What follows belongs to an exercise in optimizing a design on an open flow for small area and a short achievable clock period; a production flow would make more cautious choices. Only simulation tests tie the RTL to the original design; equivalence was not proved. The series may have gaps, and a smaller design here may also do less where the tests do not look.

==> flow/design.v <==
module Decoder_2_to_4_Unit
(
    input   wire    [3 : 0] alu_fun,     
    output  reg     arith_En,
    output  reg     logic_En,
    output  reg     cmp_En,
    output  reg     shift_En
);
wire    [1:0]   alu_fun_MSBs = alu_fun[3:2];
always @ (*)
    begin
        case (alu_fun_MSBs)
        2'b00 : begin
                    arith_En = 1'b1;    
                    logic_En = 1'b0;
                    cmp_En = 1'b0;
                    shift_En = 1'b0;
                end 
        2'b01 : begin
                    arith_En = 1'b0;   
                    logic_En = 1'b1;    
                    cmp_En = 1'b0;
                    shift_En = 1'b0;
                end 
        2'b10 : begin
                    arith_En = 1'b0;   
                    logic_En = 1'b0;
                    cmp_En = 1'b1;      
                    shift_En = 1'b0;
                end 
        2'b11 : begin
                    arith_En = 1'b0;   
                    logic_En = 1'b0;
                    cmp_En = 1'b0;
                    shift_En = 1'b1;    
                end 
        endcase
    end
endmodule
module Arithmetic_Unit #(parameter Data_In_Width = 16)
(
    input   wire    signed  [Data_In_Width-1 : 0]    A_in ,      
    input   wire    signed  [Data_In_Width-1 : 0]    B_in ,      
    input   wire                          [3 : 0]    alu_fun,    
    input   wire                                     CLK_in,
    input   wire                                     RST_in,
    input   wire                                     arith_En,
    output  reg         [(2*Data_In_Width)-1 : 0]    arith_out,  
    output  reg                                      arith_flag,
    output  reg                                      over_flow
);
wire    [1:0]   alu_fun_LSBs = alu_fun[1:0];      
reg     [(2*Data_In_Width)-1 : 0]   arith_out_comb;
reg     arith_flag_comb;
reg     over_flow_comb;
always @ (posedge CLK_in or negedge RST_in)   
    begin
        if (!RST_in)
            begin
               arith_out  <= 'sb0; 
               arith_flag <= 1'b0;
               over_flow  <= 1'b0;
            end
        else
            begin
                arith_out  <= arith_out_comb;
                arith_flag <= arith_flag_comb;
                over_flow  <= over_flow_comb;
            end
    end
always @ (*)
    begin
        if (arith_En)
            begin
                arith_flag_comb = 1'b1;
                case (alu_fun_LSBs)
                    2'b00 : {over_flow_comb , arith_out_comb} = A_in + B_in ;
                    2'b10 : {over_flow_comb , arith_out_comb} = A_in * B_in ;
                    2'b01 : {over_flow_comb , arith_out_comb} = A_in - B_in ;
                    2'b11 : begin over_flow_comb = 1'b0; arith_out_comb = (B_in != 'sb0) ? A_in / B_in : 'sb0 ; end   
                endcase
            end
        else
            begin
                arith_flag_comb = 1'b0;
                arith_out_comb = 'sb0;
                over_flow_comb = 1'b0;
            end
    end
endmodule
module Logic_Unit #(parameter Data_In_Width = 16) 
(
    input   wire    [Data_In_Width-1 : 0]    A_in ,    
    input   wire    [Data_In_Width-1 : 0]    B_in ,    
    input   wire                  [3 : 0]    alu_fun,  
    input   wire                             CLK_in,
    input   wire                             RST_in,
    input   wire                             logic_En,
    output  reg    [Data_In_Width-1 : 0]     logic_out, 
    output  reg                              logic_flag
);
wire    [1:0]   alu_fun_LSBs = alu_fun[1:0];      
reg     [Data_In_Width-1 : 0]   logic_out_comb;
reg     logic_flag_comb;
always @ (posedge CLK_in or negedge RST_in)       
    begin
        if (!RST_in)
            begin
                logic_out  <= 'b0;
                logic_flag <= 1'b0;
            end
        else
            begin
                logic_out  <= logic_out_comb;
                logic_flag <= logic_flag_comb;
            end
    end
always @ (*)
    begin
        if (logic_En)
            begin
                logic_flag_comb = 1'b1;
                case (alu_fun_LSBs)
                2'b00 : logic_out_comb = A_in & B_in;    
                2'b01 : logic_out_comb = A_in | B_in;    
                2'b10 : logic_out_comb = ~(A_in & B_in);     
                2'b11 : logic_out_comb = ~(A_in | B_in);     
                endcase
            end
        else
            begin
                logic_flag_comb = 1'b0;
                logic_out_comb = 'b0;
            end
    end
endmodule
module CMP_Unit #(parameter Data_In_Width = 16)
(
    input   wire    signed  [Data_In_Width-1 : 0]    A_in ,      
    input   wire    signed  [Data_In_Width-1 : 0]    B_in ,      
    input   wire                          [3 : 0]    alu_fun,    
    input   wire                                     CLK_in,
    input   wire                                     RST_in,
    input   wire                                     cmp_En,
    output  reg             [1 : 0]                  cmp_out,
    output  reg                                      cmp_flag
);
wire    [1 : 0]   alu_fun_LSBs = alu_fun[1:0];      
reg     [1 : 0]   cmp_out_comb;
reg     cmp_flag_comb;
always @ (posedge CLK_in or negedge RST_in)
    begin
        if (!RST_in)
            begin
                cmp_out  <= 'sb0;
                cmp_flag <= 1'b0;
            end
        else
            begin
                cmp_out  <= cmp_out_comb;
                cmp_flag <= cmp_flag_comb;
            end
    end
always @ (*)
    begin
        if (cmp_En)
            begin
                case (alu_fun_LSBs)
                2'b00 : begin
                            cmp_flag_comb = 1'b0;
                            cmp_out_comb = 'sb0;
                        end
                2'b01 : begin
                            cmp_flag_comb = 1'b1;
                            cmp_out_comb = (A_in == B_in) ? 'sd1 : 'sd0;
                        end
                2'b10 : begin
                            cmp_flag_comb = 1'b1;
                            cmp_out_comb = (A_in > B_in) ?  'sd2 : 'sd0;
                        end
                2'b11 : begin   
                            cmp_flag_comb = 1'b1;
                            cmp_out_comb = (A_in < B_in) ?  'sd3 : 'sd0;
                        end
                endcase
            end
        else
            begin
                cmp_flag_comb = 1'b0;
                cmp_out_comb = 'sb0;
            end
    end
endmodule
module Shift_unit #(parameter Data_In_Width = 16)
(
    input   wire    signed  [Data_In_Width-1 : 0]    A_in ,      
    input   wire    signed  [Data_In_Width-1 : 0]    B_in ,      
    input   wire                          [3 : 0]    alu_fun,    
    input   wire                                     CLK_in,
    input   wire                                     RST_in,
    input   wire                                     shift_En,
    output  reg     signed  [Data_In_Width-1 : 0]    shift_out, 
    output  reg                                      shift_flag
);
wire    [1:0]   alu_fun_LSBs = alu_fun[1:0];      
reg     [Data_In_Width-1 : 0]   shift_out_comb;
reg     shift_flag_comb;
always @ (posedge CLK_in or negedge RST_in)
    begin
        if (!RST_in)
            begin
                shift_out  <= 'sb0;
                shift_flag <= 1'b0;
            end
        else
            begin
                shift_out  <= shift_out_comb;
                shift_flag <= shift_flag_comb;
            end
    end
always @ (*)
    begin
        if (shift_En)
            begin
                shift_flag_comb = 1'b1;
                case (alu_fun_LSBs)
                2'b00 : shift_out_comb = (A_in >> 1'b1);    
                2'b01 : shift_out_comb = (A_in << 1'b1);    
                2'b10 : shift_out_comb = (B_in >> 1'b1);    
                2'b11 : shift_out_comb = (B_in << 1'b1);    
                endcase
            end
        else
            begin
                shift_flag_comb = 1'b0;
                shift_out_comb = 'sb0;
            end
    end
endmodule
module ALU_Top #(parameter Data_In_Width = 16)
(
    input   wire            [Data_In_Width-1 : 0]    A ,      
    input   wire            [Data_In_Width-1 : 0]    B ,      
    input   wire                          [3 : 0]    ALU_FUN,   
    input   wire                                     CLK,
    input   wire                                     RST,
    output  wire      [(2*Data_In_Width)-1 : 0]      Arith_OUT,   
    output  wire                                     Arith_Flag,
    output  wire            [Data_In_Width-1 : 0]    Logic_OUT, 
    output  wire                                     Logic_Flag,
    output  wire                          [1 : 0]    CMP_OUT,
    output  wire                                     CMP_Flag,
    output  wire            [Data_In_Width-1 : 0]    Shift_OUT, 
    output  wire                                     Shift_Flag
);
wire    Arith_Enable;
wire    Logic_Enable;
wire    CMP_Enable;
wire    Shift_Enable;
wire    Over_Flow;
Decoder_2_to_4_Unit ins_Decoder_2_to_4_Unit (
    .alu_fun (ALU_FUN),
    .arith_En (Arith_Enable),
    .logic_En (Logic_Enable),
    .cmp_En (CMP_Enable),
    .shift_En (Shift_Enable)
);
Arithmetic_Unit ins_Arithmetic_Unit (
    .A_in (A),
    .B_in (B),
    .alu_fun (ALU_FUN),
    .CLK_in (CLK),
    .RST_in (RST),
    .arith_En (Arith_Enable),
    .arith_out (Arith_OUT),
    .arith_flag (Arith_Flag),
    .over_flow (Over_Flow)
);
Logic_Unit ins_Logic_unit (
    .A_in (A),
    .B_in (B),
    .alu_fun (ALU_FUN),
    .CLK_in (CLK),
    .RST_in (RST),
    .logic_En (Logic_Enable),
    .logic_out (Logic_OUT),
    .logic_flag (Logic_Flag)
);
CMP_Unit ins_CMP_Unit (
    .A_in (A),
    .B_in (B),
    .alu_fun  (ALU_FUN),
    .CLK_in (CLK),
    .RST_in (RST),
    .cmp_En (CMP_Enable),
    .cmp_out (CMP_OUT),
    .cmp_flag (CMP_Flag)
);
Shift_unit ins_Shift_Unit (
    .A_in (A),
    .B_in (B),
    .alu_fun  (ALU_FUN),
    .CLK_in (CLK),
    .RST_in (RST),
    .shift_En (Shift_Enable),
    .shift_out (Shift_OUT),
    .shift_flag (Shift_Flag)
);
endmodule
==> flow/run.sh <==
#!/bin/bash
# synth_recipe.tcl (not shown) runs the flow's synth.tcl, then flattens the netlist and writes it again
# the make line also repeats each setting of config.mk as NAME=value (left out here)
make -C /OpenROAD-flow-scripts/flow DESIGN_CONFIG=/design/flow/config.mk WORK_HOME=/design/flow/orfs CLKGATE_MAP_FILE= SYNTH_SCRIPT=/design/flow/synth_recipe.tcl finish
==> flow/config.mk <==
export PLATFORM = sky130hd
export DESIGN_NAME = ALU_Top
export DESIGN_NICKNAME = ALU_Top
export VERILOG_FILES = /design/flow/design.v
export SDC_FILE = /design/flow/constraint.sdc
export NUM_CORES = 4
export LEC_CHECK = 0
export CAP_MARGIN = 20
export CORE_MARGIN = 2
export CORE_UTILIZATION = 40
export SLEW_MARGIN = 20
==> flow/constraint.sdc <==
create_clock -name core_clock -period 85.0 [get_ports {CLK}]
set_input_delay 17.0000 -clock core_clock [delete_from_list [all_inputs] [get_ports {CLK}]]
set_output_delay 17.0000 -clock core_clock [all_outputs]
set_load 0.01 [all_outputs]
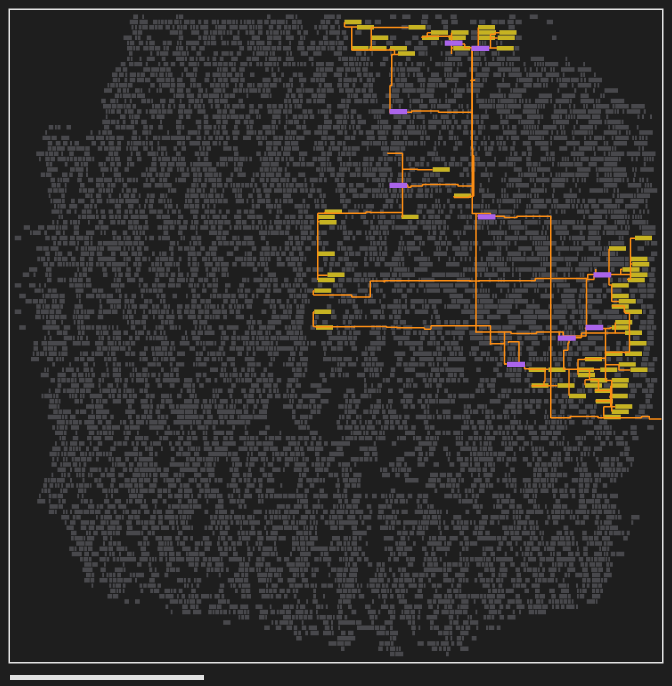
Figure 1: run 1, clock network drawn from the DEF.
The bar under the picture is 100 um long.
- flip-flops: yellow (count 70)
- clock-net drivers: purple (count 9)
- clock wires: orange (length 1,720 um)
- routed clock nets: 10

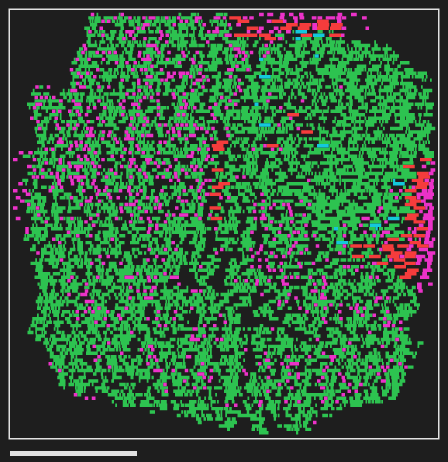
Figure 2: run 1, cell classes on the final placement.
The bar under the picture is 100 um long.
- remaining logic cells: green (cells 5,808; share of their area 83%)
- clock drivers and dummy loads: cyan (cells 16; share of their area 0.53%)
- remaining buffers and delay cells: magenta (cells 911; share of their area 14%)
- registers: red (cells 70; share of their area 3.3%)

==> flow_summary_export.csv, run 1 <==
group,metric,value,unit
floorplanning,ios,108,
grt,grt_pass1_vias,47200,
layout,seq_cells,70,
clock_network,cts_sinks,70,
timing,timing.final.max_slew_violations,0,
grt,grt_pass1_wl,282000,um
logic_synthesis,async_flop_share,100,%
job,maxCapViolations,0,
floorplanning,die_area,113000,um2
logic_synthesis,yosys-top-cells-area,"ha_1 (19%), fa_1 (12%), xnor2_1 (5.7%)",
clock_network,cts_root_buf,"clkbuf_16",
grt,top_usage_layer,"met2",
layout,instances_no_fill,8293,
timing,setup_violations,0,
timing,fin_crit,82350,ps
worst_setup_path,path_depth,310,
grt,globalRouteMet2Util,51.3,%
detailed_routing,highest_layer,"met5",
status,status,"finished clean",
worst_setup_path,worst-setup-path-type,"in -> reg",
floorplanning,coreArea,110000,um2
floorplanning,die-width,337,um
worst_setup_path,max_stage_delay,660,ps
floorplanning,initial_core_util,40.2,%
timing,tns,0,ps
detailed_routing,dr_wl_met2,81800,um
clock_network,cts-resized-gates,85,
layout,nets,7764,
floorplanning,row_count,122,
layout,final_area,55400,um2
clock_network,h-tree-depth,3,
logic_synthesis,synth_xor_area_share,8.78,%
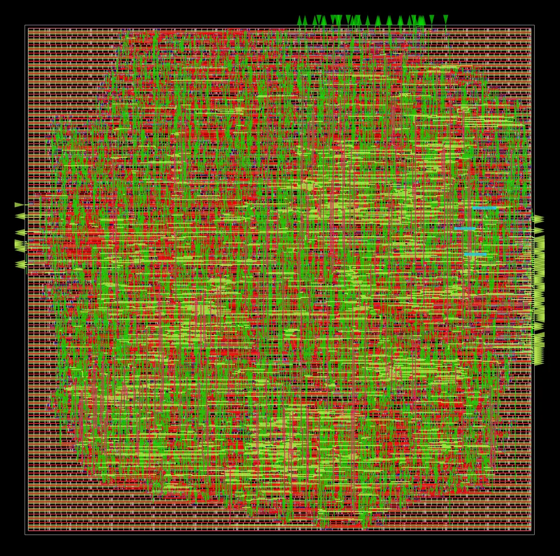
Figure 3: run 1, the routed nets.
final wirelength: 188,000 um
met1 WL: 82,400 um

==> inputs of run 2 (changes only) <==
--- a/flow/design.v
+++ b/flow/design.v
@@ -41,5 +41,5 @@
 (
-    input   wire    signed  [Data_In_Width-1 : 0]    A_in ,      
-    input   wire    signed  [Data_In_Width-1 : 0]    B_in ,      
-    input   wire                          [3 : 0]    alu_fun,    
+    input   wire    signed  [Data_In_Width-1 : 0]    A_in ,
+    input   wire    signed  [Data_In_Width-1 : 0]    B_in ,
+    input   wire                          [3 : 0]    alu_fun,
     input   wire                                     CLK_in,
@@ -47,11 +47,31 @@
     input   wire                                     arith_En,
-    output  reg         [(2*Data_In_Width)-1 : 0]    arith_out,  
-    output  reg                                      arith_flag,
-    output  reg                                      over_flow
+    output  reg         [(2*Data_In_Width)-1 : 0]    arith_out,
+    output  reg                                      arith_flag
 );
-wire    [1:0]   alu_fun_LSBs = alu_fun[1:0];      
-reg     [(2*Data_In_Width)-1 : 0]   arith_out_comb;
-reg     arith_flag_comb;
-reg     over_flow_comb;
-always @ (posedge CLK_in or negedge RST_in)   
+localparam N = Data_In_Width;
+wire            sub = alu_fun[0];
+wire [N : 0]    addsub = {A_in[N-1], A_in} + ({B_in[N-1], B_in} ^ {(N+1){sub}}) + {{N{1'b0}}, sub};
+wire signed [2*N-1 : 0] prod = A_in * B_in;
+wire [N-1 : 0]  quot;
+Div_Unsigned #(.N(N)) ins_div (
+    .a ((A_in[N-1]) ? (~A_in + 1'b1) : A_in),
+    .b ((B_in[N-1]) ? (~B_in + 1'b1) : B_in),
+    .q (quot)
+);
+wire            b_nz = |B_in;
+wire            q_neg = A_in[N-1] ^ B_in[N-1];
+wire [N : 0]    quot_s = q_neg ? (~{1'b0, quot} + 1'b1) : {1'b0, quot};
+reg [2*N-1 : 0] arith_out_comb;
+always @ (*)
+    begin
+        if (arith_En)
+            case (alu_fun[1:0])
+                2'b00, 2'b01 : arith_out_comb = {{(N-1){addsub[N]}}, addsub};
+                2'b10        : arith_out_comb = prod;
+                2'b11        : arith_out_comb = b_nz ? {{(N-1){quot_s[N]}}, quot_s} : {(2*N){1'b0}};
+            endcase
+        else
+            arith_out_comb = {(2*N){1'b0}};
+    end
+always @ (posedge CLK_in or negedge RST_in)
     begin
@@ -59,5 +79,4 @@
             begin
-               arith_out  <= 'sb0; 
+               arith_out  <= {(2*N){1'b0}};
                arith_flag <= 1'b0;
-               over_flow  <= 1'b0;
             end
@@ -66,25 +85,41 @@
                 arith_out  <= arith_out_comb;
-                arith_flag <= arith_flag_comb;
-                over_flow  <= over_flow_comb;
+                arith_flag <= arith_En;
             end
     end
-always @ (*)
-    begin
-        if (arith_En)
-            begin
-                arith_flag_comb = 1'b1;
-                case (alu_fun_LSBs)
-                    2'b00 : {over_flow_comb , arith_out_comb} = A_in + B_in ;
-                    2'b10 : {over_flow_comb , arith_out_comb} = A_in * B_in ;
-                    2'b01 : {over_flow_comb , arith_out_comb} = A_in - B_in ;
-                    2'b11 : begin over_flow_comb = 1'b0; arith_out_comb = (B_in != 'sb0) ? A_in / B_in : 'sb0 ; end   
-                endcase
-            end
-        else
-            begin
-                arith_flag_comb = 1'b0;
-                arith_out_comb = 'sb0;
-                over_flow_comb = 1'b0;
-            end
+endmodule
+module Div_Unsigned #(parameter N = 16)
+(
+    input  wire [N-1 : 0] a,
+    input  wire [N-1 : 0] b,
+    output wire [N-1 : 0] q
+);
+wire [N-1 : 0] rem [0 : N];    
+assign rem[N] = {N{1'b0}};
+genvar k;
+generate
+    for (k = N-1; k >= 0; k = k - 1) begin : row
+        localparam W = N - k;
+        wire [W-1 : 0] t;
+        wire [W : 0]   d;
+        wire           b_hi_zero;
+        if (W == 1) begin : first
+            assign t = a[k];
+            assign b_hi_zero = ~|b[N-1 : 1];
+        end else begin : rest
+            assign t = {rem[k+1][W-2 : 0], a[k]};
+            if (W == N) begin : last
+                assign b_hi_zero = 1'b1;
+            end else begin : mid
+                assign b_hi_zero = ~|b[N-1 : W];
+            end
+        end
+        assign d = {1'b0, t} - {1'b0, b[W-1 : 0]};
+        assign q[k] = b_hi_zero & ~d[W];
+        if (W == N) begin : full
+            assign rem[k] = q[k] ? d[W-1 : 0] : t;
+        end else begin : part
+            assign rem[k] = {{(N-W){1'b0}}, (q[k] ? d[W-1 : 0] : t)};
+        end
     end
+endgenerate
 endmodule
@@ -241,10 +276,10 @@
 (
-    input   wire            [Data_In_Width-1 : 0]    A ,      
-    input   wire            [Data_In_Width-1 : 0]    B ,      
-    input   wire                          [3 : 0]    ALU_FUN,   
+    input   wire            [Data_In_Width-1 : 0]    A ,
+    input   wire            [Data_In_Width-1 : 0]    B ,
+    input   wire                          [3 : 0]    ALU_FUN,
     input   wire                                     CLK,
     input   wire                                     RST,
-    output  wire      [(2*Data_In_Width)-1 : 0]      Arith_OUT,   
+    output  wire      [(2*Data_In_Width)-1 : 0]      Arith_OUT,
     output  wire                                     Arith_Flag,
-    output  wire            [Data_In_Width-1 : 0]    Logic_OUT, 
+    output  wire            [Data_In_Width-1 : 0]    Logic_OUT,
     output  wire                                     Logic_Flag,
@@ -252,3 +287,3 @@
     output  wire                                     CMP_Flag,
-    output  wire            [Data_In_Width-1 : 0]    Shift_OUT, 
+    output  wire            [Data_In_Width-1 : 0]    Shift_OUT,
     output  wire                                     Shift_Flag
@@ -259,3 +294,2 @@
 wire    Shift_Enable;
-wire    Over_Flow;
 Decoder_2_to_4_Unit ins_Decoder_2_to_4_Unit (
@@ -275,4 +309,3 @@
     .arith_out (Arith_OUT),
-    .arith_flag (Arith_Flag),
-    .over_flow (Over_Flow)
+    .arith_flag (Arith_Flag)
 );
@@ -291,3 +324,3 @@
     .B_in (B),
-    .alu_fun  (ALU_FUN),
+    .alu_fun (ALU_FUN),
     .CLK_in (CLK),
@@ -301,3 +334,3 @@
     .B_in (B),
-    .alu_fun  (ALU_FUN),
+    .alu_fun (ALU_FUN),
     .CLK_in (CLK),
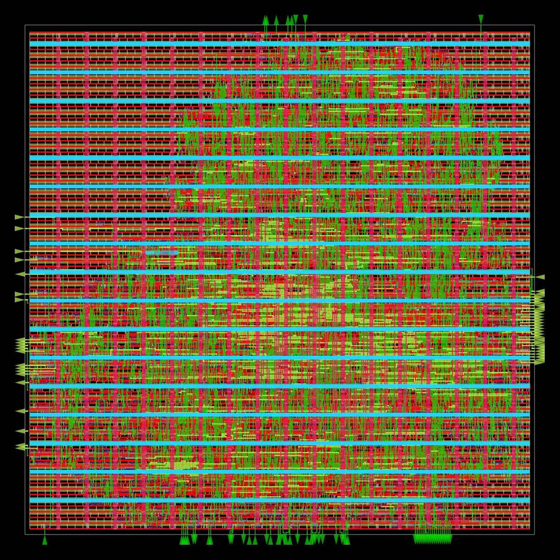
Figure 4: run 2, top view of the die.
Core Util, Final: 44.6%
die area: 59,000 um2
Rows: 87
final wirelength: 81,100 um

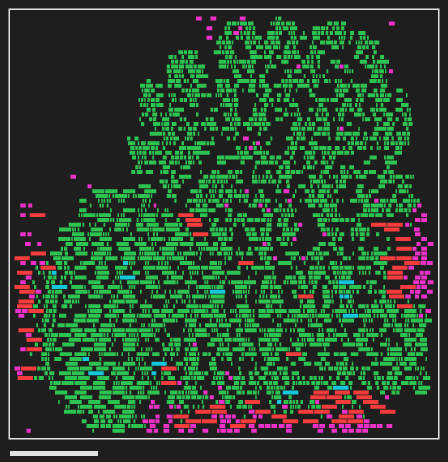
Figure 5: run 2, cell classes on the final placement.
The bar under the picture is 50 um long.
- remaining buffers and delay cells: magenta (cells 165; share of their area 6.2%)
- remaining logic cells: green (cells 2,577; share of their area 85%)
- registers: red (cells 70; share of their area 7.2%)
- clock drivers and dummy loads: cyan (cells 16; share of their area 1.2%)

==> flow_summary_export.csv, run 2 <==
group,metric,value,unit
worst_setup_path,path_depth,135,
logic_synthesis,synth_xor_area_share,6.60,%
clock_network,h-tree-depth,3,
grt,top_usage_layer,"met2",
grt,grt_pass1_wl,126000,um
grt,globalRouteMet2Util,43.2,%
logic_synthesis,async_flop_share,100,%
timing,timing.final.max_slew_violations,0,
grt,grt_pass1_vias,21150,
floorplanning,die-width,243,um
detailed_routing,dr_wl_met2,36400,um
clock_network,cts_root_buf,"clkbuf_16",
job,maxCapViolations,0,
timing,tns,0,ps
timing,fin_crit,54390,ps
detailed_routing,highest_layer,"met5",
floorplanning,initial_core_util,40.5,%
clock_network,cts-resized-gates,0,
worst_setup_path,worst-setup-path-type,"in -> reg",
logic_synthesis,yosys-top-cells-area,"fa_1 (24%), ha_1 (16%), dfrtp_1 (7.7%)",
detailed_routing,wl_met1,34500,um
layout,seq_cells,70,
timing,setup_violations,0,
status,status,"finished clean",
layout,final_area,25100,um2
==> run 3: a larger rewrite; changed files in full <==
==> flow/design.v <==
module Decoder_2_to_4_Unit
(
    input   wire    [3 : 0] alu_fun,     
    output  reg     arith_En,
    output  reg     logic_En,
    output  reg     cmp_En,
    output  reg     shift_En
);
wire    [1:0]   alu_fun_MSBs = alu_fun[3:2];
always @ (*)
    begin
        case (alu_fun_MSBs)
        2'b00 : begin
                    arith_En = 1'b1;    
                    logic_En = 1'b0;
                    cmp_En = 1'b0;
                    shift_En = 1'b0;
                end 
        2'b01 : begin
                    arith_En = 1'b0;   
                    logic_En = 1'b1;    
                    cmp_En = 1'b0;
                    shift_En = 1'b0;
                end 
        2'b10 : begin
                    arith_En = 1'b0;   
                    logic_En = 1'b0;
                    cmp_En = 1'b1;      
                    shift_En = 1'b0;
                end 
        2'b11 : begin
                    arith_En = 1'b0;   
                    logic_En = 1'b0;
                    cmp_En = 1'b0;
                    shift_En = 1'b1;    
                end 
        endcase
    end
endmodule
module Arithmetic_Unit #(parameter Data_In_Width = 16)
(
    input   wire    signed  [Data_In_Width-1 : 0]    A_in ,
    input   wire    signed  [Data_In_Width-1 : 0]    B_in ,
    input   wire                          [3 : 0]    alu_fun,
    input   wire                                     CLK_in,
    input   wire                                     RST_in,
    input   wire                                     arith_En,
    output  reg         [(2*Data_In_Width)-1 : 0]    arith_out,
    output  reg                                      arith_flag
);
localparam N = Data_In_Width;
wire            sub = alu_fun[0];
wire [N : 0]    addsub = {A_in[N-1], A_in} + ({B_in[N-1], B_in} ^ {(N+1){sub}}) + {{N{1'b0}}, sub};
wire [2*N-1 : 0] prod;
Mul_Booth ins_mul (.a (A_in), .b (B_in), .p (prod));
wire [N-1 : 0]  quot;
Div_Unsigned #(.N(N)) ins_div (
    .a ((A_in[N-1]) ? (~A_in + 1'b1) : A_in),
    .b ((B_in[N-1]) ? (~B_in + 1'b1) : B_in),
    .q (quot)
);
wire            b_nz = |B_in;
wire            q_neg = A_in[N-1] ^ B_in[N-1];
wire [N : 0]    quot_s = q_neg ? (~{1'b0, quot} + 1'b1) : {1'b0, quot};
reg [2*N-1 : 0] arith_out_comb;
always @ (*)
    begin
        if (arith_En)
            case (alu_fun[1:0])
                2'b00, 2'b01 : arith_out_comb = {{(N-1){addsub[N]}}, addsub};
                2'b10        : arith_out_comb = prod;
                2'b11        : arith_out_comb = b_nz ? {{(N-1){quot_s[N]}}, quot_s} : {(2*N){1'b0}};
            endcase
        else
            arith_out_comb = {(2*N){1'b0}};
    end
always @ (posedge CLK_in or negedge RST_in)
    begin
        if (!RST_in)
            begin
               arith_out  <= {(2*N){1'b0}};
               arith_flag <= 1'b0;
            end
        else
            begin
                arith_out  <= arith_out_comb;
                arith_flag <= arith_En;
            end
    end
endmodule
module Div_Unsigned #(parameter N = 16)
(
    input  wire [N-1 : 0] a,
    input  wire [N-1 : 0] b,
    output wire [N-1 : 0] q
);
wire [N-1 : 0] rem [0 : N];    
assign rem[N] = {N{1'b0}};
genvar k;
generate
    for (k = N-1; k >= 0; k = k - 1) begin : row
        localparam W = N - k;
        wire [W-1 : 0] t;
        wire [W : 0]   d;
        wire           b_hi_zero;
        if (W == 1) begin : first
            assign t = a[k];
            assign b_hi_zero = ~|b[N-1 : 1];
        end else begin : rest
            assign t = {rem[k+1][W-2 : 0], a[k]};
            if (W == N) begin : last
                assign b_hi_zero = 1'b1;
            end else begin : mid
                assign b_hi_zero = ~|b[N-1 : W];
            end
        end
        assign d = {1'b0, t} - {1'b0, b[W-1 : 0]};
        assign q[k] = b_hi_zero & ~d[W];
        if (W == N) begin : full
            assign rem[k] = q[k] ? d[W-1 : 0] : t;
        end else begin : part
            assign rem[k] = {{(N-W){1'b0}}, (q[k] ? d[W-1 : 0] : t)};
        end
    end
endgenerate
endmodule
module Mul_Booth
(
    input  wire [15 : 0] a,
    input  wire [15 : 0] b,
    output wire [31 : 0] p
);
wire one0;
wire two0;
wire neg0;
wire y0_1;
wire y0_2;
wire y0_3;
wire y0_4;
wire y0_5;
wire y0_6;
wire y0_7;
wire y0_8;
wire y0_9;
wire y0_10;
wire y0_11;
wire y0_12;
wire y0_13;
wire y0_14;
wire y0_15;
wire y0_16;
wire y0_17;
wire y0_18;
wire one1;
wire two1;
wire neg1;
wire y1_19;
wire y1_20;
wire y1_21;
wire y1_22;
wire y1_23;
wire y1_24;
wire y1_25;
wire y1_26;
wire y1_27;
wire y1_28;
wire y1_29;
wire y1_30;
wire y1_31;
wire y1_32;
wire y1_33;
wire y1_34;
wire y1_35;
wire y1_36;
wire one2;
wire two2;
wire neg2;
wire y2_37;
wire y2_38;
wire y2_39;
wire y2_40;
wire y2_41;
wire y2_42;
wire y2_43;
wire y2_44;
wire y2_45;
wire y2_46;
wire y2_47;
wire y2_48;
wire y2_49;
wire y2_50;
wire y2_51;
wire y2_52;
wire y2_53;
wire y2_54;
wire one3;
wire two3;
wire neg3;
wire y3_55;
wire y3_56;
wire y3_57;
wire y3_58;
wire y3_59;
wire y3_60;
wire y3_61;
wire y3_62;
wire y3_63;
wire y3_64;
wire y3_65;
wire y3_66;
wire y3_67;
wire y3_68;
wire y3_69;
wire y3_70;
wire y3_71;
wire y3_72;
wire one4;
wire two4;
wire neg4;
wire y4_73;
wire y4_74;
wire y4_75;
wire y4_76;
wire y4_77;
wire y4_78;
wire y4_79;
wire y4_80;
wire y4_81;
wire y4_82;
wire y4_83;
wire y4_84;
wire y4_85;
wire y4_86;
wire y4_87;
wire y4_88;
wire y4_89;
wire y4_90;
wire one5;
wire two5;
wire neg5;
wire y5_91;
wire y5_92;
wire y5_93;
wire y5_94;
wire y5_95;
wire y5_96;
wire y5_97;
wire y5_98;
wire y5_99;
wire y5_100;
wire y5_101;
wire y5_102;
wire y5_103;
wire y5_104;
wire y5_105;
wire y5_106;
wire y5_107;
wire y5_108;
wire one6;
wire two6;
wire neg6;
wire y6_109;
wire y6_110;
wire y6_111;
wire y6_112;
wire y6_113;
wire y6_114;
wire y6_115;
wire y6_116;
wire y6_117;
wire y6_118;
wire y6_119;
wire y6_120;
wire y6_121;
wire y6_122;
wire y6_123;
wire y6_124;
wire y6_125;
wire y6_126;
wire one7;
wire two7;
wire neg7;
wire y7_127;
wire y7_128;
wire y7_129;
wire y7_130;
wire y7_131;
wire y7_132;
wire y7_133;
wire y7_134;
wire y7_135;
wire y7_136;
wire y7_137;
wire y7_138;
wire y7_139;
wire y7_140;
wire y7_141;
wire y7_142;
wire y7_143;
wire y7_144;
wire s145;
wire c146;
wire s147;
wire c148;
wire s149;
wire c150;
wire s151;
wire c152;
wire s153;
wire c154;
wire s155;
wire c156;
wire s157;
wire c158;
wire s159;
wire c160;
wire s161;
wire c162;
wire s163;
wire c164;
wire s165;
wire c166;
wire s167;
wire c168;
wire s169;
wire c170;
wire s171;
wire c172;
wire s173;
wire c174;
wire s175;
wire c176;
wire s177;
wire c178;
wire s179;
wire c180;
wire s181;
wire c182;
wire s183;
wire c184;
wire s185;
wire c186;
wire s187;
wire c188;
wire s189;
wire c190;
wire s191;
wire c192;
wire s193;
wire c194;
wire s195;
wire c196;
wire s197;
wire c198;
wire s199;
wire c200;
wire s201;
wire c202;
wire s203;
wire c204;
wire s205;
wire c206;
wire s207;
wire c208;
wire s209;
wire c210;
wire s211;
wire c212;
wire s213;
wire c214;
wire s215;
wire c216;
wire s217;
wire c218;
wire s219;
wire c220;
wire s221;
wire c222;
wire s223;
wire c224;
wire s225;
wire c226;
wire s227;
wire c228;
wire s229;
wire c230;
wire s231;
wire c232;
wire s233;
wire c234;
wire s235;
wire c236;
wire s237;
wire c238;
wire s239;
wire c240;
wire s241;
wire c242;
wire s243;
wire c244;
wire s245;
wire c246;
wire s247;
wire c248;
wire s249;
wire c250;
wire s251;
wire c252;
wire s253;
wire c254;
wire s255;
wire c256;
wire s257;
wire c258;
wire s259;
wire c260;
wire s261;
wire c262;
wire s263;
wire c264;
wire s265;
wire c266;
wire s267;
wire c268;
wire s269;
wire c270;
wire s271;
wire c272;
wire s273;
wire c274;
wire s275;
wire c276;
wire s277;
wire c278;
wire s279;
wire c280;
wire s281;
wire c282;
wire s283;
wire c284;
wire s285;
wire c286;
wire s287;
wire c288;
wire s289;
wire c290;
wire s291;
wire c292;
wire s293;
wire c294;
wire s295;
wire c296;
wire s297;
wire c298;
wire s299;
wire c300;
wire s301;
wire c302;
wire s303;
wire c304;
wire s305;
wire c306;
wire s307;
wire c308;
wire s309;
wire c310;
wire s311;
wire c312;
wire s313;
wire c314;
wire s315;
wire c316;
wire s317;
wire c318;
wire s319;
wire c320;
wire s321;
wire c322;
wire s323;
wire c324;
wire s325;
wire c326;
wire s327;
wire c328;
wire s329;
wire c330;
wire s331;
wire c332;
wire s333;
wire c334;
wire s335;
wire c336;
wire s337;
wire c338;
wire s339;
wire c340;
wire s341;
wire c342;
wire s343;
wire c344;
wire s345;
wire c346;
wire s347;
wire c348;
wire s349;
wire c350;
wire s351;
wire c352;
wire s353;
wire c354;
wire s355;
wire c356;
wire s357;
wire c358;
wire s359;
wire c360;
wire s361;
wire c362;
wire s363;
wire c364;
wire s365;
wire c366;
wire s367;
wire c368;
wire s369;
wire c370;
wire s371;
wire c372;
wire s373;
wire c374;
wire s375;
wire c376;
wire s377;
wire c378;
wire s379;
wire c380;
wire s381;
wire c382;
wire s383;
wire c384;
wire s385;
wire c386;
wire s387;
wire c388;
wire s389;
wire c390;
wire s391;
wire c392;
wire s393;
wire c394;
wire s395;
wire c396;
wire s397;
wire c398;
wire s399;
wire c400;
wire s401;
wire c402;
wire s403;
wire c404;
wire s405;
wire c406;
wire s407;
wire c408;
wire s409;
wire c410;
wire s411;
wire c412;
wire s413;
wire c414;
wire s415;
wire c416;
wire s417;
wire c418;
wire s419;
wire c420;
wire s421;
wire c422;
wire s423;
wire c424;
wire s425;
wire c426;
wire s427;
wire c428;
wire s429;
wire c430;
wire s431;
wire c432;
wire s433;
wire c434;
wire s435;
wire c436;
wire s437;
wire c438;
wire s439;
wire c440;
wire s441;
wire c442;
wire s443;
wire c444;
wire s445;
wire c446;
assign one0 = 1'b0 ^ b[0];
assign two0 = (b[1] & ~b[0] & ~1'b0) | (~b[1] & b[0] & 1'b0);
assign neg0 = b[1];
assign y0_1 = ((one0 & a[0]) | (two0 & 1'b0)) ^ neg0;
assign y0_2 = ((one0 & a[1]) | (two0 & a[0])) ^ neg0;
assign y0_3 = ((one0 & a[2]) | (two0 & a[1])) ^ neg0;
assign y0_4 = ((one0 & a[3]) | (two0 & a[2])) ^ neg0;
assign y0_5 = ((one0 & a[4]) | (two0 & a[3])) ^ neg0;
assign y0_6 = ((one0 & a[5]) | (two0 & a[4])) ^ neg0;
assign y0_7 = ((one0 & a[6]) | (two0 & a[5])) ^ neg0;
assign y0_8 = ((one0 & a[7]) | (two0 & a[6])) ^ neg0;
assign y0_9 = ((one0 & a[8]) | (two0 & a[7])) ^ neg0;
assign y0_10 = ((one0 & a[9]) | (two0 & a[8])) ^ neg0;
assign y0_11 = ((one0 & a[10]) | (two0 & a[9])) ^ neg0;
assign y0_12 = ((one0 & a[11]) | (two0 & a[10])) ^ neg0;
assign y0_13 = ((one0 & a[12]) | (two0 & a[11])) ^ neg0;
assign y0_14 = ((one0 & a[13]) | (two0 & a[12])) ^ neg0;
assign y0_15 = ((one0 & a[14]) | (two0 & a[13])) ^ neg0;
assign y0_16 = ((one0 & a[15]) | (two0 & a[14])) ^ neg0;
assign y0_17 = ((one0 & a[15]) | (two0 & a[15])) ^ neg0;
assign y0_18 = ((one0 & a[15]) | (two0 & a[15])) ^ neg0;
assign one1 = b[1] ^ b[2];
assign two1 = (b[3] & ~b[2] & ~b[1]) | (~b[3] & b[2] & b[1]);
assign neg1 = b[3];
assign y1_19 = ((one1 & a[0]) | (two1 & 1'b0)) ^ neg1;
assign y1_20 = ((one1 & a[1]) | (two1 & a[0])) ^ neg1;
assign y1_21 = ((one1 & a[2]) | (two1 & a[1])) ^ neg1;
assign y1_22 = ((one1 & a[3]) | (two1 & a[2])) ^ neg1;
assign y1_23 = ((one1 & a[4]) | (two1 & a[3])) ^ neg1;
assign y1_24 = ((one1 & a[5]) | (two1 & a[4])) ^ neg1;
assign y1_25 = ((one1 & a[6]) | (two1 & a[5])) ^ neg1;
assign y1_26 = ((one1 & a[7]) | (two1 & a[6])) ^ neg1;
assign y1_27 = ((one1 & a[8]) | (two1 & a[7])) ^ neg1;
assign y1_28 = ((one1 & a[9]) | (two1 & a[8])) ^ neg1;
assign y1_29 = ((one1 & a[10]) | (two1 & a[9])) ^ neg1;
assign y1_30 = ((one1 & a[11]) | (two1 & a[10])) ^ neg1;
assign y1_31 = ((one1 & a[12]) | (two1 & a[11])) ^ neg1;
assign y1_32 = ((one1 & a[13]) | (two1 & a[12])) ^ neg1;
assign y1_33 = ((one1 & a[14]) | (two1 & a[13])) ^ neg1;
assign y1_34 = ((one1 & a[15]) | (two1 & a[14])) ^ neg1;
assign y1_35 = ((one1 & a[15]) | (two1 & a[15])) ^ neg1;
assign y1_36 = ((one1 & a[15]) | (two1 & a[15])) ^ neg1;
assign one2 = b[3] ^ b[4];
assign two2 = (b[5] & ~b[4] & ~b[3]) | (~b[5] & b[4] & b[3]);
assign neg2 = b[5];
assign y2_37 = ((one2 & a[0]) | (two2 & 1'b0)) ^ neg2;
assign y2_38 = ((one2 & a[1]) | (two2 & a[0])) ^ neg2;
assign y2_39 = ((one2 & a[2]) | (two2 & a[1])) ^ neg2;
assign y2_40 = ((one2 & a[3]) | (two2 & a[2])) ^ neg2;
assign y2_41 = ((one2 & a[4]) | (two2 & a[3])) ^ neg2;
assign y2_42 = ((one2 & a[5]) | (two2 & a[4])) ^ neg2;
assign y2_43 = ((one2 & a[6]) | (two2 & a[5])) ^ neg2;
assign y2_44 = ((one2 & a[7]) | (two2 & a[6])) ^ neg2;
assign y2_45 = ((one2 & a[8]) | (two2 & a[7])) ^ neg2;
assign y2_46 = ((one2 & a[9]) | (two2 & a[8])) ^ neg2;
assign y2_47 = ((one2 & a[10]) | (two2 & a[9])) ^ neg2;
assign y2_48 = ((one2 & a[11]) | (two2 & a[10])) ^ neg2;
assign y2_49 = ((one2 & a[12]) | (two2 & a[11])) ^ neg2;
assign y2_50 = ((one2 & a[13]) | (two2 & a[12])) ^ neg2;
assign y2_51 = ((one2 & a[14]) | (two2 & a[13])) ^ neg2;
assign y2_52 = ((one2 & a[15]) | (two2 & a[14])) ^ neg2;
assign y2_53 = ((one2 & a[15]) | (two2 & a[15])) ^ neg2;
assign y2_54 = ((one2 & a[15]) | (two2 & a[15])) ^ neg2;
assign one3 = b[5] ^ b[6];
assign two3 = (b[7] & ~b[6] & ~b[5]) | (~b[7] & b[6] & b[5]);
assign neg3 = b[7];
assign y3_55 = ((one3 & a[0]) | (two3 & 1'b0)) ^ neg3;
assign y3_56 = ((one3 & a[1]) | (two3 & a[0])) ^ neg3;
assign y3_57 = ((one3 & a[2]) | (two3 & a[1])) ^ neg3;
assign y3_58 = ((one3 & a[3]) | (two3 & a[2])) ^ neg3;
assign y3_59 = ((one3 & a[4]) | (two3 & a[3])) ^ neg3;
assign y3_60 = ((one3 & a[5]) | (two3 & a[4])) ^ neg3;
assign y3_61 = ((one3 & a[6]) | (two3 & a[5])) ^ neg3;
assign y3_62 = ((one3 & a[7]) | (two3 & a[6])) ^ neg3;
assign y3_63 = ((one3 & a[8]) | (two3 & a[7])) ^ neg3;
assign y3_64 = ((one3 & a[9]) | (two3 & a[8])) ^ neg3;
assign y3_65 = ((one3 & a[10]) | (two3 & a[9])) ^ neg3;
assign y3_66 = ((one3 & a[11]) | (two3 & a[10])) ^ neg3;
assign y3_67 = ((one3 & a[12]) | (two3 & a[11])) ^ neg3;
assign y3_68 = ((one3 & a[13]) | (two3 & a[12])) ^ neg3;
assign y3_69 = ((one3 & a[14]) | (two3 & a[13])) ^ neg3;
assign y3_70 = ((one3 & a[15]) | (two3 & a[14])) ^ neg3;
assign y3_71 = ((one3 & a[15]) | (two3 & a[15])) ^ neg3;
assign y3_72 = ((one3 & a[15]) | (two3 & a[15])) ^ neg3;
assign one4 = b[7] ^ b[8];
assign two4 = (b[9] & ~b[8] & ~b[7]) | (~b[9] & b[8] & b[7]);
assign neg4 = b[9];
assign y4_73 = ((one4 & a[0]) | (two4 & 1'b0)) ^ neg4;
assign y4_74 = ((one4 & a[1]) | (two4 & a[0])) ^ neg4;
assign y4_75 = ((one4 & a[2]) | (two4 & a[1])) ^ neg4;
assign y4_76 = ((one4 & a[3]) | (two4 & a[2])) ^ neg4;
assign y4_77 = ((one4 & a[4]) | (two4 & a[3])) ^ neg4;
assign y4_78 = ((one4 & a[5]) | (two4 & a[4])) ^ neg4;
assign y4_79 = ((one4 & a[6]) | (two4 & a[5])) ^ neg4;
assign y4_80 = ((one4 & a[7]) | (two4 & a[6])) ^ neg4;
assign y4_81 = ((one4 & a[8]) | (two4 & a[7])) ^ neg4;
assign y4_82 = ((one4 & a[9]) | (two4 & a[8])) ^ neg4;
assign y4_83 = ((one4 & a[10]) | (two4 & a[9])) ^ neg4;
assign y4_84 = ((one4 & a[11]) | (two4 & a[10])) ^ neg4;
assign y4_85 = ((one4 & a[12]) | (two4 & a[11])) ^ neg4;
assign y4_86 = ((one4 & a[13]) | (two4 & a[12])) ^ neg4;
assign y4_87 = ((one4 & a[14]) | (two4 & a[13])) ^ neg4;
assign y4_88 = ((one4 & a[15]) | (two4 & a[14])) ^ neg4;
assign y4_89 = ((one4 & a[15]) | (two4 & a[15])) ^ neg4;
assign y4_90 = ((one4 & a[15]) | (two4 & a[15])) ^ neg4;
assign one5 = b[9] ^ b[10];
assign two5 = (b[11] & ~b[10] & ~b[9]) | (~b[11] & b[10] & b[9]);
assign neg5 = b[11];
assign y5_91 = ((one5 & a[0]) | (two5 & 1'b0)) ^ neg5;
assign y5_92 = ((one5 & a[1]) | (two5 & a[0])) ^ neg5;
assign y5_93 = ((one5 & a[2]) | (two5 & a[1])) ^ neg5;
assign y5_94 = ((one5 & a[3]) | (two5 & a[2])) ^ neg5;
assign y5_95 = ((one5 & a[4]) | (two5 & a[3])) ^ neg5;
assign y5_96 = ((one5 & a[5]) | (two5 & a[4])) ^ neg5;
assign y5_97 = ((one5 & a[6]) | (two5 & a[5])) ^ neg5;
assign y5_98 = ((one5 & a[7]) | (two5 & a[6])) ^ neg5;
assign y5_99 = ((one5 & a[8]) | (two5 & a[7])) ^ neg5;
assign y5_100 = ((one5 & a[9]) | (two5 & a[8])) ^ neg5;
assign y5_101 = ((one5 & a[10]) | (two5 & a[9])) ^ neg5;
assign y5_102 = ((one5 & a[11]) | (two5 & a[10])) ^ neg5;
assign y5_103 = ((one5 & a[12]) | (two5 & a[11])) ^ neg5;
assign y5_104 = ((one5 & a[13]) | (two5 & a[12])) ^ neg5;
assign y5_105 = ((one5 & a[14]) | (two5 & a[13])) ^ neg5;
assign y5_106 = ((one5 & a[15]) | (two5 & a[14])) ^ neg5;
assign y5_107 = ((one5 & a[15]) | (two5 & a[15])) ^ neg5;
assign y5_108 = ((one5 & a[15]) | (two5 & a[15])) ^ neg5;
assign one6 = b[11] ^ b[12];
assign two6 = (b[13] & ~b[12] & ~b[11]) | (~b[13] & b[12] & b[11]);
assign neg6 = b[13];
assign y6_109 = ((one6 & a[0]) | (two6 & 1'b0)) ^ neg6;
assign y6_110 = ((one6 & a[1]) | (two6 & a[0])) ^ neg6;
assign y6_111 = ((one6 & a[2]) | (two6 & a[1])) ^ neg6;
assign y6_112 = ((one6 & a[3]) | (two6 & a[2])) ^ neg6;
assign y6_113 = ((one6 & a[4]) | (two6 & a[3])) ^ neg6;
assign y6_114 = ((one6 & a[5]) | (two6 & a[4])) ^ neg6;
assign y6_115 = ((one6 & a[6]) | (two6 & a[5])) ^ neg6;
assign y6_116 = ((one6 & a[7]) | (two6 & a[6])) ^ neg6;
assign y6_117 = ((one6 & a[8]) | (two6 & a[7])) ^ neg6;
assign y6_118 = ((one6 & a[9]) | (two6 & a[8])) ^ neg6;
assign y6_119 = ((one6 & a[10]) | (two6 & a[9])) ^ neg6;
assign y6_120 = ((one6 & a[11]) | (two6 & a[10])) ^ neg6;
assign y6_121 = ((one6 & a[12]) | (two6 & a[11])) ^ neg6;
assign y6_122 = ((one6 & a[13]) | (two6 & a[12])) ^ neg6;
assign y6_123 = ((one6 & a[14]) | (two6 & a[13])) ^ neg6;
assign y6_124 = ((one6 & a[15]) | (two6 & a[14])) ^ neg6;
assign y6_125 = ((one6 & a[15]) | (two6 & a[15])) ^ neg6;
assign y6_126 = ((one6 & a[15]) | (two6 & a[15])) ^ neg6;
assign one7 = b[13] ^ b[14];
assign two7 = (b[15] & ~b[14] & ~b[13]) | (~b[15] & b[14] & b[13]);
assign neg7 = b[15];
assign y7_127 = ((one7 & a[0]) | (two7 & 1'b0)) ^ neg7;
assign y7_128 = ((one7 & a[1]) | (two7 & a[0])) ^ neg7;
assign y7_129 = ((one7 & a[2]) | (two7 & a[1])) ^ neg7;
assign y7_130 = ((one7 & a[3]) | (two7 & a[2])) ^ neg7;
assign y7_131 = ((one7 & a[4]) | (two7 & a[3])) ^ neg7;
assign y7_132 = ((one7 & a[5]) | (two7 & a[4])) ^ neg7;
assign y7_133 = ((one7 & a[6]) | (two7 & a[5])) ^ neg7;
assign y7_134 = ((one7 & a[7]) | (two7 & a[6])) ^ neg7;
assign y7_135 = ((one7 & a[8]) | (two7 & a[7])) ^ neg7;
assign y7_136 = ((one7 & a[9]) | (two7 & a[8])) ^ neg7;
assign y7_137 = ((one7 & a[10]) | (two7 & a[9])) ^ neg7;
assign y7_138 = ((one7 & a[11]) | (two7 & a[10])) ^ neg7;
assign y7_139 = ((one7 & a[12]) | (two7 & a[11])) ^ neg7;
assign y7_140 = ((one7 & a[13]) | (two7 & a[12])) ^ neg7;
assign y7_141 = ((one7 & a[14]) | (two7 & a[13])) ^ neg7;
assign y7_142 = ((one7 & a[15]) | (two7 & a[14])) ^ neg7;
assign y7_143 = ((one7 & a[15]) | (two7 & a[15])) ^ neg7;
assign y7_144 = ((one7 & a[15]) | (two7 & a[15])) ^ neg7;
assign s145 = y0_11 ^ y1_27;
assign c146 = y0_11 & y1_27;
assign s147 = y0_12 ^ y1_28;
assign c148 = y0_12 & y1_28;
assign s149 = y0_13 ^ y1_29 ^ y2_45;
assign c150 = (y0_13 & y1_29) | (y0_13 & y2_45) | (y1_29 & y2_45);
assign s151 = y3_61 ^ y4_77;
assign c152 = y3_61 & y4_77;
assign s153 = y0_14 ^ y1_30 ^ y2_46;
assign c154 = (y0_14 & y1_30) | (y0_14 & y2_46) | (y1_30 & y2_46);
assign s155 = y3_62 ^ y4_78;
assign c156 = y3_62 & y4_78;
assign s157 = y0_15 ^ y1_31 ^ y2_47;
assign c158 = (y0_15 & y1_31) | (y0_15 & y2_47) | (y1_31 & y2_47);
assign s159 = y3_63 ^ y4_79 ^ y5_95;
assign c160 = (y3_63 & y4_79) | (y3_63 & y5_95) | (y4_79 & y5_95);
assign s161 = y6_111 ^ y7_127;
assign c162 = y6_111 & y7_127;
assign s163 = y0_16 ^ y1_32 ^ y2_48;
assign c164 = (y0_16 & y1_32) | (y0_16 & y2_48) | (y1_32 & y2_48);
assign s165 = y3_64 ^ y4_80 ^ y5_96;
assign c166 = (y3_64 & y4_80) | (y3_64 & y5_96) | (y4_80 & y5_96);
assign s167 = y6_112 ^ y7_128;
assign c168 = y6_112 & y7_128;
assign s169 = y0_17 ^ y1_33 ^ y2_49;
assign c170 = (y0_17 & y1_33) | (y0_17 & y2_49) | (y1_33 & y2_49);
assign s171 = y3_65 ^ y4_81 ^ y5_97;
assign c172 = (y3_65 & y4_81) | (y3_65 & y5_97) | (y4_81 & y5_97);
assign s173 = y6_113 ^ y7_129;
assign c174 = y6_113 & y7_129;
assign s175 = ~y0_18 ^ y1_34 ^ y2_50;
assign c176 = (~y0_18 & y1_34) | (~y0_18 & y2_50) | (y1_34 & y2_50);
assign s177 = y3_66 ^ y4_82 ^ y5_98;
assign c178 = (y3_66 & y4_82) | (y3_66 & y5_98) | (y4_82 & y5_98);
assign s179 = y6_114 ^ y7_130 ^ 1'b1;
assign c180 = (y6_114 & y7_130) | (y6_114 & 1'b1) | (y7_130 & 1'b1);
assign s181 = y1_35 ^ y2_51 ^ y3_67;
assign c182 = (y1_35 & y2_51) | (y1_35 & y3_67) | (y2_51 & y3_67);
assign s183 = y4_83 ^ y5_99 ^ y6_115;
assign c184 = (y4_83 & y5_99) | (y4_83 & y6_115) | (y5_99 & y6_115);
assign s185 = y7_131 ^ 1'b1;
assign c186 = y7_131 & 1'b1;
assign s187 = ~y1_36 ^ y2_52 ^ y3_68;
assign c188 = (~y1_36 & y2_52) | (~y1_36 & y3_68) | (y2_52 & y3_68);
assign s189 = y4_84 ^ y5_100 ^ y6_116;
assign c190 = (y4_84 & y5_100) | (y4_84 & y6_116) | (y5_100 & y6_116);
assign s191 = y2_53 ^ y3_69 ^ y4_85;
assign c192 = (y2_53 & y3_69) | (y2_53 & y4_85) | (y3_69 & y4_85);
assign s193 = y5_101 ^ y6_117;
assign c194 = y5_101 & y6_117;
assign s195 = ~y2_54 ^ y3_70 ^ y4_86;
assign c196 = (~y2_54 & y3_70) | (~y2_54 & y4_86) | (y3_70 & y4_86);
assign s197 = y3_71 ^ y4_87;
assign c198 = y3_71 & y4_87;
assign s199 = y0_7 ^ y1_23;
assign c200 = y0_7 & y1_23;
assign s201 = y0_8 ^ y1_24;
assign c202 = y0_8 & y1_24;
assign s203 = y0_9 ^ y1_25 ^ y2_41;
assign c204 = (y0_9 & y1_25) | (y0_9 & y2_41) | (y1_25 & y2_41);
assign s205 = y3_57 ^ y4_73;
assign c206 = y3_57 & y4_73;
assign s207 = y0_10 ^ y1_26 ^ y2_42;
assign c208 = (y0_10 & y1_26) | (y0_10 & y2_42) | (y1_26 & y2_42);
assign s209 = y3_58 ^ y4_74;
assign c210 = y3_58 & y4_74;
assign s211 = y2_43 ^ y3_59 ^ y4_75;
assign c212 = (y2_43 & y3_59) | (y2_43 & y4_75) | (y3_59 & y4_75);
assign s213 = y5_91 ^ neg5 ^ s145;
assign c214 = (y5_91 & neg5) | (y5_91 & s145) | (neg5 & s145);
assign s215 = y2_44 ^ y3_60 ^ y4_76;
assign c216 = (y2_44 & y3_60) | (y2_44 & y4_76) | (y3_60 & y4_76);
assign s217 = y5_92 ^ s147 ^ c146;
assign c218 = (y5_92 & s147) | (y5_92 & c146) | (s147 & c146);
assign s219 = y5_93 ^ y6_109 ^ neg6;
assign c220 = (y5_93 & y6_109) | (y5_93 & neg6) | (y6_109 & neg6);
assign s221 = s149 ^ s151 ^ c148;
assign c222 = (s149 & s151) | (s149 & c148) | (s151 & c148);
assign s223 = y5_94 ^ y6_110 ^ s153;
assign c224 = (y5_94 & y6_110) | (y5_94 & s153) | (y6_110 & s153);
assign s225 = s155 ^ c150 ^ c152;
assign c226 = (s155 & c150) | (s155 & c152) | (c150 & c152);
assign s227 = neg7 ^ s157 ^ s159;
assign c228 = (neg7 & s157) | (neg7 & s159) | (s157 & s159);
assign s229 = s161 ^ c154 ^ c156;
assign c230 = (s161 & c154) | (s161 & c156) | (c154 & c156);
assign s231 = s163 ^ s165 ^ s167;
assign c232 = (s163 & s165) | (s163 & s167) | (s165 & s167);
assign s233 = c158 ^ c160 ^ c162;
assign c234 = (c158 & c160) | (c158 & c162) | (c160 & c162);
assign s235 = s169 ^ s171 ^ s173;
assign c236 = (s169 & s171) | (s169 & s173) | (s171 & s173);
assign s237 = c164 ^ c166 ^ c168;
assign c238 = (c164 & c166) | (c164 & c168) | (c166 & c168);
assign s239 = s175 ^ s177 ^ s179;
assign c240 = (s175 & s177) | (s175 & s179) | (s177 & s179);
assign s241 = c170 ^ c172 ^ c174;
assign c242 = (c170 & c172) | (c170 & c174) | (c172 & c174);
assign s243 = s181 ^ s183 ^ s185;
assign c244 = (s181 & s183) | (s181 & s185) | (s183 & s185);
assign s245 = c176 ^ c178 ^ c180;
assign c246 = (c176 & c178) | (c176 & c180) | (c178 & c180);
assign s247 = y7_132 ^ s187 ^ s189;
assign c248 = (y7_132 & s187) | (y7_132 & s189) | (s187 & s189);
assign s249 = c182 ^ c184 ^ c186;
assign c250 = (c182 & c184) | (c182 & c186) | (c184 & c186);
assign s251 = y7_133 ^ 1'b1 ^ s191;
assign c252 = (y7_133 & 1'b1) | (y7_133 & s191) | (1'b1 & s191);
assign s253 = s193 ^ c188 ^ c190;
assign c254 = (s193 & c188) | (s193 & c190) | (c188 & c190);
assign s255 = y5_102 ^ y6_118 ^ y7_134;
assign c256 = (y5_102 & y6_118) | (y5_102 & y7_134) | (y6_118 & y7_134);
assign s257 = s195 ^ c192 ^ c194;
assign c258 = (s195 & c192) | (s195 & c194) | (c192 & c194);
assign s259 = y5_103 ^ y6_119 ^ y7_135;
assign c260 = (y5_103 & y6_119) | (y5_103 & y7_135) | (y6_119 & y7_135);
assign s261 = 1'b1 ^ s197 ^ c196;
assign c262 = (1'b1 & s197) | (1'b1 & c196) | (s197 & c196);
assign s263 = ~y3_72 ^ y4_88 ^ y5_104;
assign c264 = (~y3_72 & y4_88) | (~y3_72 & y5_104) | (y4_88 & y5_104);
assign s265 = y6_120 ^ y7_136 ^ c198;
assign c266 = (y6_120 & y7_136) | (y6_120 & c198) | (y7_136 & c198);
assign s267 = y4_89 ^ y5_105 ^ y6_121;
assign c268 = (y4_89 & y5_105) | (y4_89 & y6_121) | (y5_105 & y6_121);
assign s269 = y7_137 ^ 1'b1;
assign c270 = y7_137 & 1'b1;
assign s271 = ~y4_90 ^ y5_106 ^ y6_122;
assign c272 = (~y4_90 & y5_106) | (~y4_90 & y6_122) | (y5_106 & y6_122);
assign s273 = y5_107 ^ y6_123;
assign c274 = y5_107 & y6_123;
assign s275 = y0_5 ^ y1_21;
assign c276 = y0_5 & y1_21;
assign s277 = y0_6 ^ y1_22;
assign c278 = y0_6 & y1_22;
assign s279 = y2_39 ^ y3_55 ^ neg3;
assign c280 = (y2_39 & y3_55) | (y2_39 & neg3) | (y3_55 & neg3);
assign s281 = y2_40 ^ y3_56 ^ s201;
assign c282 = (y2_40 & y3_56) | (y2_40 & s201) | (y3_56 & s201);
assign s283 = neg4 ^ s203 ^ s205;
assign c284 = (neg4 & s203) | (neg4 & s205) | (s203 & s205);
assign s285 = s207 ^ s209 ^ c204;
assign c286 = (s207 & s209) | (s207 & c204) | (s209 & c204);
assign s287 = s211 ^ s213 ^ c208;
assign c288 = (s211 & s213) | (s211 & c208) | (s213 & c208);
assign s289 = s215 ^ s217 ^ c212;
assign c290 = (s215 & s217) | (s215 & c212) | (s217 & c212);
assign s291 = s219 ^ s221 ^ c216;
assign c292 = (s219 & s221) | (s219 & c216) | (s221 & c216);
assign s293 = s223 ^ s225 ^ c220;
assign c294 = (s223 & s225) | (s223 & c220) | (s225 & c220);
assign s295 = s227 ^ s229 ^ c224;
assign c296 = (s227 & s229) | (s227 & c224) | (s229 & c224);
assign s297 = s231 ^ s233 ^ c228;
assign c298 = (s231 & s233) | (s231 & c228) | (s233 & c228);
assign s299 = s235 ^ s237 ^ c232;
assign c300 = (s235 & s237) | (s235 & c232) | (s237 & c232);
assign s301 = s239 ^ s241 ^ c236;
assign c302 = (s239 & s241) | (s239 & c236) | (s241 & c236);
assign s303 = s243 ^ s245 ^ c240;
assign c304 = (s243 & s245) | (s243 & c240) | (s245 & c240);
assign s305 = s247 ^ s249 ^ c244;
assign c306 = (s247 & s249) | (s247 & c244) | (s249 & c244);
assign s307 = s251 ^ s253 ^ c248;
assign c308 = (s251 & s253) | (s251 & c248) | (s253 & c248);
assign s309 = s255 ^ s257 ^ c252;
assign c310 = (s255 & s257) | (s255 & c252) | (s257 & c252);
assign s311 = s259 ^ s261 ^ c256;
assign c312 = (s259 & s261) | (s259 & c256) | (s261 & c256);
assign s313 = s263 ^ s265 ^ c260;
assign c314 = (s263 & s265) | (s263 & c260) | (s265 & c260);
assign s315 = s267 ^ s269 ^ c264;
assign c316 = (s267 & s269) | (s267 & c264) | (s269 & c264);
assign s317 = y7_138 ^ s271 ^ c268;
assign c318 = (y7_138 & s271) | (y7_138 & c268) | (s271 & c268);
assign s319 = y7_139 ^ 1'b1 ^ s273;
assign c320 = (y7_139 & 1'b1) | (y7_139 & s273) | (1'b1 & s273);
assign s321 = ~y5_108 ^ y6_124 ^ y7_140;
assign c322 = (~y5_108 & y6_124) | (~y5_108 & y7_140) | (y6_124 & y7_140);
assign s323 = y6_125 ^ y7_141;
assign c324 = y6_125 & y7_141;
assign s325 = y0_3 ^ y1_19;
assign c326 = y0_3 & y1_19;
assign s327 = y0_4 ^ y1_20;
assign c328 = y0_4 & y1_20;
assign s329 = y2_37 ^ neg2 ^ s275;
assign c330 = (y2_37 & neg2) | (y2_37 & s275) | (neg2 & s275);
assign s331 = y2_38 ^ s277 ^ c276;
assign c332 = (y2_38 & s277) | (y2_38 & c276) | (s277 & c276);
assign s333 = s199 ^ s279 ^ c278;
assign c334 = (s199 & s279) | (s199 & c278) | (s279 & c278);
assign s335 = c200 ^ s281 ^ c280;
assign c336 = (c200 & s281) | (c200 & c280) | (s281 & c280);
assign s337 = c202 ^ s283 ^ c282;
assign c338 = (c202 & s283) | (c202 & c282) | (s283 & c282);
assign s339 = c206 ^ s285 ^ c284;
assign c340 = (c206 & s285) | (c206 & c284) | (s285 & c284);
assign s341 = c210 ^ s287 ^ c286;
assign c342 = (c210 & s287) | (c210 & c286) | (s287 & c286);
assign s343 = c214 ^ s289 ^ c288;
assign c344 = (c214 & s289) | (c214 & c288) | (s289 & c288);
assign s345 = c218 ^ s291 ^ c290;
assign c346 = (c218 & s291) | (c218 & c290) | (s291 & c290);
assign s347 = c222 ^ s293 ^ c292;
assign c348 = (c222 & s293) | (c222 & c292) | (s293 & c292);
assign s349 = c226 ^ s295 ^ c294;
assign c350 = (c226 & s295) | (c226 & c294) | (s295 & c294);
assign s351 = c230 ^ s297 ^ c296;
assign c352 = (c230 & s297) | (c230 & c296) | (s297 & c296);
assign s353 = c234 ^ s299 ^ c298;
assign c354 = (c234 & s299) | (c234 & c298) | (s299 & c298);
assign s355 = c238 ^ s301 ^ c300;
assign c356 = (c238 & s301) | (c238 & c300) | (s301 & c300);
assign s357 = c242 ^ s303 ^ c302;
assign c358 = (c242 & s303) | (c242 & c302) | (s303 & c302);
assign s359 = c246 ^ s305 ^ c304;
assign c360 = (c246 & s305) | (c246 & c304) | (s305 & c304);
assign s361 = c250 ^ s307 ^ c306;
assign c362 = (c250 & s307) | (c250 & c306) | (s307 & c306);
assign s363 = c254 ^ s309 ^ c308;
assign c364 = (c254 & s309) | (c254 & c308) | (s309 & c308);
assign s365 = c258 ^ s311 ^ c310;
assign c366 = (c258 & s311) | (c258 & c310) | (s311 & c310);
assign s367 = c262 ^ s313 ^ c312;
assign c368 = (c262 & s313) | (c262 & c312) | (s313 & c312);
assign s369 = c266 ^ s315 ^ c314;
assign c370 = (c266 & s315) | (c266 & c314) | (s315 & c314);
assign s371 = c270 ^ s317 ^ c316;
assign c372 = (c270 & s317) | (c270 & c316) | (s317 & c316);
assign s373 = c272 ^ s319 ^ c318;
assign c374 = (c272 & s319) | (c272 & c318) | (s319 & c318);
assign s375 = c274 ^ s321 ^ c320;
assign c376 = (c274 & s321) | (c274 & c320) | (s321 & c320);
assign s377 = 1'b1 ^ s323 ^ c322;
assign c378 = (1'b1 & s323) | (1'b1 & c322) | (s323 & c322);
assign s379 = ~y6_126 ^ y7_142 ^ c324;
assign c380 = (~y6_126 & y7_142) | (~y6_126 & c324) | (y7_142 & c324);
assign s381 = y7_143 ^ 1'b1;
assign c382 = y7_143 & 1'b1;
assign s383 = y0_1 ^ neg0;
assign c384 = y0_1 & neg0;
assign s385 = y0_2 ^ c384;
assign c386 = y0_2 & c384;
assign s387 = neg1 ^ s325 ^ c386;
assign c388 = (neg1 & s325) | (neg1 & c386) | (s325 & c386);
assign s389 = s327 ^ c326 ^ c388;
assign c390 = (s327 & c326) | (s327 & c388) | (c326 & c388);
assign s391 = s329 ^ c328 ^ c390;
assign c392 = (s329 & c328) | (s329 & c390) | (c328 & c390);
assign s393 = s331 ^ c330 ^ c392;
assign c394 = (s331 & c330) | (s331 & c392) | (c330 & c392);
assign s395 = s333 ^ c332 ^ c394;
assign c396 = (s333 & c332) | (s333 & c394) | (c332 & c394);
assign s397 = s335 ^ c334 ^ c396;
assign c398 = (s335 & c334) | (s335 & c396) | (c334 & c396);
assign s399 = s337 ^ c336 ^ c398;
assign c400 = (s337 & c336) | (s337 & c398) | (c336 & c398);
assign s401 = s339 ^ c338 ^ c400;
assign c402 = (s339 & c338) | (s339 & c400) | (c338 & c400);
assign s403 = s341 ^ c340 ^ c402;
assign c404 = (s341 & c340) | (s341 & c402) | (c340 & c402);
assign s405 = s343 ^ c342 ^ c404;
assign c406 = (s343 & c342) | (s343 & c404) | (c342 & c404);
assign s407 = s345 ^ c344 ^ c406;
assign c408 = (s345 & c344) | (s345 & c406) | (c344 & c406);
assign s409 = s347 ^ c346 ^ c408;
assign c410 = (s347 & c346) | (s347 & c408) | (c346 & c408);
assign s411 = s349 ^ c348 ^ c410;
assign c412 = (s349 & c348) | (s349 & c410) | (c348 & c410);
assign s413 = s351 ^ c350 ^ c412;
assign c414 = (s351 & c350) | (s351 & c412) | (c350 & c412);
assign s415 = s353 ^ c352 ^ c414;
assign c416 = (s353 & c352) | (s353 & c414) | (c352 & c414);
assign s417 = s355 ^ c354 ^ c416;
assign c418 = (s355 & c354) | (s355 & c416) | (c354 & c416);
assign s419 = s357 ^ c356 ^ c418;
assign c420 = (s357 & c356) | (s357 & c418) | (c356 & c418);
assign s421 = s359 ^ c358 ^ c420;
assign c422 = (s359 & c358) | (s359 & c420) | (c358 & c420);
assign s423 = s361 ^ c360 ^ c422;
assign c424 = (s361 & c360) | (s361 & c422) | (c360 & c422);
assign s425 = s363 ^ c362 ^ c424;
assign c426 = (s363 & c362) | (s363 & c424) | (c362 & c424);
assign s427 = s365 ^ c364 ^ c426;
assign c428 = (s365 & c364) | (s365 & c426) | (c364 & c426);
assign s429 = s367 ^ c366 ^ c428;
assign c430 = (s367 & c366) | (s367 & c428) | (c366 & c428);
assign s431 = s369 ^ c368 ^ c430;
assign c432 = (s369 & c368) | (s369 & c430) | (c368 & c430);
assign s433 = s371 ^ c370 ^ c432;
assign c434 = (s371 & c370) | (s371 & c432) | (c370 & c432);
assign s435 = s373 ^ c372 ^ c434;
assign c436 = (s373 & c372) | (s373 & c434) | (c372 & c434);
assign s437 = s375 ^ c374 ^ c436;
assign c438 = (s375 & c374) | (s375 & c436) | (c374 & c436);
assign s439 = s377 ^ c376 ^ c438;
assign c440 = (s377 & c376) | (s377 & c438) | (c376 & c438);
assign s441 = s379 ^ c378 ^ c440;
assign c442 = (s379 & c378) | (s379 & c440) | (c378 & c440);
assign s443 = s381 ^ c380 ^ c442;
assign c444 = (s381 & c380) | (s381 & c442) | (c380 & c442);
assign s445 = ~y7_144 ^ c382 ^ c444;
assign c446 = (~y7_144 & c382) | (~y7_144 & c444) | (c382 & c444);
assign p[0] = s383;
assign p[1] = s385;
assign p[2] = s387;
assign p[3] = s389;
assign p[4] = s391;
assign p[5] = s393;
assign p[6] = s395;
assign p[7] = s397;
assign p[8] = s399;
assign p[9] = s401;
assign p[10] = s403;
assign p[11] = s405;
assign p[12] = s407;
assign p[13] = s409;
assign p[14] = s411;
assign p[15] = s413;
assign p[16] = s415;
assign p[17] = s417;
assign p[18] = s419;
assign p[19] = s421;
assign p[20] = s423;
assign p[21] = s425;
assign p[22] = s427;
assign p[23] = s429;
assign p[24] = s431;
assign p[25] = s433;
assign p[26] = s435;
assign p[27] = s437;
assign p[28] = s439;
assign p[29] = s441;
assign p[30] = s443;
assign p[31] = s445;
endmodule
module Logic_Unit #(parameter Data_In_Width = 16) 
(
    input   wire    [Data_In_Width-1 : 0]    A_in ,    
    input   wire    [Data_In_Width-1 : 0]    B_in ,    
    input   wire                  [3 : 0]    alu_fun,  
    input   wire                             CLK_in,
    input   wire                             RST_in,
    input   wire                             logic_En,
    output  reg    [Data_In_Width-1 : 0]     logic_out, 
    output  reg                              logic_flag
);
wire    [1:0]   alu_fun_LSBs = alu_fun[1:0];      
reg     [Data_In_Width-1 : 0]   logic_out_comb;
reg     logic_flag_comb;
always @ (posedge CLK_in or negedge RST_in)       
    begin
        if (!RST_in)
            begin
                logic_out  <= 'b0;
                logic_flag <= 1'b0;
            end
        else
            begin
                logic_out  <= logic_out_comb;
                logic_flag <= logic_flag_comb;
            end
    end
always @ (*)
    begin
        if (logic_En)
            begin
                logic_flag_comb = 1'b1;
                case (alu_fun_LSBs)
                2'b00 : logic_out_comb = A_in & B_in;    
                2'b01 : logic_out_comb = A_in | B_in;    
                2'b10 : logic_out_comb = ~(A_in & B_in);     
                2'b11 : logic_out_comb = ~(A_in | B_in);     
                endcase
            end
        else
            begin
                logic_flag_comb = 1'b0;
                logic_out_comb = 'b0;
            end
    end
endmodule
module CMP_Unit #(parameter Data_In_Width = 16)
(
    input   wire    signed  [Data_In_Width-1 : 0]    A_in ,      
    input   wire    signed  [Data_In_Width-1 : 0]    B_in ,      
    input   wire                          [3 : 0]    alu_fun,    
    input   wire                                     CLK_in,
    input   wire                                     RST_in,
    input   wire                                     cmp_En,
    output  reg             [1 : 0]                  cmp_out,
    output  reg                                      cmp_flag
);
wire    [1 : 0]   alu_fun_LSBs = alu_fun[1:0];      
reg     [1 : 0]   cmp_out_comb;
reg     cmp_flag_comb;
always @ (posedge CLK_in or negedge RST_in)
    begin
        if (!RST_in)
            begin
                cmp_out  <= 'sb0;
                cmp_flag <= 1'b0;
            end
        else
            begin
                cmp_out  <= cmp_out_comb;
                cmp_flag <= cmp_flag_comb;
            end
    end
always @ (*)
    begin
        if (cmp_En)
            begin
                case (alu_fun_LSBs)
                2'b00 : begin
                            cmp_flag_comb = 1'b0;
                            cmp_out_comb = 'sb0;
                        end
                2'b01 : begin
                            cmp_flag_comb = 1'b1;
                            cmp_out_comb = (A_in == B_in) ? 'sd1 : 'sd0;
                        end
                2'b10 : begin
                            cmp_flag_comb = 1'b1;
                            cmp_out_comb = (A_in > B_in) ?  'sd2 : 'sd0;
                        end
                2'b11 : begin   
                            cmp_flag_comb = 1'b1;
                            cmp_out_comb = (A_in < B_in) ?  'sd3 : 'sd0;
                        end
                endcase
            end
        else
            begin
                cmp_flag_comb = 1'b0;
                cmp_out_comb = 'sb0;
            end
    end
endmodule
module Shift_unit #(parameter Data_In_Width = 16)
(
    input   wire    signed  [Data_In_Width-1 : 0]    A_in ,      
    input   wire    signed  [Data_In_Width-1 : 0]    B_in ,      
    input   wire                          [3 : 0]    alu_fun,    
    input   wire                                     CLK_in,
    input   wire                                     RST_in,
    input   wire                                     shift_En,
    output  reg     signed  [Data_In_Width-1 : 0]    shift_out, 
    output  reg                                      shift_flag
);
wire    [1:0]   alu_fun_LSBs = alu_fun[1:0];      
reg     [Data_In_Width-1 : 0]   shift_out_comb;
reg     shift_flag_comb;
always @ (posedge CLK_in or negedge RST_in)
    begin
        if (!RST_in)
            begin
                shift_out  <= 'sb0;
                shift_flag <= 1'b0;
            end
        else
            begin
                shift_out  <= shift_out_comb;
                shift_flag <= shift_flag_comb;
            end
    end
always @ (*)
    begin
        if (shift_En)
            begin
                shift_flag_comb = 1'b1;
                case (alu_fun_LSBs)
                2'b00 : shift_out_comb = (A_in >> 1'b1);    
                2'b01 : shift_out_comb = (A_in << 1'b1);    
                2'b10 : shift_out_comb = (B_in >> 1'b1);    
                2'b11 : shift_out_comb = (B_in << 1'b1);    
                endcase
            end
        else
            begin
                shift_flag_comb = 1'b0;
                shift_out_comb = 'sb0;
            end
    end
endmodule
module ALU_Top #(parameter Data_In_Width = 16)
(
    input   wire            [Data_In_Width-1 : 0]    A ,
    input   wire            [Data_In_Width-1 : 0]    B ,
    input   wire                          [3 : 0]    ALU_FUN,
    input   wire                                     CLK,
    input   wire                                     RST,
    output  wire      [(2*Data_In_Width)-1 : 0]      Arith_OUT,
    output  wire                                     Arith_Flag,
    output  wire            [Data_In_Width-1 : 0]    Logic_OUT,
    output  wire                                     Logic_Flag,
    output  wire                          [1 : 0]    CMP_OUT,
    output  wire                                     CMP_Flag,
    output  wire            [Data_In_Width-1 : 0]    Shift_OUT,
    output  wire                                     Shift_Flag
);
wire    Arith_Enable;
wire    Logic_Enable;
wire    CMP_Enable;
wire    Shift_Enable;
Decoder_2_to_4_Unit ins_Decoder_2_to_4_Unit (
    .alu_fun (ALU_FUN),
    .arith_En (Arith_Enable),
    .logic_En (Logic_Enable),
    .cmp_En (CMP_Enable),
    .shift_En (Shift_Enable)
);
Arithmetic_Unit ins_Arithmetic_Unit (
    .A_in (A),
    .B_in (B),
    .alu_fun (ALU_FUN),
    .CLK_in (CLK),
    .RST_in (RST),
    .arith_En (Arith_Enable),
    .arith_out (Arith_OUT),
    .arith_flag (Arith_Flag)
);
Logic_Unit ins_Logic_unit (
    .A_in (A),
    .B_in (B),
    .alu_fun (ALU_FUN),
    .CLK_in (CLK),
    .RST_in (RST),
    .logic_En (Logic_Enable),
    .logic_out (Logic_OUT),
    .logic_flag (Logic_Flag)
);
CMP_Unit ins_CMP_Unit (
    .A_in (A),
    .B_in (B),
    .alu_fun (ALU_FUN),
    .CLK_in (CLK),
    .RST_in (RST),
    .cmp_En (CMP_Enable),
    .cmp_out (CMP_OUT),
    .cmp_flag (CMP_Flag)
);
Shift_unit ins_Shift_Unit (
    .A_in (A),
    .B_in (B),
    .alu_fun (ALU_FUN),
    .CLK_in (CLK),
    .RST_in (RST),
    .shift_En (Shift_Enable),
    .shift_out (Shift_OUT),
    .shift_flag (Shift_Flag)
);
endmodule
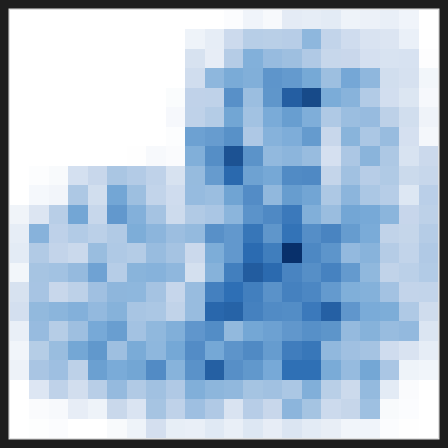
Figure 6: run 3, signal metal coverage by tile.
22 x 22 tiles, from white (low) to dark blue (high), scaled to the fullest tile. Values are wire area over tile area, all layers added.
- nearly empty tiles: 19%
- densest ninth of the die: middle
- fullest tile: 0.77

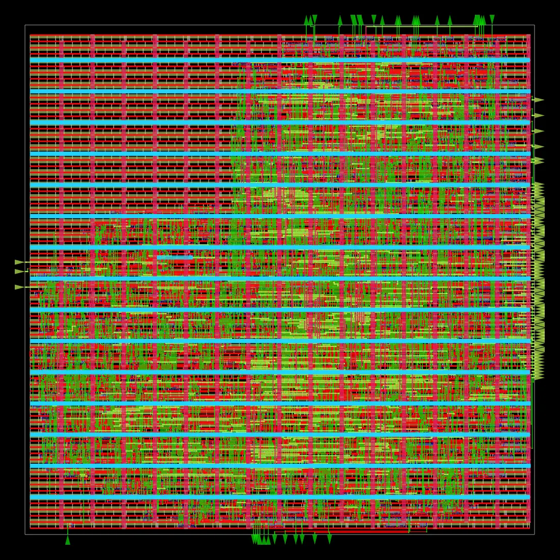
Figure 7: run 3, top view of the die.
Die Ht: 222 um
Core Util, Final: 45.1%

==> flow_summary_export.csv, run 3 <==
group,metric,value,unit
worst_setup_path,max_stage_delay,810,ps
detailed_routing,highest_layer,"met5",
worst_setup_path,worst-setup-path-type,"in -> reg",
clock_network,h-tree-depth,3,
grt,top_usage_layer,"met2",
layout,seq_cells,70,
floorplanning,die-width,222,um
job,maxCapViolations,0,
status,status,"finished clean",
grt,grt_pass1_wl,108000,um
grt,globalRouteMet2Util,45.1,%
floorplanning,die_area,49300,um2
logic_synthesis,async_flop_share,100,%
clock_network,cts_sinks,70,
logic_synthesis,yosys-top-cells-area,"ha_1 (15%), fa_1 (14%), xnor2_1 (11%)",
detailed_routing,wl_met1,30400,um
floorplanning,coreArea,46800,um2
detailed_routing,totalWireLength,70200,um
worst_setup_path,path_depth,138,
floorplanning,row_count,79,
timing,fin_crit,53970,ps
clock_network,cts-resized-gates,0,
timing,timing.final.max_slew_violations,0,
floorplanning,ios,108,
timing,setup_violations,0,
detailed_routing,dr_wl_met2,31100,um
==> inputs of run 4 (changes only) <==
--- a/flow/config.mk
+++ b/flow/config.mk
@@ -7,2 +7,3 @@
 export LEC_CHECK = 0
+export ABC_AREA = 1
 export CAP_MARGIN = 20
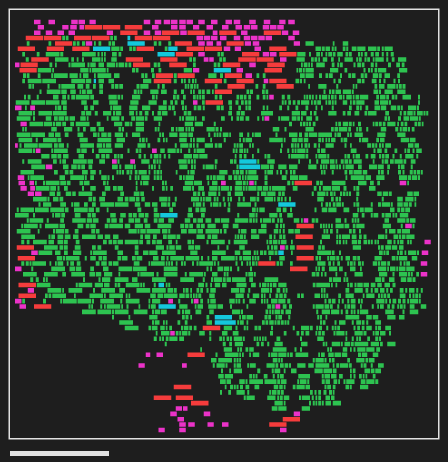
Figure 8: run 4, cell classes on the final placement.
The bar under the picture is 50 um long.
- registers: red (cells 70; share of their area 9.1%)
- clock drivers and dummy loads: cyan (cells 16; share of their area 1.7%)
- remaining logic cells: green (cells 2,277; share of their area 83%)
- remaining buffers and delay cells: magenta (cells 134; share of their area 6.6%)

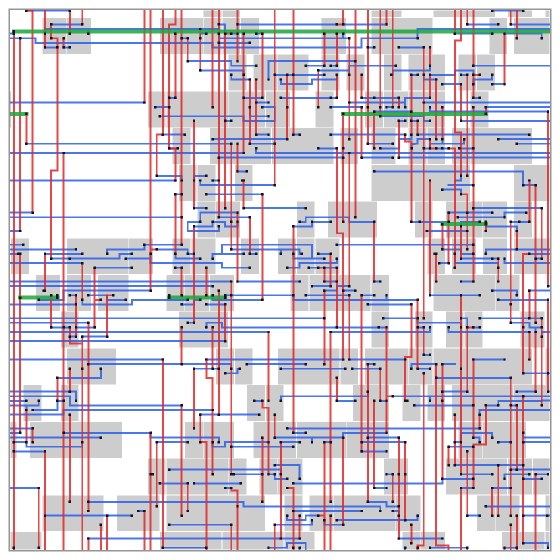
Figure 9: run 4, layout detail.
Region (143, 34) to (183, 74) um. Cells in grey, sequential cells in the stronger grey; small squares are vias.
- M2: red
- M1: blue
- M3: green
- cells with their middle in the window: 130
- sequential cells in the window: 0
- most frequent: nand2_1 (35), inv_1 (17), ha_1 (17)

==> flow_summary_export.csv, run 4 <==
group,metric,value,unit
grt,grt_pass1_wl,96400,um
floorplanning,die-width,217,um
job,maxCapViolations,0,
detailed_routing,dr_wl_met2,29800,um
floorplanning,ios,108,
floorplanning,die_h,217,um
layout,seq_cells,70,
status,status,"finished clean",
floorplanning,coreArea,44500,um2
logic_synthesis,async_flop_share,100,%
detailed_routing,highest_layer,"met4",
logic_synthesis,yosys.area.top_type,"ha_1",
clock_network,cts-resized-gates,0,
timing,fin_crit,52100,ps
layout,fin_util,44.9,%
logic_synthesis,synth_xor_area_share,11.9,%
placed_design,dp.cells,3073,
clock_network,cts-buffers-inserted,9,
grt,grt_pass1_vias,17306,
layout,clock_buffers,11,
logic_synthesis,synth_compound_area_share,20.3,%
clock_network,cts_sinks,70,
detailed_routing,wl_met1,25700,um
layout,nets,2896,
clock_network,cts_root_buf,"clkbuf_16",
layout,sh_seq_area,8.76,%
grt,top_usage_layer,"met2",
floorplanning,row_count,77,
worst_setup_path,max_stage_delay,1060,ps
logic_synthesis,yosys-top-cells-area,"ha_1 (16%), fa_1 (14%), xor2_1 (11%)",
clock_network,h-tree-depth,3,
timing,tns,0,ps
grt,globalRouteMet2Util,45.8,%
layout,final_area,20000,um2
timing,timing.final.max_slew_violations,0,
worst_setup_path,path_depth,207,
grt,grt_max_degree,71,
layout,instances_no_fill,3089,
floorplanning,die_area,47000,um2
detailed_routing,totalWireLength,61600,um
worst_setup_path,worst-setup-path-type,"in -> reg",
floorplanning,initial_core_util,40.7,%
## Run 5: large edit since run 4, in outline
flow/design.v: 1322 -> 2468 lines; modules unchanged: 6
  Arithmetic_Unit: edited, 51 -> 51 lines
  Div_Unsigned: edited, 36 -> 1182 lines
==> module Arithmetic_Unit as of run 5 <==
module Arithmetic_Unit #(parameter Data_In_Width = 16)
(
    input   wire    signed  [Data_In_Width-1 : 0]    A_in ,
    input   wire    signed  [Data_In_Width-1 : 0]    B_in ,
    input   wire                          [3 : 0]    alu_fun,
    input   wire                                     CLK_in,
    input   wire                                     RST_in,
    input   wire                                     arith_En,
    output  reg         [(2*Data_In_Width)-1 : 0]    arith_out,
    output  reg                                      arith_flag
);
localparam N = Data_In_Width;
wire            sub = alu_fun[0];
wire [N : 0]    addsub = {A_in[N-1], A_in} + ({B_in[N-1], B_in} ^ {(N+1){sub}}) + {{N{1'b0}}, sub};
wire [2*N-1 : 0] prod;
Mul_Booth ins_mul (.a (A_in), .b (B_in), .p (prod));
wire [N-1 : 0]  quot;
Div_Unsigned ins_div (
    .a ((A_in[N-1]) ? (~A_in + 1'b1) : A_in),
    .b ((B_in[N-1]) ? (~B_in + 1'b1) : B_in),
    .q (quot)
);
wire            b_nz = |B_in;
wire            q_neg = A_in[N-1] ^ B_in[N-1];
wire [N : 0]    quot_s = q_neg ? (~{1'b0, quot} + 1'b1) : {1'b0, quot};
reg [2*N-1 : 0] arith_out_comb;
always @ (*)
    begin
        if (arith_En)
            case (alu_fun[1:0])
                2'b00, 2'b01 : arith_out_comb = {{(N-1){addsub[N]}}, addsub};
                2'b10        : arith_out_comb = prod;
                2'b11        : arith_out_comb = b_nz ? {{(N-1){quot_s[N]}}, quot_s} : {(2*N){1'b0}};
            endcase
        else
            arith_out_comb = {(2*N){1'b0}};
    end
always @ (posedge CLK_in or negedge RST_in)
    begin
        if (!RST_in)
            begin
               arith_out  <= {(2*N){1'b0}};
               arith_flag <= 1'b0;
            end
        else
            begin
                arith_out  <= arith_out_comb;
                arith_flag <= arith_En;
            end
    end
endmodule
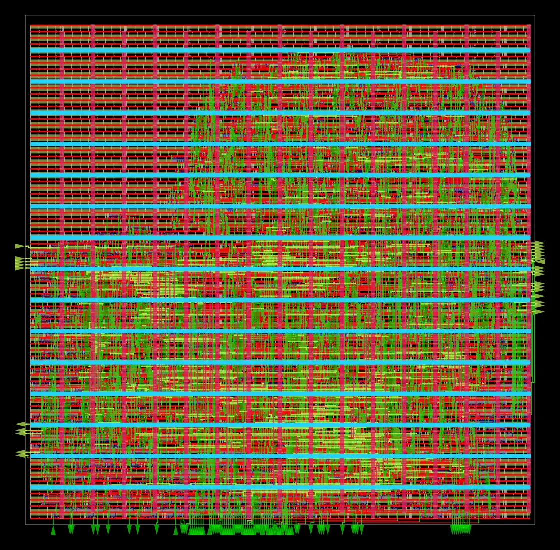
Figure 10: run 5, top view of the die.
chip width: 222 um
Die Ht: 222 um
IO Count: 108
Finished Cell Area: 20,600 um2
final wirelength: 67,900 um

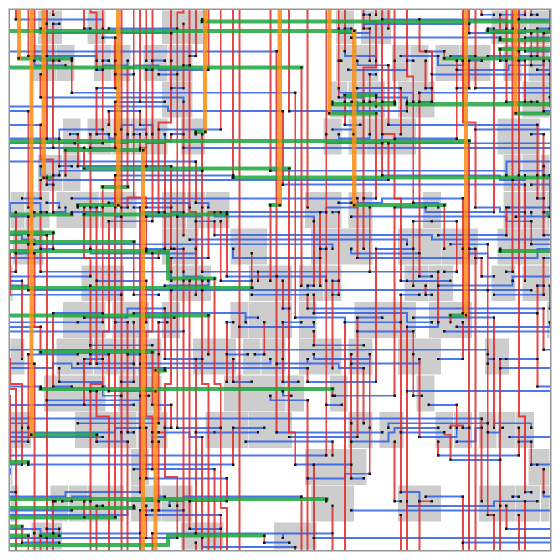
Figure 11: run 5, layout detail.
Region (147, 36) to (187, 76) um. Cells in grey, sequential cells in the stronger grey; small squares are vias.
- M2: red
- M3: green
- M4: orange
- M1: blue
- cells with their middle in the window: 122
- sequential cells in the window: 0
- most frequent: nand2_1 (21), xor2_1 (14), inv_1 (12)

==> flow_summary_export.csv, run 5 <==
group,metric,value,unit
status,status,"finished clean",
floorplanning,coreArea,46800,um2
detailed_routing,dr_wl_met2,30500,um
clock_network,cts_root_buf,"clkbuf_16",
layout,fin_util,44.0,%
clock_network,cts-buffers-inserted,9,
clock_network,h-tree-depth,3,
layout,clock_buffers,9,
floorplanning,row_count,79,
detailed_routing,highest_layer,"met4",
grt,globalRouteMet2Util,43.6,%
worst_setup_path,worst-setup-path-type,"in -> reg",
clock_network,cts-resized-gates,0,
placed_design,dp.cells,3413,
timing,timing.final.max_slew_violations,0,
timing,fin_crit,38410,ps
floorplanning,initial_core_util,40.7,%
layout,instances_no_fill,3430,
logic_synthesis,synth_compound_area_share,13.7,%
worst_setup_path,max_stage_delay,570,ps
logic_synthesis,yosys.area.top_type,"fa_1",
logic_synthesis,synth_xor_area_share,11.4,%
floorplanning,die_area,49300,um2
grt,top_usage_layer,"met2",
grt,grt_max_degree,71,
clock_network,cts_sinks,70,
worst_setup_path,path_depth,189,
layout,nets,3073,
layout,sh_seq_area,8.51,%
timing,setup_violations,0,
grt,grt_pass1_vias,18744,
==> inputs of run 6 (changes only) <==
--- a/flow/config.mk
+++ b/flow/config.mk
@@ -10,3 +10,4 @@
 export CORE_MARGIN = 2
-export CORE_UTILIZATION = 40
+export CORE_UTILIZATION = 65
+export PLACE_DENSITY = 0.8
 export SLEW_MARGIN = 20
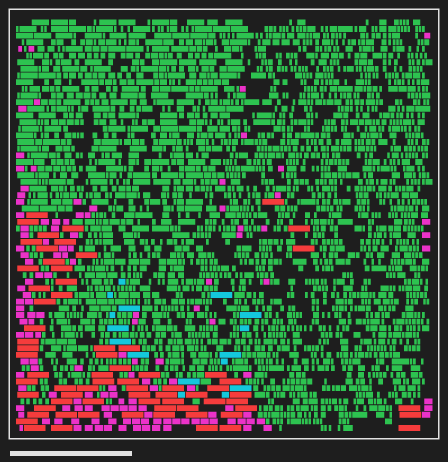
Figure 12: run 6, cell classes on the final placement.
The bar under the picture is 50 um long.
- remaining logic cells: green (cells 2,594; share of their area 83%)
- registers: red (cells 70; share of their area 8.8%)
- clock drivers and dummy loads: cyan (cells 16; share of their area 1.4%)
- remaining buffers and delay cells: magenta (cells 138; share of their area 6.5%)

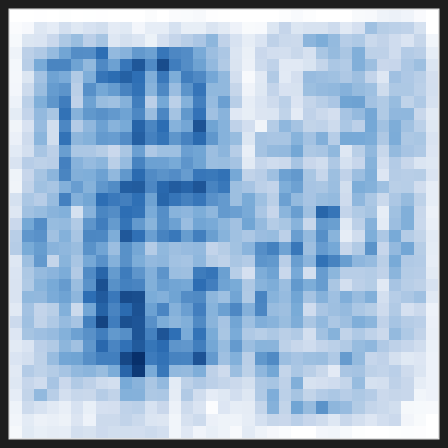
Figure 13: run 6, signal metal coverage by tile.
35 x 35 tiles, from white (low) to dark blue (high), scaled to the fullest tile. Values are wire area over tile area, all layers added.
- mean over tiles: 0.39
- nearly empty tiles: 3.0%
- fullest tile: 1.1

==> flow_summary_export.csv, run 6 <==
group,metric,value,unit
status,status,"finished clean",
floorplanning,coreArea,28800,um2
job,maxCapViolations,0,
layout,final_area,20300,um2
layout,clock_buffers,9,
worst_setup_path,worst-setup-path-type,"in -> reg",
clock_network,cts-buffers-inserted,9,
logic_synthesis,yosys-top-cells-area,"fa_1 (12%), xor2_1 (11%), nand2_1 (10%)",
detailed_routing,dr_wl_met2,29600,um
grt,grt_pass1_vias,19377,
floorplanning,ios,108,
timing,setup_violations,0,
floorplanning,initial_core_util,66.1,%
detailed_routing,wl_met1,23400,um
layout,seq_cells,70,
layout,nets,3069,
detailed_routing,totalWireLength,66000,um
floorplanning,die_area,30600,um2
grt,grt_pass1_wl,103000,um
grt,top_usage_layer,"met2",
worst_setup_path,max_stage_delay,910,ps
floorplanning,die_h,175,um
clock_network,cts-resized-gates,0,
layout,sh_seq_area,8.64,%
timing,fin_crit,38440,ps
grt,globalRouteMet2Util,68.7,%
logic_synthesis,yosys.area.top_type,"fa_1",
==> run 7: too many edits to list; what changed since run 6 <==
flow/design.v: 2468 -> 2532 lines; modules unchanged: 6
  Arithmetic_Unit: edited, 51 -> 51 lines
  Div_Mag: new, 1246 lines
  removed: Div_Unsigned
==> module Arithmetic_Unit as of run 7 <==
module Arithmetic_Unit #(parameter Data_In_Width = 16)
(
    input   wire    signed  [Data_In_Width-1 : 0]    A_in ,
    input   wire    signed  [Data_In_Width-1 : 0]    B_in ,
    input   wire                          [3 : 0]    alu_fun,
    input   wire                                     CLK_in,
    input   wire                                     RST_in,
    input   wire                                     arith_En,
    output  reg         [(2*Data_In_Width)-1 : 0]    arith_out,
    output  reg                                      arith_flag
);
localparam N = Data_In_Width;
wire            sub = alu_fun[0];
wire [N : 0]    addsub = {A_in[N-1], A_in} + ({B_in[N-1], B_in} ^ {(N+1){sub}}) + {{N{1'b0}}, sub};
wire [2*N-1 : 0] prod;
Mul_Booth ins_mul (.a (A_in), .b (B_in), .p (prod));
wire [N-1 : 0]  quot;
Div_Mag ins_div (
    .a ((A_in[N-1]) ? (~A_in + 1'b1) : A_in),
    .b (B_in),
    .q (quot)
);
wire            b_nz = |B_in;
wire            q_neg = A_in[N-1] ^ B_in[N-1];
wire [N : 0]    quot_s = q_neg ? (~{1'b0, quot} + 1'b1) : {1'b0, quot};
reg [2*N-1 : 0] arith_out_comb;
always @ (*)
    begin
        if (arith_En)
            case (alu_fun[1:0])
                2'b00, 2'b01 : arith_out_comb = {{(N-1){addsub[N]}}, addsub};
                2'b10        : arith_out_comb = prod;
                2'b11        : arith_out_comb = b_nz ? {{(N-1){quot_s[N]}}, quot_s} : {(2*N){1'b0}};
            endcase
        else
            arith_out_comb = {(2*N){1'b0}};
    end
always @ (posedge CLK_in or negedge RST_in)
    begin
        if (!RST_in)
            begin
               arith_out  <= {(2*N){1'b0}};
               arith_flag <= 1'b0;
            end
        else
            begin
                arith_out  <= arith_out_comb;
                arith_flag <= arith_En;
            end
    end
endmodule
==> flow/flow/run.sh (new file) <==
#!/bin/bash
# The standard layout, with repair_timing aiming for 48 ns of setup slack
# (an optimisation target only: the clock and constraints are unchanged).
set -euo pipefail
bash standard.sh synth > synth.log 2>&1
bash standard.sh SETUP_SLACK_MARGIN=48 finish > layout.log 2>&1
==> flow/standard.sh (new file) <==
#!/bin/bash
# synth_recipe.tcl (not shown) runs the flow's synth.tcl, then flattens the netlist and writes it again
# the make line also repeats each setting of config.mk as NAME=value (left out here)
make -C /OpenROAD-flow-scripts/flow DESIGN_CONFIG=/design/flow/config.mk WORK_HOME=/design/flow/orfs CLKGATE_MAP_FILE= SYNTH_SCRIPT=/design/flow/synth_recipe.tcl "${@:-finish}"
--- a/flow/config.mk
+++ b/flow/config.mk
@@ -9,5 +9,4 @@
 export CAP_MARGIN = 20
 export CORE_MARGIN = 2
-export CORE_UTILIZATION = 65
-export PLACE_DENSITY = 0.8
+export CORE_UTILIZATION = 40
 export SLEW_MARGIN = 20
removed: flow/run.sh
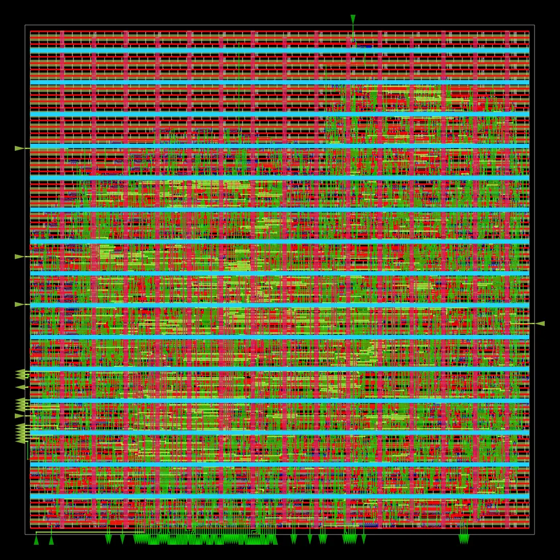
Figure 14: run 7, top view of the die.
Die Ht: 218 um
chip width: 218 um

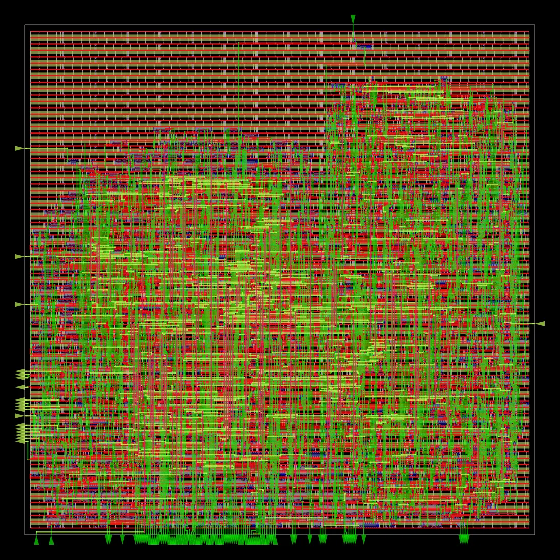
Figure 15: run 7, the routed nets.
met1 WL: 27,200 um
uppermost layer routed: met4
final wirelength: 69,300 um
vias: 19,179

==> flow_summary_export.csv, run 7 <==
group,metric,value,unit
logic_synthesis,yosys.area.top_type,"xor2_1",
clock_network,cts_root_buf,"clkbuf_16",
floorplanning,die_area,47300,um2
clock_network,h-tree-depth,3,
layout,fin_util,48.2,%
logic_synthesis,yosys-top-cells-area,"xor2_1 (13%), fa_1 (13%), nand2_1 (12%)",
layout,multiInputGateArea,15000,um2
logic_synthesis,async_flop_share,100,%
timing,timing.final.max_slew_violations,0,
clock_network,cts_sinks,70,
placed_design,dp.cells,3322,
grt,grt_pass1_vias,18121,
floorplanning,ios,108,
floorplanning,coreArea,45200,um2
timing,fin_crit,35710,ps
floorplanning,initial_core_util,40.4,%
timing,setup_violations,0,
timing,tns,0,ps
logic_synthesis,synth_compound_area_share,14.3,%
grt,globalRouteMet2Util,48.3,%
grt,grt_pass1_wl,104000,um
worst_setup_path,path_delay_family,"simple AND/OR/NAND/NOR gates",
layout,reg_top3,"ins_Arithmetic_Unit.arith_out: 32 flops, ins_Logic_unit.logic_out: 16 flops, ins_Shift_Unit.shift_out: 16 flops",
detailed_routing,dr_wl_met2,33400,um
floorplanning,row_count,78,
layout,sh_seq_area,8.04,%
layout,clock_buffers,9,
grt,grt_max_degree,71,
logic_synthesis,synth_xor_area_share,14.6,%
clock_network,cts-resized-gates,24,
layout,seq_cells,70,
clock_network,cts-buffers-inserted,9,
worst_setup_path,worst-setup-path-type,"in -> reg",
job,maxCapViolations,0,
layout,nets,3090,
grt,antenna_found_initial,0,
worst_setup_path,path_depth,178,
status,status,"finished clean",
worst_setup_path,cp-end-kind,"flop",
layout,final_area,21800,um2
==> inputs of run 8 (changes only) <==
==> flow/run.sh (new file) <==
#!/bin/bash
# synth_recipe.tcl (not shown) runs the flow's synth.tcl, then flattens the netlist and writes it again
# the make line also repeats each setting of config.mk as NAME=value (left out here)
make -C /OpenROAD-flow-scripts/flow DESIGN_CONFIG=/design/flow/config.mk WORK_HOME=/design/flow/orfs CLKGATE_MAP_FILE= SYNTH_SCRIPT=/design/flow/synth_recipe.tcl finish
removed: flow/flow/run.sh
removed: flow/standard.sh
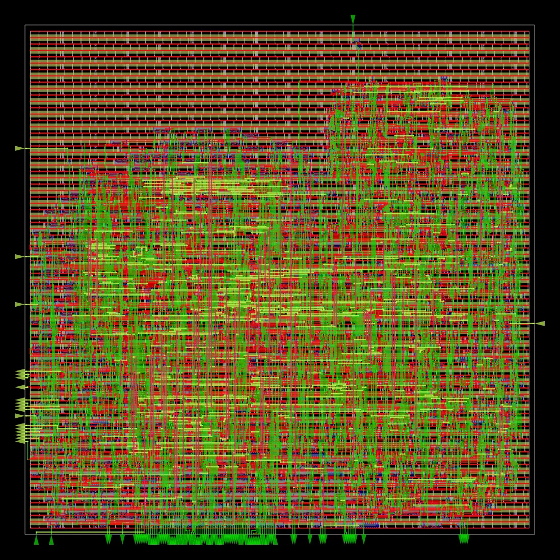
Figure 16: run 8, the routed nets.
gr usage total: 28.2%
met1 WL: 26,900 um
vias: 18,525
DR WL met3: 4380 um

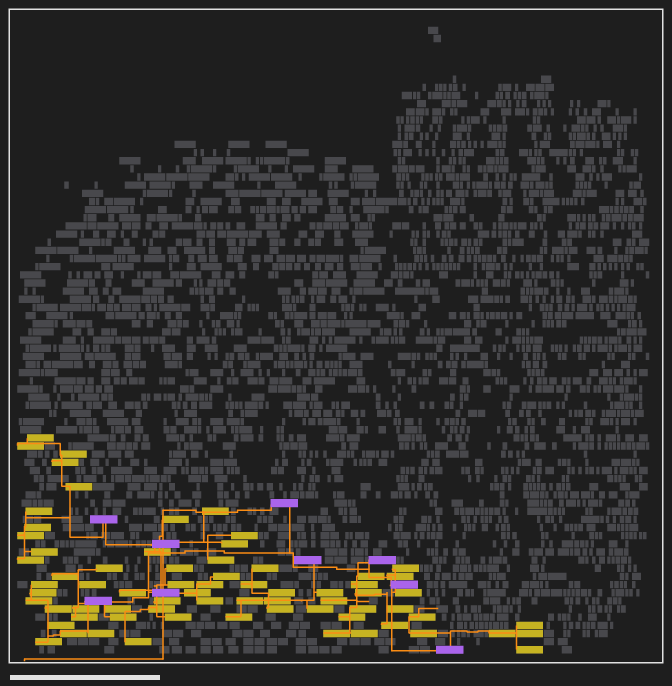
Figure 17: run 8, clock network drawn from the DEF.
The bar under the picture is 50 um long.
- clock-net drivers: purple (count 9)
- clock wires: orange (length 998 um)
- flip-flops: yellow (count 70)
- routed clock nets: 10

==> flow_summary_export.csv, run 8 <==
group,metric,value,unit
worst_setup_path,cp-end-kind,"flop",
timing,setup_violations,0,
timing,timing.final.max_slew_violations,0,
grt,grt_pass1_wl,104000,um
layout,fin_util,44.5,%
status,status,"finished clean",
grt,globalRouteMet2Util,48.5,%
placed_design,dp.cells,3322,
worst_setup_path,path_depth,200,
layout,reg_top3,"ins_Arithmetic_Unit.arith_out: 32 flops, ins_Logic_unit.logic_out: 16 flops, ins_Shift_Unit.shift_out: 16 flops",
floorplanning,ios,108,
logic_synthesis,yosys-top-cells-area,"xor2_1 (13%), fa_1 (13%), nand2_1 (12%)",
clock_network,cts-buffers-inserted,9,
layout,multiInputGateArea,14400,um2
grt,antenna_found_initial,0,
timing,tns,0,ps
grt,grt_max_degree,71,
floorplanning,coreArea,45200,um2
layout,seq_cells,70,
worst_setup_path,worst-setup-path-type,"in -> reg",
layout,final_area,20100,um2
layout,clock_buffers,9,
logic_synthesis,async_flop_share,100,%
worst_setup_path,path_delay_family,"simple AND/OR/NAND/NOR gates",
grt,top_usage_layer,"met2",
layout,sh_seq_area,8.71,%
worst_setup_path,max_stage_delay,770,ps
layout,nets,2999,
floorplanning,die-width,218,um
logic_synthesis,synth_compound_area_share,14.3,%
logic_synthesis,yosys.area.top_type,"xor2_1",
detailed_routing,dr_wl_met2,32400,um
detailed_routing,totalWireLength,66500,um
clock_network,cts_root_buf,"clkbuf_16",
clock_network,cts_sinks,70,
floorplanning,initial_core_util,40.4,%
logic_synthesis,synth_xor_area_share,14.6,%
timing,fin_crit,38280,ps
==> inputs of run 9 (changes only) <==
==> flow/flow/run.sh (new file) <==
#!/bin/bash
# The standard layout, except that the port buffers are buf_1 cells (ORFS
# otherwise picks clkdlybuf4s50_1 delay cells); every port is still buffered.
set -euo pipefail
bash standard.sh synth > synth.log 2>&1
bash standard.sh "BUFFER_PORTS_ARGS=-buffer_cell sky130_fd_sc_hd__buf_1" finish > layout.log 2>&1
==> flow/standard.sh (new file) <==
#!/bin/bash
# synth_recipe.tcl (not shown) runs the flow's synth.tcl, then flattens the netlist and writes it again
# the make line also repeats each setting of config.mk as NAME=value (left out here)
make -C /OpenROAD-flow-scripts/flow DESIGN_CONFIG=/design/flow/config.mk WORK_HOME=/design/flow/orfs CLKGATE_MAP_FILE= SYNTH_SCRIPT=/design/flow/synth_recipe.tcl "${@:-finish}"
removed: flow/run.sh
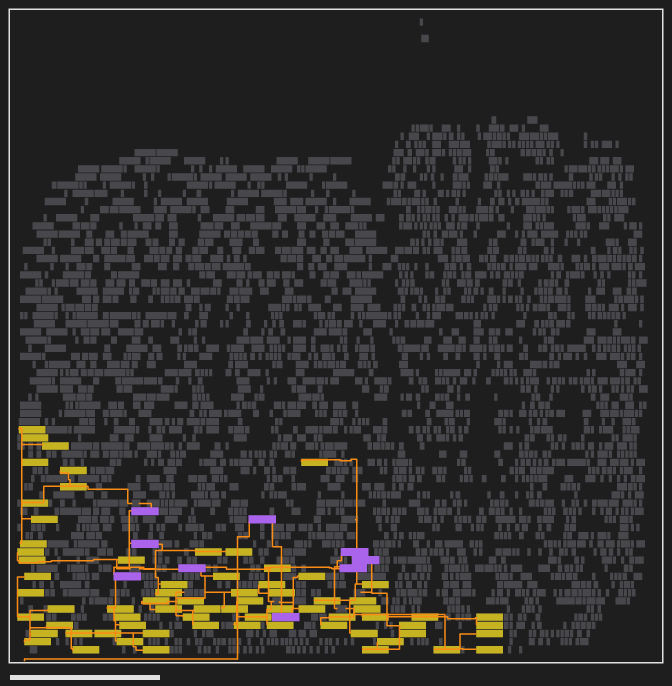
Figure 18: run 9, clock network drawn from the DEF.
The bar under the picture is 50 um long.
- clock wires: orange (length 1,060 um)
- clock-net drivers: purple (count 9)
- flip-flops: yellow (count 70)
- routed clock nets: 10

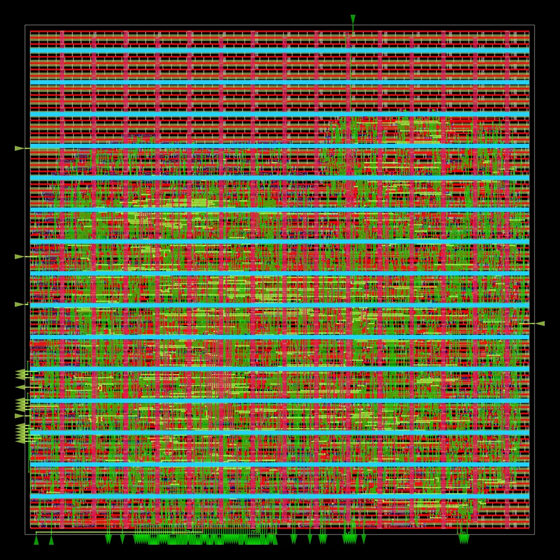
Figure 19: run 9, top view of the die.
Core Util, Final: 43.0%
Rows: 78
fin cells: 3,337
die area: 47,300 um2

==> flow_summary_export.csv, run 9 <==
group,metric,value,unit
detailed_routing,via_count,18618,
floorplanning,die_h,218,um
timing,timing.final.max_slew_violations,0,
floorplanning,ios,108,
layout,multiInputGateArea,14300,um2
grt,grt_usage,27.7,%
clock_network,cts-resized-gates,0,
clock_network,cts-buffers-inserted,9,
timing,tns,0,ps
logic_synthesis,yosys-top-cells-area,"xor2_1 (13%), fa_1 (13%), nand2_1 (12%)",
timing,fin_crit,38540,ps
status,status,"finished clean",
detailed_routing,dr_wl_met2,31400,um
clock_network,cts_sinks,70,
logic_synthesis,yosys.area.top_type,"xor2_1",
layout,seq_cells,70,
detailed_routing,totalWireLength,65900,um
detailed_routing,route.met3.wl,4290,um
grt,grt_pass1_vias,18377,
detailed_routing,highest_layer,"met4",
grt,grt_max_degree,71,
worst_setup_path,path_delay_family,"simple AND/OR/NAND/NOR gates",
worst_setup_path,max_stage_delay,860,ps
floorplanning,die-width,218,um
floorplanning,initial_core_util,40.4,%
layout,reg_top3,"ins_Arithmetic_Unit.arith_out: 32 flops, ins_Logic_unit.logic_out: 16 flops, ins_Shift_Unit.shift_out: 16 flops",
clock_network,cts_root_buf,"clkbuf_16",
timing,setup_violations,0,
layout,clock_buffers,9,
floorplanning,coreArea,45200,um2
placed_design,dp.cells,3320,
logic_synthesis,async_flop_share,100,%
==> inputs of run 10 (changes only) <==
--- a/flow/config.mk
+++ b/flow/config.mk
@@ -11,2 +11,4 @@
 export CORE_UTILIZATION = 40
+export CTS_BUF_LIST = sky130_fd_sc_hd__clkbuf_8
+export CTS_CLUSTER_SIZE = 25
 export SLEW_MARGIN = 20
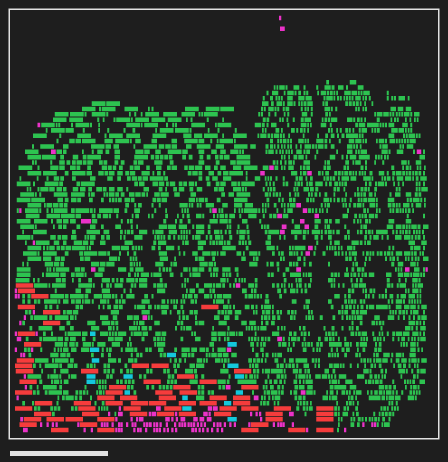
Figure 20: run 10, cell classes on the final placement.
The bar under the picture is 50 um long.
- registers: red (cells 70; share of their area 9.4%)
- remaining logic cells: green (cells 2,501; share of their area 86%)
- clock drivers and dummy loads: cyan (cells 16; share of their area 1.1%)
- remaining buffers and delay cells: magenta (cells 150; share of their area 4.0%)

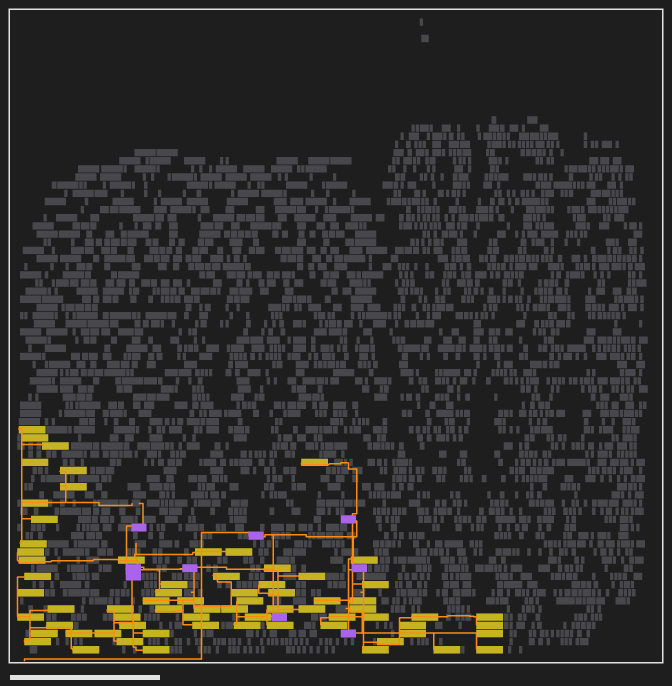
Figure 21: run 10, clock network drawn from the DEF.
The bar under the picture is 50 um long.
- clock wires: orange (length 1,050 um)
- flip-flops: yellow (count 70)
- clock-net drivers: purple (count 9)
- routed clock nets: 10

==> flow_summary_export.csv, run 10 <==
group,metric,value,unit
detailed_routing,via_count,18674,
grt,overflow,0,
layout,fin_util,42.8,%
layout,seq_cells,70,
layout,multiInputGateArea,14300,um2
timing,timing.final.max_slew_violations,0,
floorplanning,initial_core_util,40.4,%
worst_setup_path,path_depth,206,
logic_synthesis,yosys.area.top_type,"xor2_1",
layout,buf_share,3.81,%
timing,setup_violations,0,
clock_network,cts-resized-gates,0,
floorplanning,die-width,218,um
layout,instances_no_fill,3337,
floorplanning,die_area,47300,um2
detailed_routing,wl_met1,26900,um
clock_network,cts-buffers-inserted,9,
clock_network,cts_root_buf,"clkbuf_8",
status,status,"finished clean",
logic_synthesis,synth_compound_area_share,14.3,%
detailed_routing,highest_layer,"met4",
detailed_routing,dr_wl_met2,31300,um
min_path,hold_class,"in -> async",
floorplanning,die_h,218,um
layout,reg_top3,"ins_Arithmetic_Unit.arith_out: 32 flops, ins_Logic_unit.logic_out: 16 flops, ins_Shift_Unit.shift_out: 16 flops",
layout,final_cell_mix,"nand2_1 (579), inv_1 (338), xor2_1 (272)",
logic_synthesis,synth_xor_area_share,14.6,%
worst_setup_path,max_stage_delay,850,ps
grt,grt_pass1_vias,18406,
detailed_routing,route.met3.wl,4210,um
layout,clock_buffers,9,
grt,antenna_found_initial,0,
layout,final_area,19300,um2
layout,sh_seq_area,9.05,%
floorplanning,coreArea,45200,um2
worst_setup_path,path_delay_family,"simple AND/OR/NAND/NOR gates",
timing,tns,0,ps
clock_network,h-tree-depth,3,
grt,grt_max_degree,71,
detailed_routing,totalWireLength,66000,um
layout,n_antenna_cell,0,
logic_synthesis,yosys.area_share.adder,20.4,%
worst_setup_path,worst-setup-path-type,"in -> reg",
clock_network,cts_tree,"built",
worst_setup_path,cp-end-kind,"flop",
placed_design,dp.cells,3320,
logic_synthesis,ys_types,66,
timing,rsz0062_at_grt,"false",
timing,fin_crit,38540,ps
layout,nets,2997,
logic_synthesis,async_flop_share,100,%
grt,globalRouteMet2Util,46.8,%
job,maxCapViolations,0,
logic_synthesis,yosys-top-cells-area,"xor2_1 (13%), fa_1 (13%), nand2_1 (12%)",
==> inputs of run 11 (changes only) <==
==> flow/flow/run.sh (replaced) <==
#!/bin/bash
# The standard layout, repair_timing aiming for 46 ns of setup slack, with power recovery after global routing: gates on
# paths with positive slack are downsized (an optimisation step only: the
# clock and constraints are unchanged).
set -euo pipefail
bash standard.sh synth > synth.log 2>&1
bash standard.sh SETUP_SLACK_MARGIN=46 RECOVER_POWER=100 finish > layout.log 2>&1
--- a/flow/config.mk
+++ b/flow/config.mk
@@ -11,4 +11,2 @@
 export CORE_UTILIZATION = 40
-export CTS_BUF_LIST = sky130_fd_sc_hd__clkbuf_8
-export CTS_CLUSTER_SIZE = 25
 export SLEW_MARGIN = 20
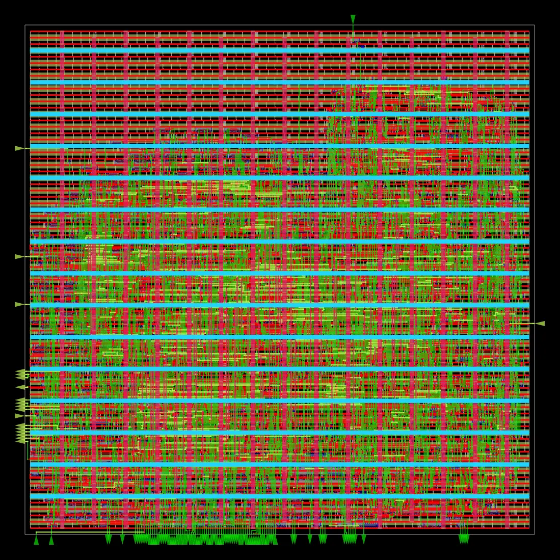
Figure 22: run 11, top view of the die.
Finished Cell Area: 20,300 um2
fin cells: 3,356
Core Util, Final: 44.8%
final wirelength: 66,800 um

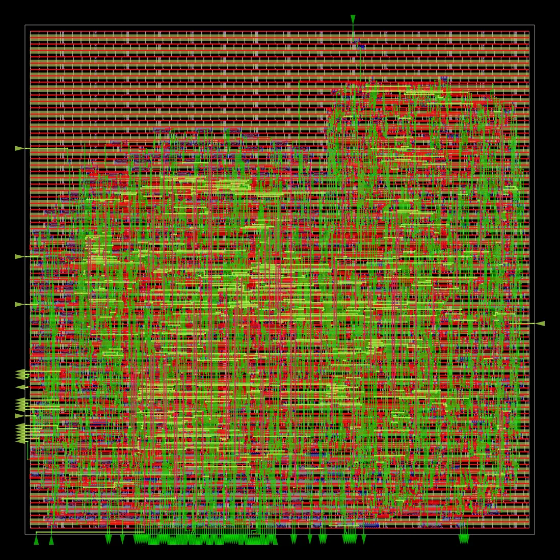
Figure 23: run 11, the routed nets.
metal2 WL: 32,300 um
DR WL met3: 4390 um
vias: 18,590
Avg WL per Cell: 19.9 um
met1 WL: 27,000 um

==> flow_summary_export.csv, run 11 <==
group,metric,value,unit
detailed_routing,highest_layer,"met4",
floorplanning,coreArea,45200,um2
grt,antenna_found_initial,0,
clock_network,h-tree-depth,3,
logic_synthesis,ys_types,66,
floorplanning,die_h,218,um
layout,sh_seq_area,8.64,%
layout,reg_top3,"ins_Arithmetic_Unit.arith_out: 32 flops, ins_Logic_unit.logic_out: 16 flops, ins_Shift_Unit.shift_out: 16 flops",
placed_design,dp.cells,3322,
logic_synthesis,yosys.area_share.adder,20.4,%
layout,seq_cells,70,
clock_network,cts_tree,"built",
clock_network,cts_root_buf,"clkbuf_16",
logic_synthesis,synth_xor_area_share,14.6,%
grt,overflow,0,
worst_setup_path,path_delay_family,"simple AND/OR/NAND/NOR gates",
worst_setup_path,max_stage_delay,1410,ps
clock_network,cts-buffers-inserted,9,
grt,globalRouteMet2Util,48.5,%
min_path,hold_class,"in -> reg",
status,violatedChecks,"capacitance limit, slew limit",
grt,top_usage_layer,"met2",
grt,grt_pass1_vias,18119,
timing,timing.final.max_slew_violations,139,
grt,grt_max_degree,71,
timing,setup_violations,0,
clock_network,cts_sinks,70,
job,maxCapViolations,3,
timing,fin_crit,43050,ps
floorplanning,die-width,218,um
layout,clock_buffers,9,
floorplanning,initial_core_util,40.4,%
floorplanning,ios,108,
status,status,"failed layout checks",
logic_synthesis,synth_compound_area_share,14.3,%
grt,grt_pass1_wl,104000,um
floorplanning,row_count,78,
timing,rsz0062_at_grt,"false",
==> inputs of run 12 (changes only) <==
==> flow/flow/run.sh (replaced) <==
#!/bin/bash
# The standard layout, except that the port buffers are buf_1 cells (ORFS
# otherwise picks clkdlybuf4s50_1 delay cells; every port is still buffered),
# and repair_timing aims for 47 ns of setup slack (an optimisation target
# only: the clock and constraints are unchanged).
set -euo pipefail
bash standard.sh synth > synth.log 2>&1
bash standard.sh "BUFFER_PORTS_ARGS=-buffer_cell sky130_fd_sc_hd__buf_1" SETUP_SLACK_MARGIN=47 finish > layout.log 2>&1
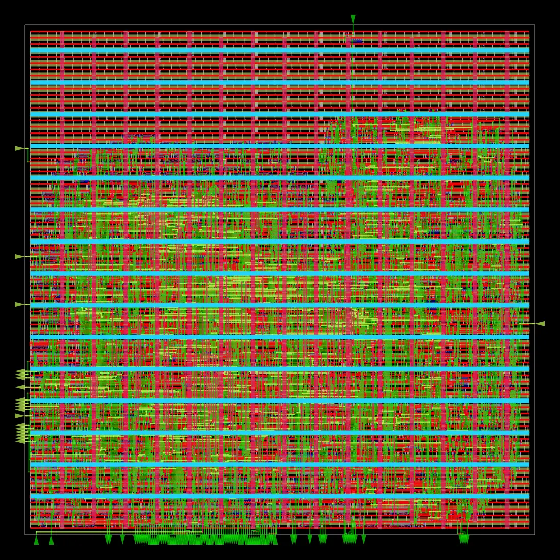
Figure 24: run 12, top view of the die.
final wirelength: 67,800 um
fin cells: 3,411
Finished Cell Area: 20,600 um2
Core Util, Final: 45.6%

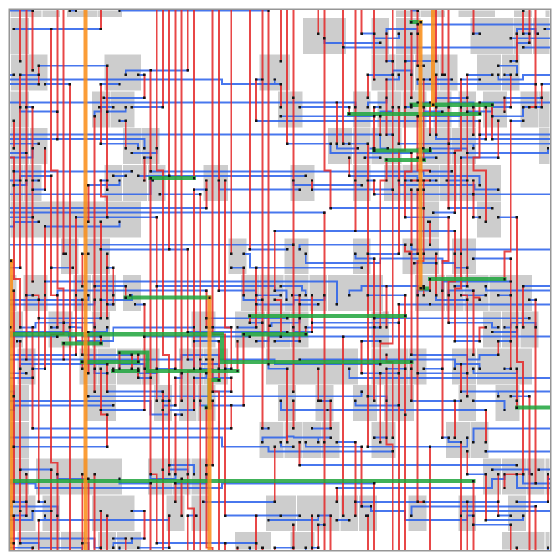
Figure 25: run 12, layout detail.
Region (143, 34) to (183, 74) um. Cells in grey, sequential cells in the stronger grey; small squares are vias.
- M1: blue
- M3: green
- M2: red
- M4: orange
- sequential cells in the window: 0
- most frequent: nand2_1 (43), nand3_1 (24), inv_1 (15)
- cells with their middle in the window: 141

==> flow_summary_export.csv, run 12 <==
group,metric,value,unit
timing,setup_violations,0,
layout,sh_seq_area,8.50,%
detailed_routing,dr_wl_met2,31900,um
detailed_routing,routedWlPerCell,19.9,um
timing,timing.final.max_slew_violations,0,
detailed_routing,via_count,19120,
timing,tns,0,ps
layout,clock_buffers,9,
logic_synthesis,yosys.area.top_type,"xor2_1",
logic_synthesis,async_flop_share,100,%
grt,grt_usage,27.7,%
floorplanning,ios,108,
logic_synthesis,synth_xor_area_share,14.6,%
min_path,hold_class,"in -> async",
clock_network,cts_root_buf,"clkbuf_16",
grt,globalRouteMet2Util,47.1,%
grt,top_usage_layer,"met2",
clock_network,cts-resized-gates,4,
logic_synthesis,yosys-top-cells-area,"xor2_1 (13%), fa_1 (13%), nand2_1 (12%)",
layout,reg_top3,"ins_Arithmetic_Unit.arith_out: 32 flops, ins_Logic_unit.logic_out: 16 flops, ins_Shift_Unit.shift_out: 16 flops",
floorplanning,die_area,47300,um2
worst_setup_path,cp-end-kind,"flop",
layout,buf_share,6.87,%
floorplanning,die-width,218,um
worst_setup_path,worst-setup-path-type,"in -> reg",
clock_network,h-tree-depth,3,
detailed_routing,route.met3.wl,4690,um
layout,final_cell_mix,"nand2_1 (570), inv_1 (329), xor2_1 (268)",
clock_network,cts_tree,"built",
grt,antenna_found_initial,0,
status,status,"finished clean",
logic_synthesis,synth_compound_area_share,14.3,%
layout,seq_cells,70,
job,maxCapViolations,0,
placed_design,dp.cells,3320,
logic_synthesis,ys_types,66,
grt,grt_pass1_vias,18383,
clock_network,cts-buffers-inserted,9,
worst_setup_path,max_stage_delay,350,ps
grt,grt_max_degree,71,
detailed_routing,wl_met1,27300,um
==> inputs of run 13 (changes only) <==
--- a/flow/config.mk
+++ b/flow/config.mk
@@ -11,2 +11,4 @@
 export CORE_UTILIZATION = 40
+export CTS_BUF_LIST = sky130_fd_sc_hd__clkbuf_8
+export CTS_CLUSTER_SIZE = 25
 export SLEW_MARGIN = 20
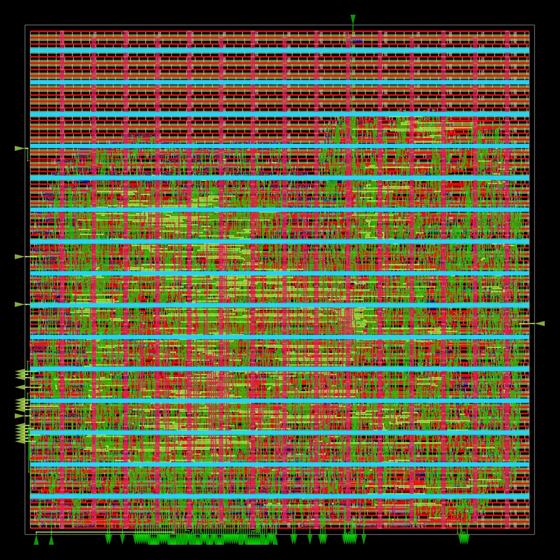
Figure 26: run 13, top view of the die.
Finished Cell Area: 20,500 um2
final wirelength: 67,800 um
Core Util, Final: 45.4%

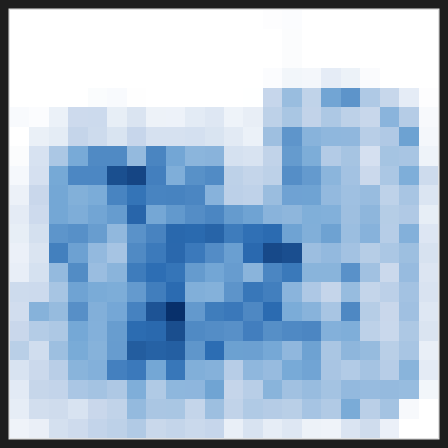
Figure 27: run 13, signal metal coverage by tile.
22 x 22 tiles, from white (low) to dark blue (high), scaled to the fullest tile. Values are wire area over tile area, all layers added.
- densest ninth of the die: middle
- tiles over half the peak: 24%
- mean over tiles: 0.24
- fullest tile: 0.75
- emptiest ninth of the die: top left

==> flow_summary_export.csv, run 13 <==
group,metric,value,unit
logic_synthesis,yosys.area.top_type,"xor2_1",
grt,top_usage_layer,"met2",
detailed_routing,route.met3.wl,4760,um
placed_design,dp.cells,3320,
worst_setup_path,path_delay_family,"simple AND/OR/NAND/NOR gates",
min_path,hold_class,"in -> async",
logic_synthesis,yosys.area_share.adder,20.4,%
clock_network,cts_tree,"built",
layout,multiInputGateArea,14600,um2
layout,final_cell_mix,"nand2_1 (570), inv_1 (329), xor2_1 (268)",
layout,instances_no_fill,3411,
timing,timing.final.max_slew_violations,0,
status,status,"finished clean",
floorplanning,die_h,218,um
grt,antenna_found_initial,0,
timing,setup_violations,0,
detailed_routing,via_count,19110,
job,maxCapViolations,0,
floorplanning,coreArea,45200,um2
worst_setup_path,max_stage_delay,320,ps
logic_synthesis,ys_types,66,
layout,clock_buffers,9,
grt,grt_pass1_vias,18424,
detailed_routing,wl_met1,27100,um
grt,grt_max_degree,71,
worst_setup_path,cp-end-kind,"flop",
worst_setup_path,worst-setup-path-type,"in -> reg",
layout,nets,3071,
detailed_routing,highest_layer,"met4",
clock_network,cts_root_buf,"clkbuf_8",
layout,n_antenna_cell,0,
floorplanning,row_count,78,
floorplanning,die-width,218,um
detailed_routing,dr_wl_met2,32000,um
floorplanning,ios,108,
clock_network,cts_sinks,70,
logic_synthesis,synth_compound_area_share,14.3,%
clock_network,cts-buffers-inserted,9,
layout,seq_cells,70,
grt,globalRouteMet2Util,46.9,%
layout,sh_seq_area,8.55,%
floorplanning,initial_core_util,40.4,%
clock_network,cts-resized-gates,3,
logic_synthesis,yosys-top-cells-area,"xor2_1 (13%), fa_1 (13%), nand2_1 (12%)",
grt,overflow,0,

==> layout pictures side by side <==
Clock network drawn from the DEF.
The bar under the picture is 50 um long.
shot_01.png
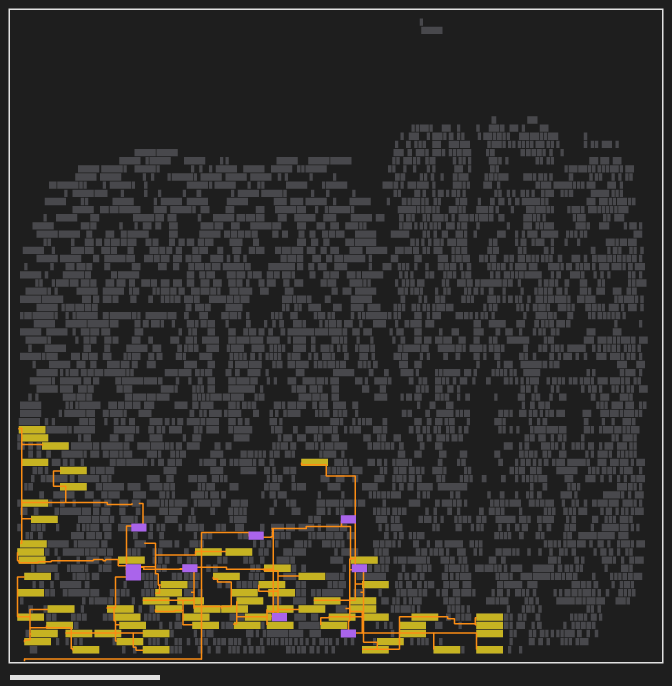
shot_02.png
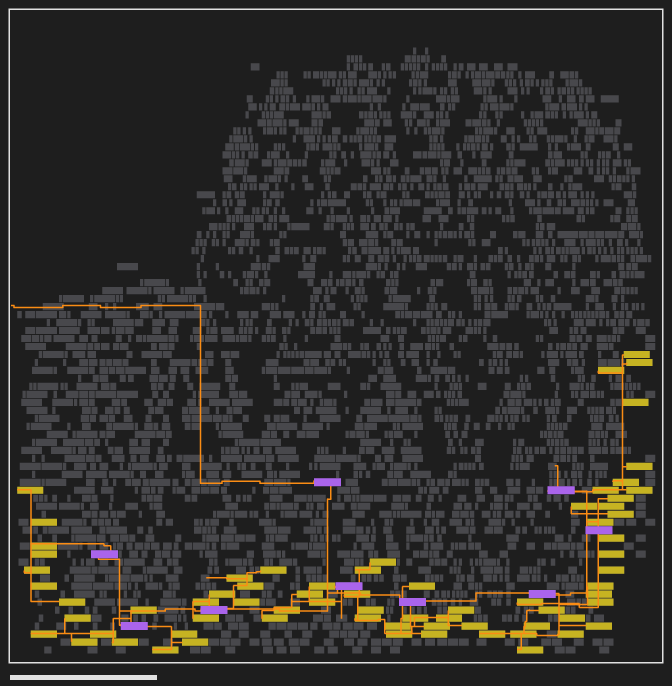
shot_03.png
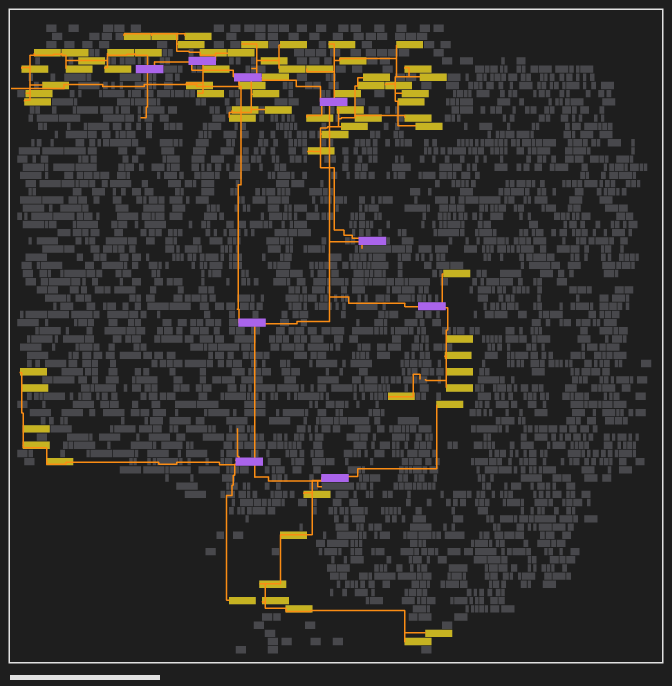
shot_04.png
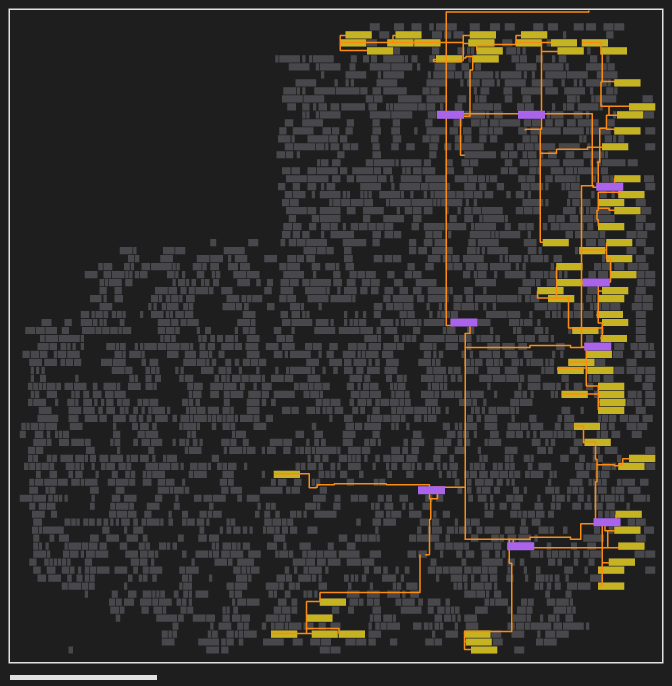
shot_05.png
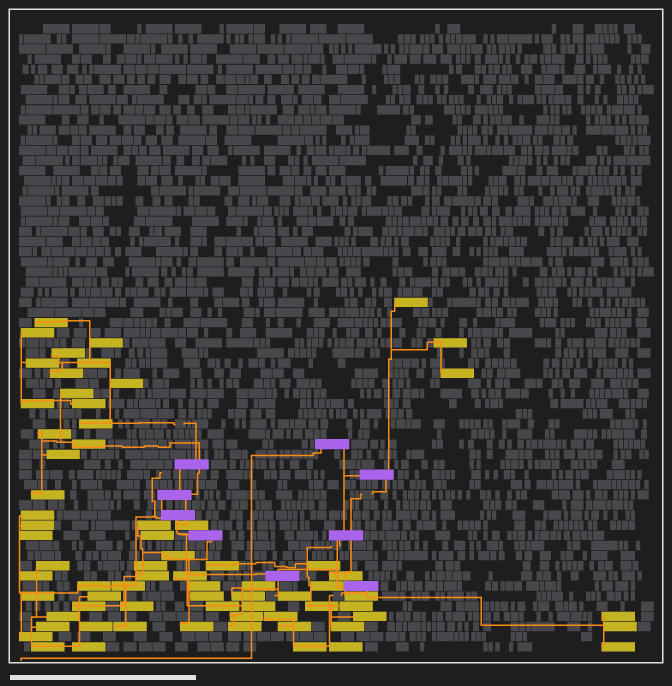
shot_06.png
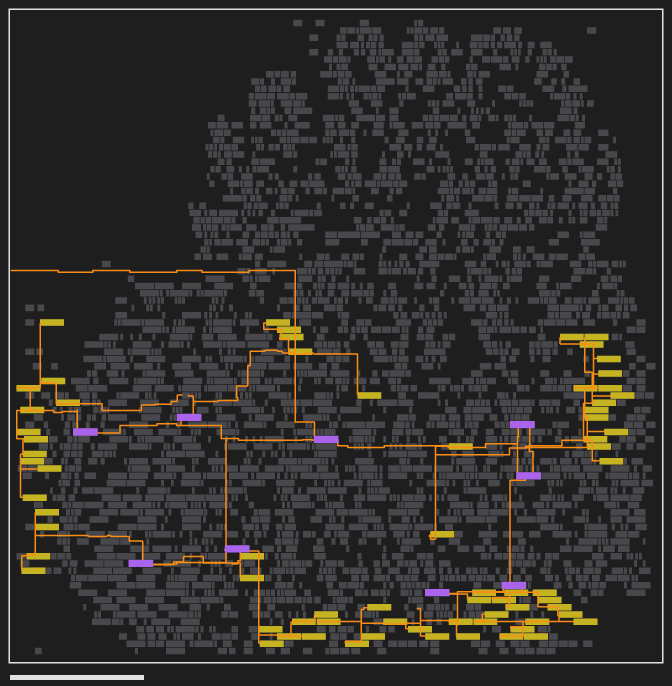
shot_02.png: run 5
shot_04.png: run 3
shot_03.png: run 4
shot_01.png: run 13
shot_06.png: run 2
shot_05.png: run 6

Key to shot_01.png:
- clock wires: orange (length 1,050 um)
- flip-flops: yellow (count 70)
- clock-net drivers: purple (count 9)
- routed clock nets: 10


## Gallery

The routed nets.
image #1
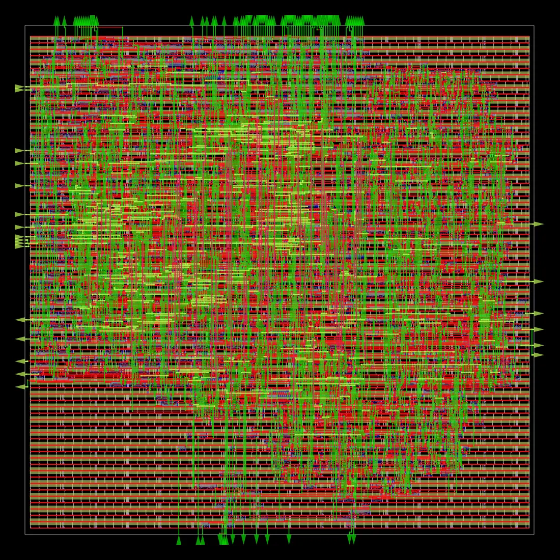
image #2
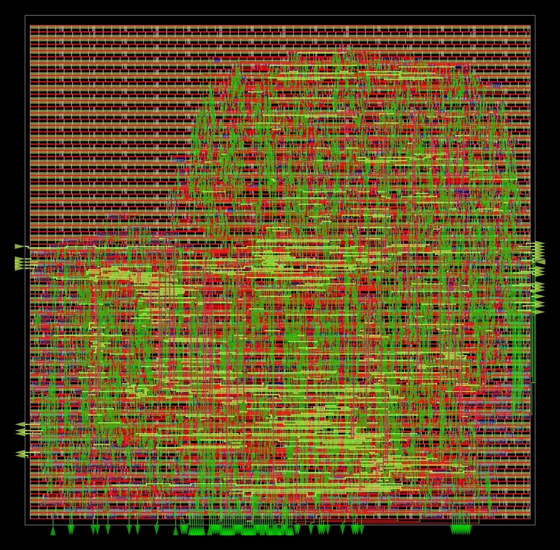
image #3
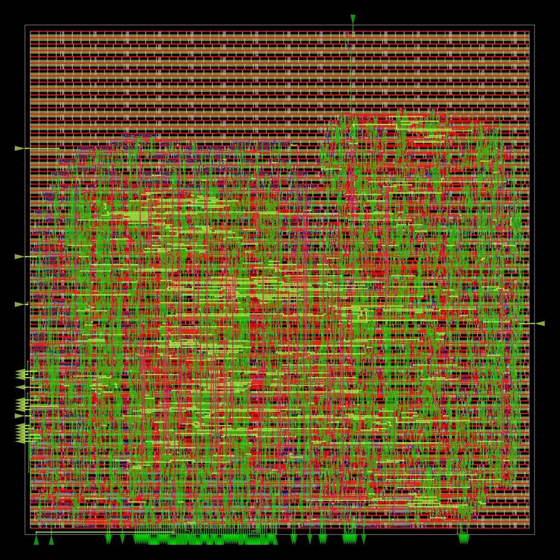
image #4
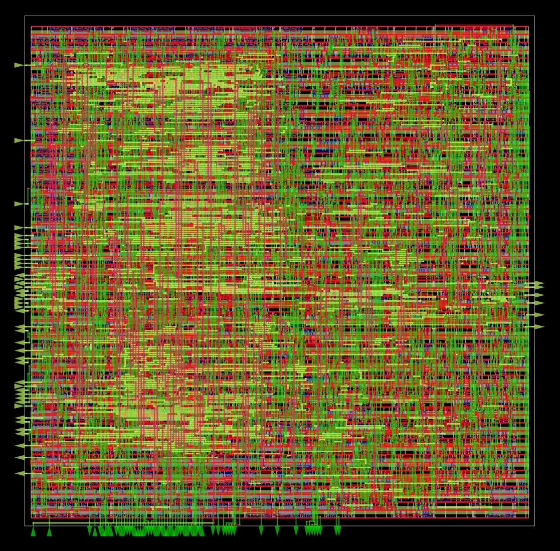
| picture | from |
|---|---|
| image #3 | run 10 |
| image #2 | run 5 |
| image #1 | run 4 |
| image #4 | run 6 |
Of these, highest track usage: image #4

-- re-timing with driven ports --
The results above use ideal ports. As a check the final layouts listed here were re-extracted and re-timed, cells and wires unchanged. Step 1, drivers: a clkbuf_16 drives CLK and a buf_2 each remaining input, both assumed. Step 2, shift: input delay + t, output delay - t, t = (earliest + latest rising clock arrival at the registers) / 2. This alone moves slack from input paths to output paths. a / b / c = ideal ports / drivers / drivers and shift; a / b = the first two.
run | t (ns) | setup WS [ns] | worst setup path after step 2 | slew at the worst register clock pin (ns) | worst data-port slew with drivers (ns)
run 1 | 0.441 | 2.655 / 2.692 / 2.252 | input to register | 0.09 / 0.09 | 0.18
run 2 | 0.425 | 30.611 / 30.637 / 30.212 | input to register | 0.08 / 0.08 | 0.07
run 3 | 0.415 | 31.031 / 31.055 / 30.640 | input to register | 0.08 / 0.08 | 0.08
run 4 | 0.410 | 32.899 / 32.920 / 32.510 | input to register | 0.07 / 0.07 | 0.05
run 5 | 0.405 | 46.587 / 46.606 / 46.201 | input to register | 0.06 / 0.06 | 0.05
run 6 | 0.382 | 46.562 / 46.582 / 46.200 | input to register | 0.07 / 0.07 | 0.05
run 7 | 0.389 | 49.286 / 49.309 / 48.920 | input to register | 0.06 / 0.06 | 0.06
run 8 | 0.387 | 46.719 / 46.743 / 46.356 | input to register | 0.06 / 0.06 | 0.06
run 9 | 0.373 | 46.462 / 46.478 / 46.105 | input to register | 0.07 / 0.07 | 0.03
run 10 | 0.398 | 46.460 / 46.473 / 46.075 | input to register | 0.10 / 0.10 | 0.03
run 11 | 0.389 | 41.949 / 41.955 / 41.566 | input to register | 0.07 / 0.07 | 0.06
run 12 | 0.378 | 48.985 / 48.997 / 48.619 | input to register | 0.07 / 0.07 | 0.05
run 13 | 0.397 | 48.952 / 48.967 / 48.570 | input to register | 0.10 / 0.10 | 0.05
For run 1, which loses most, drivers alone change the setup slack by +0.037 ns; drivers and shift together by -0.403 ns.
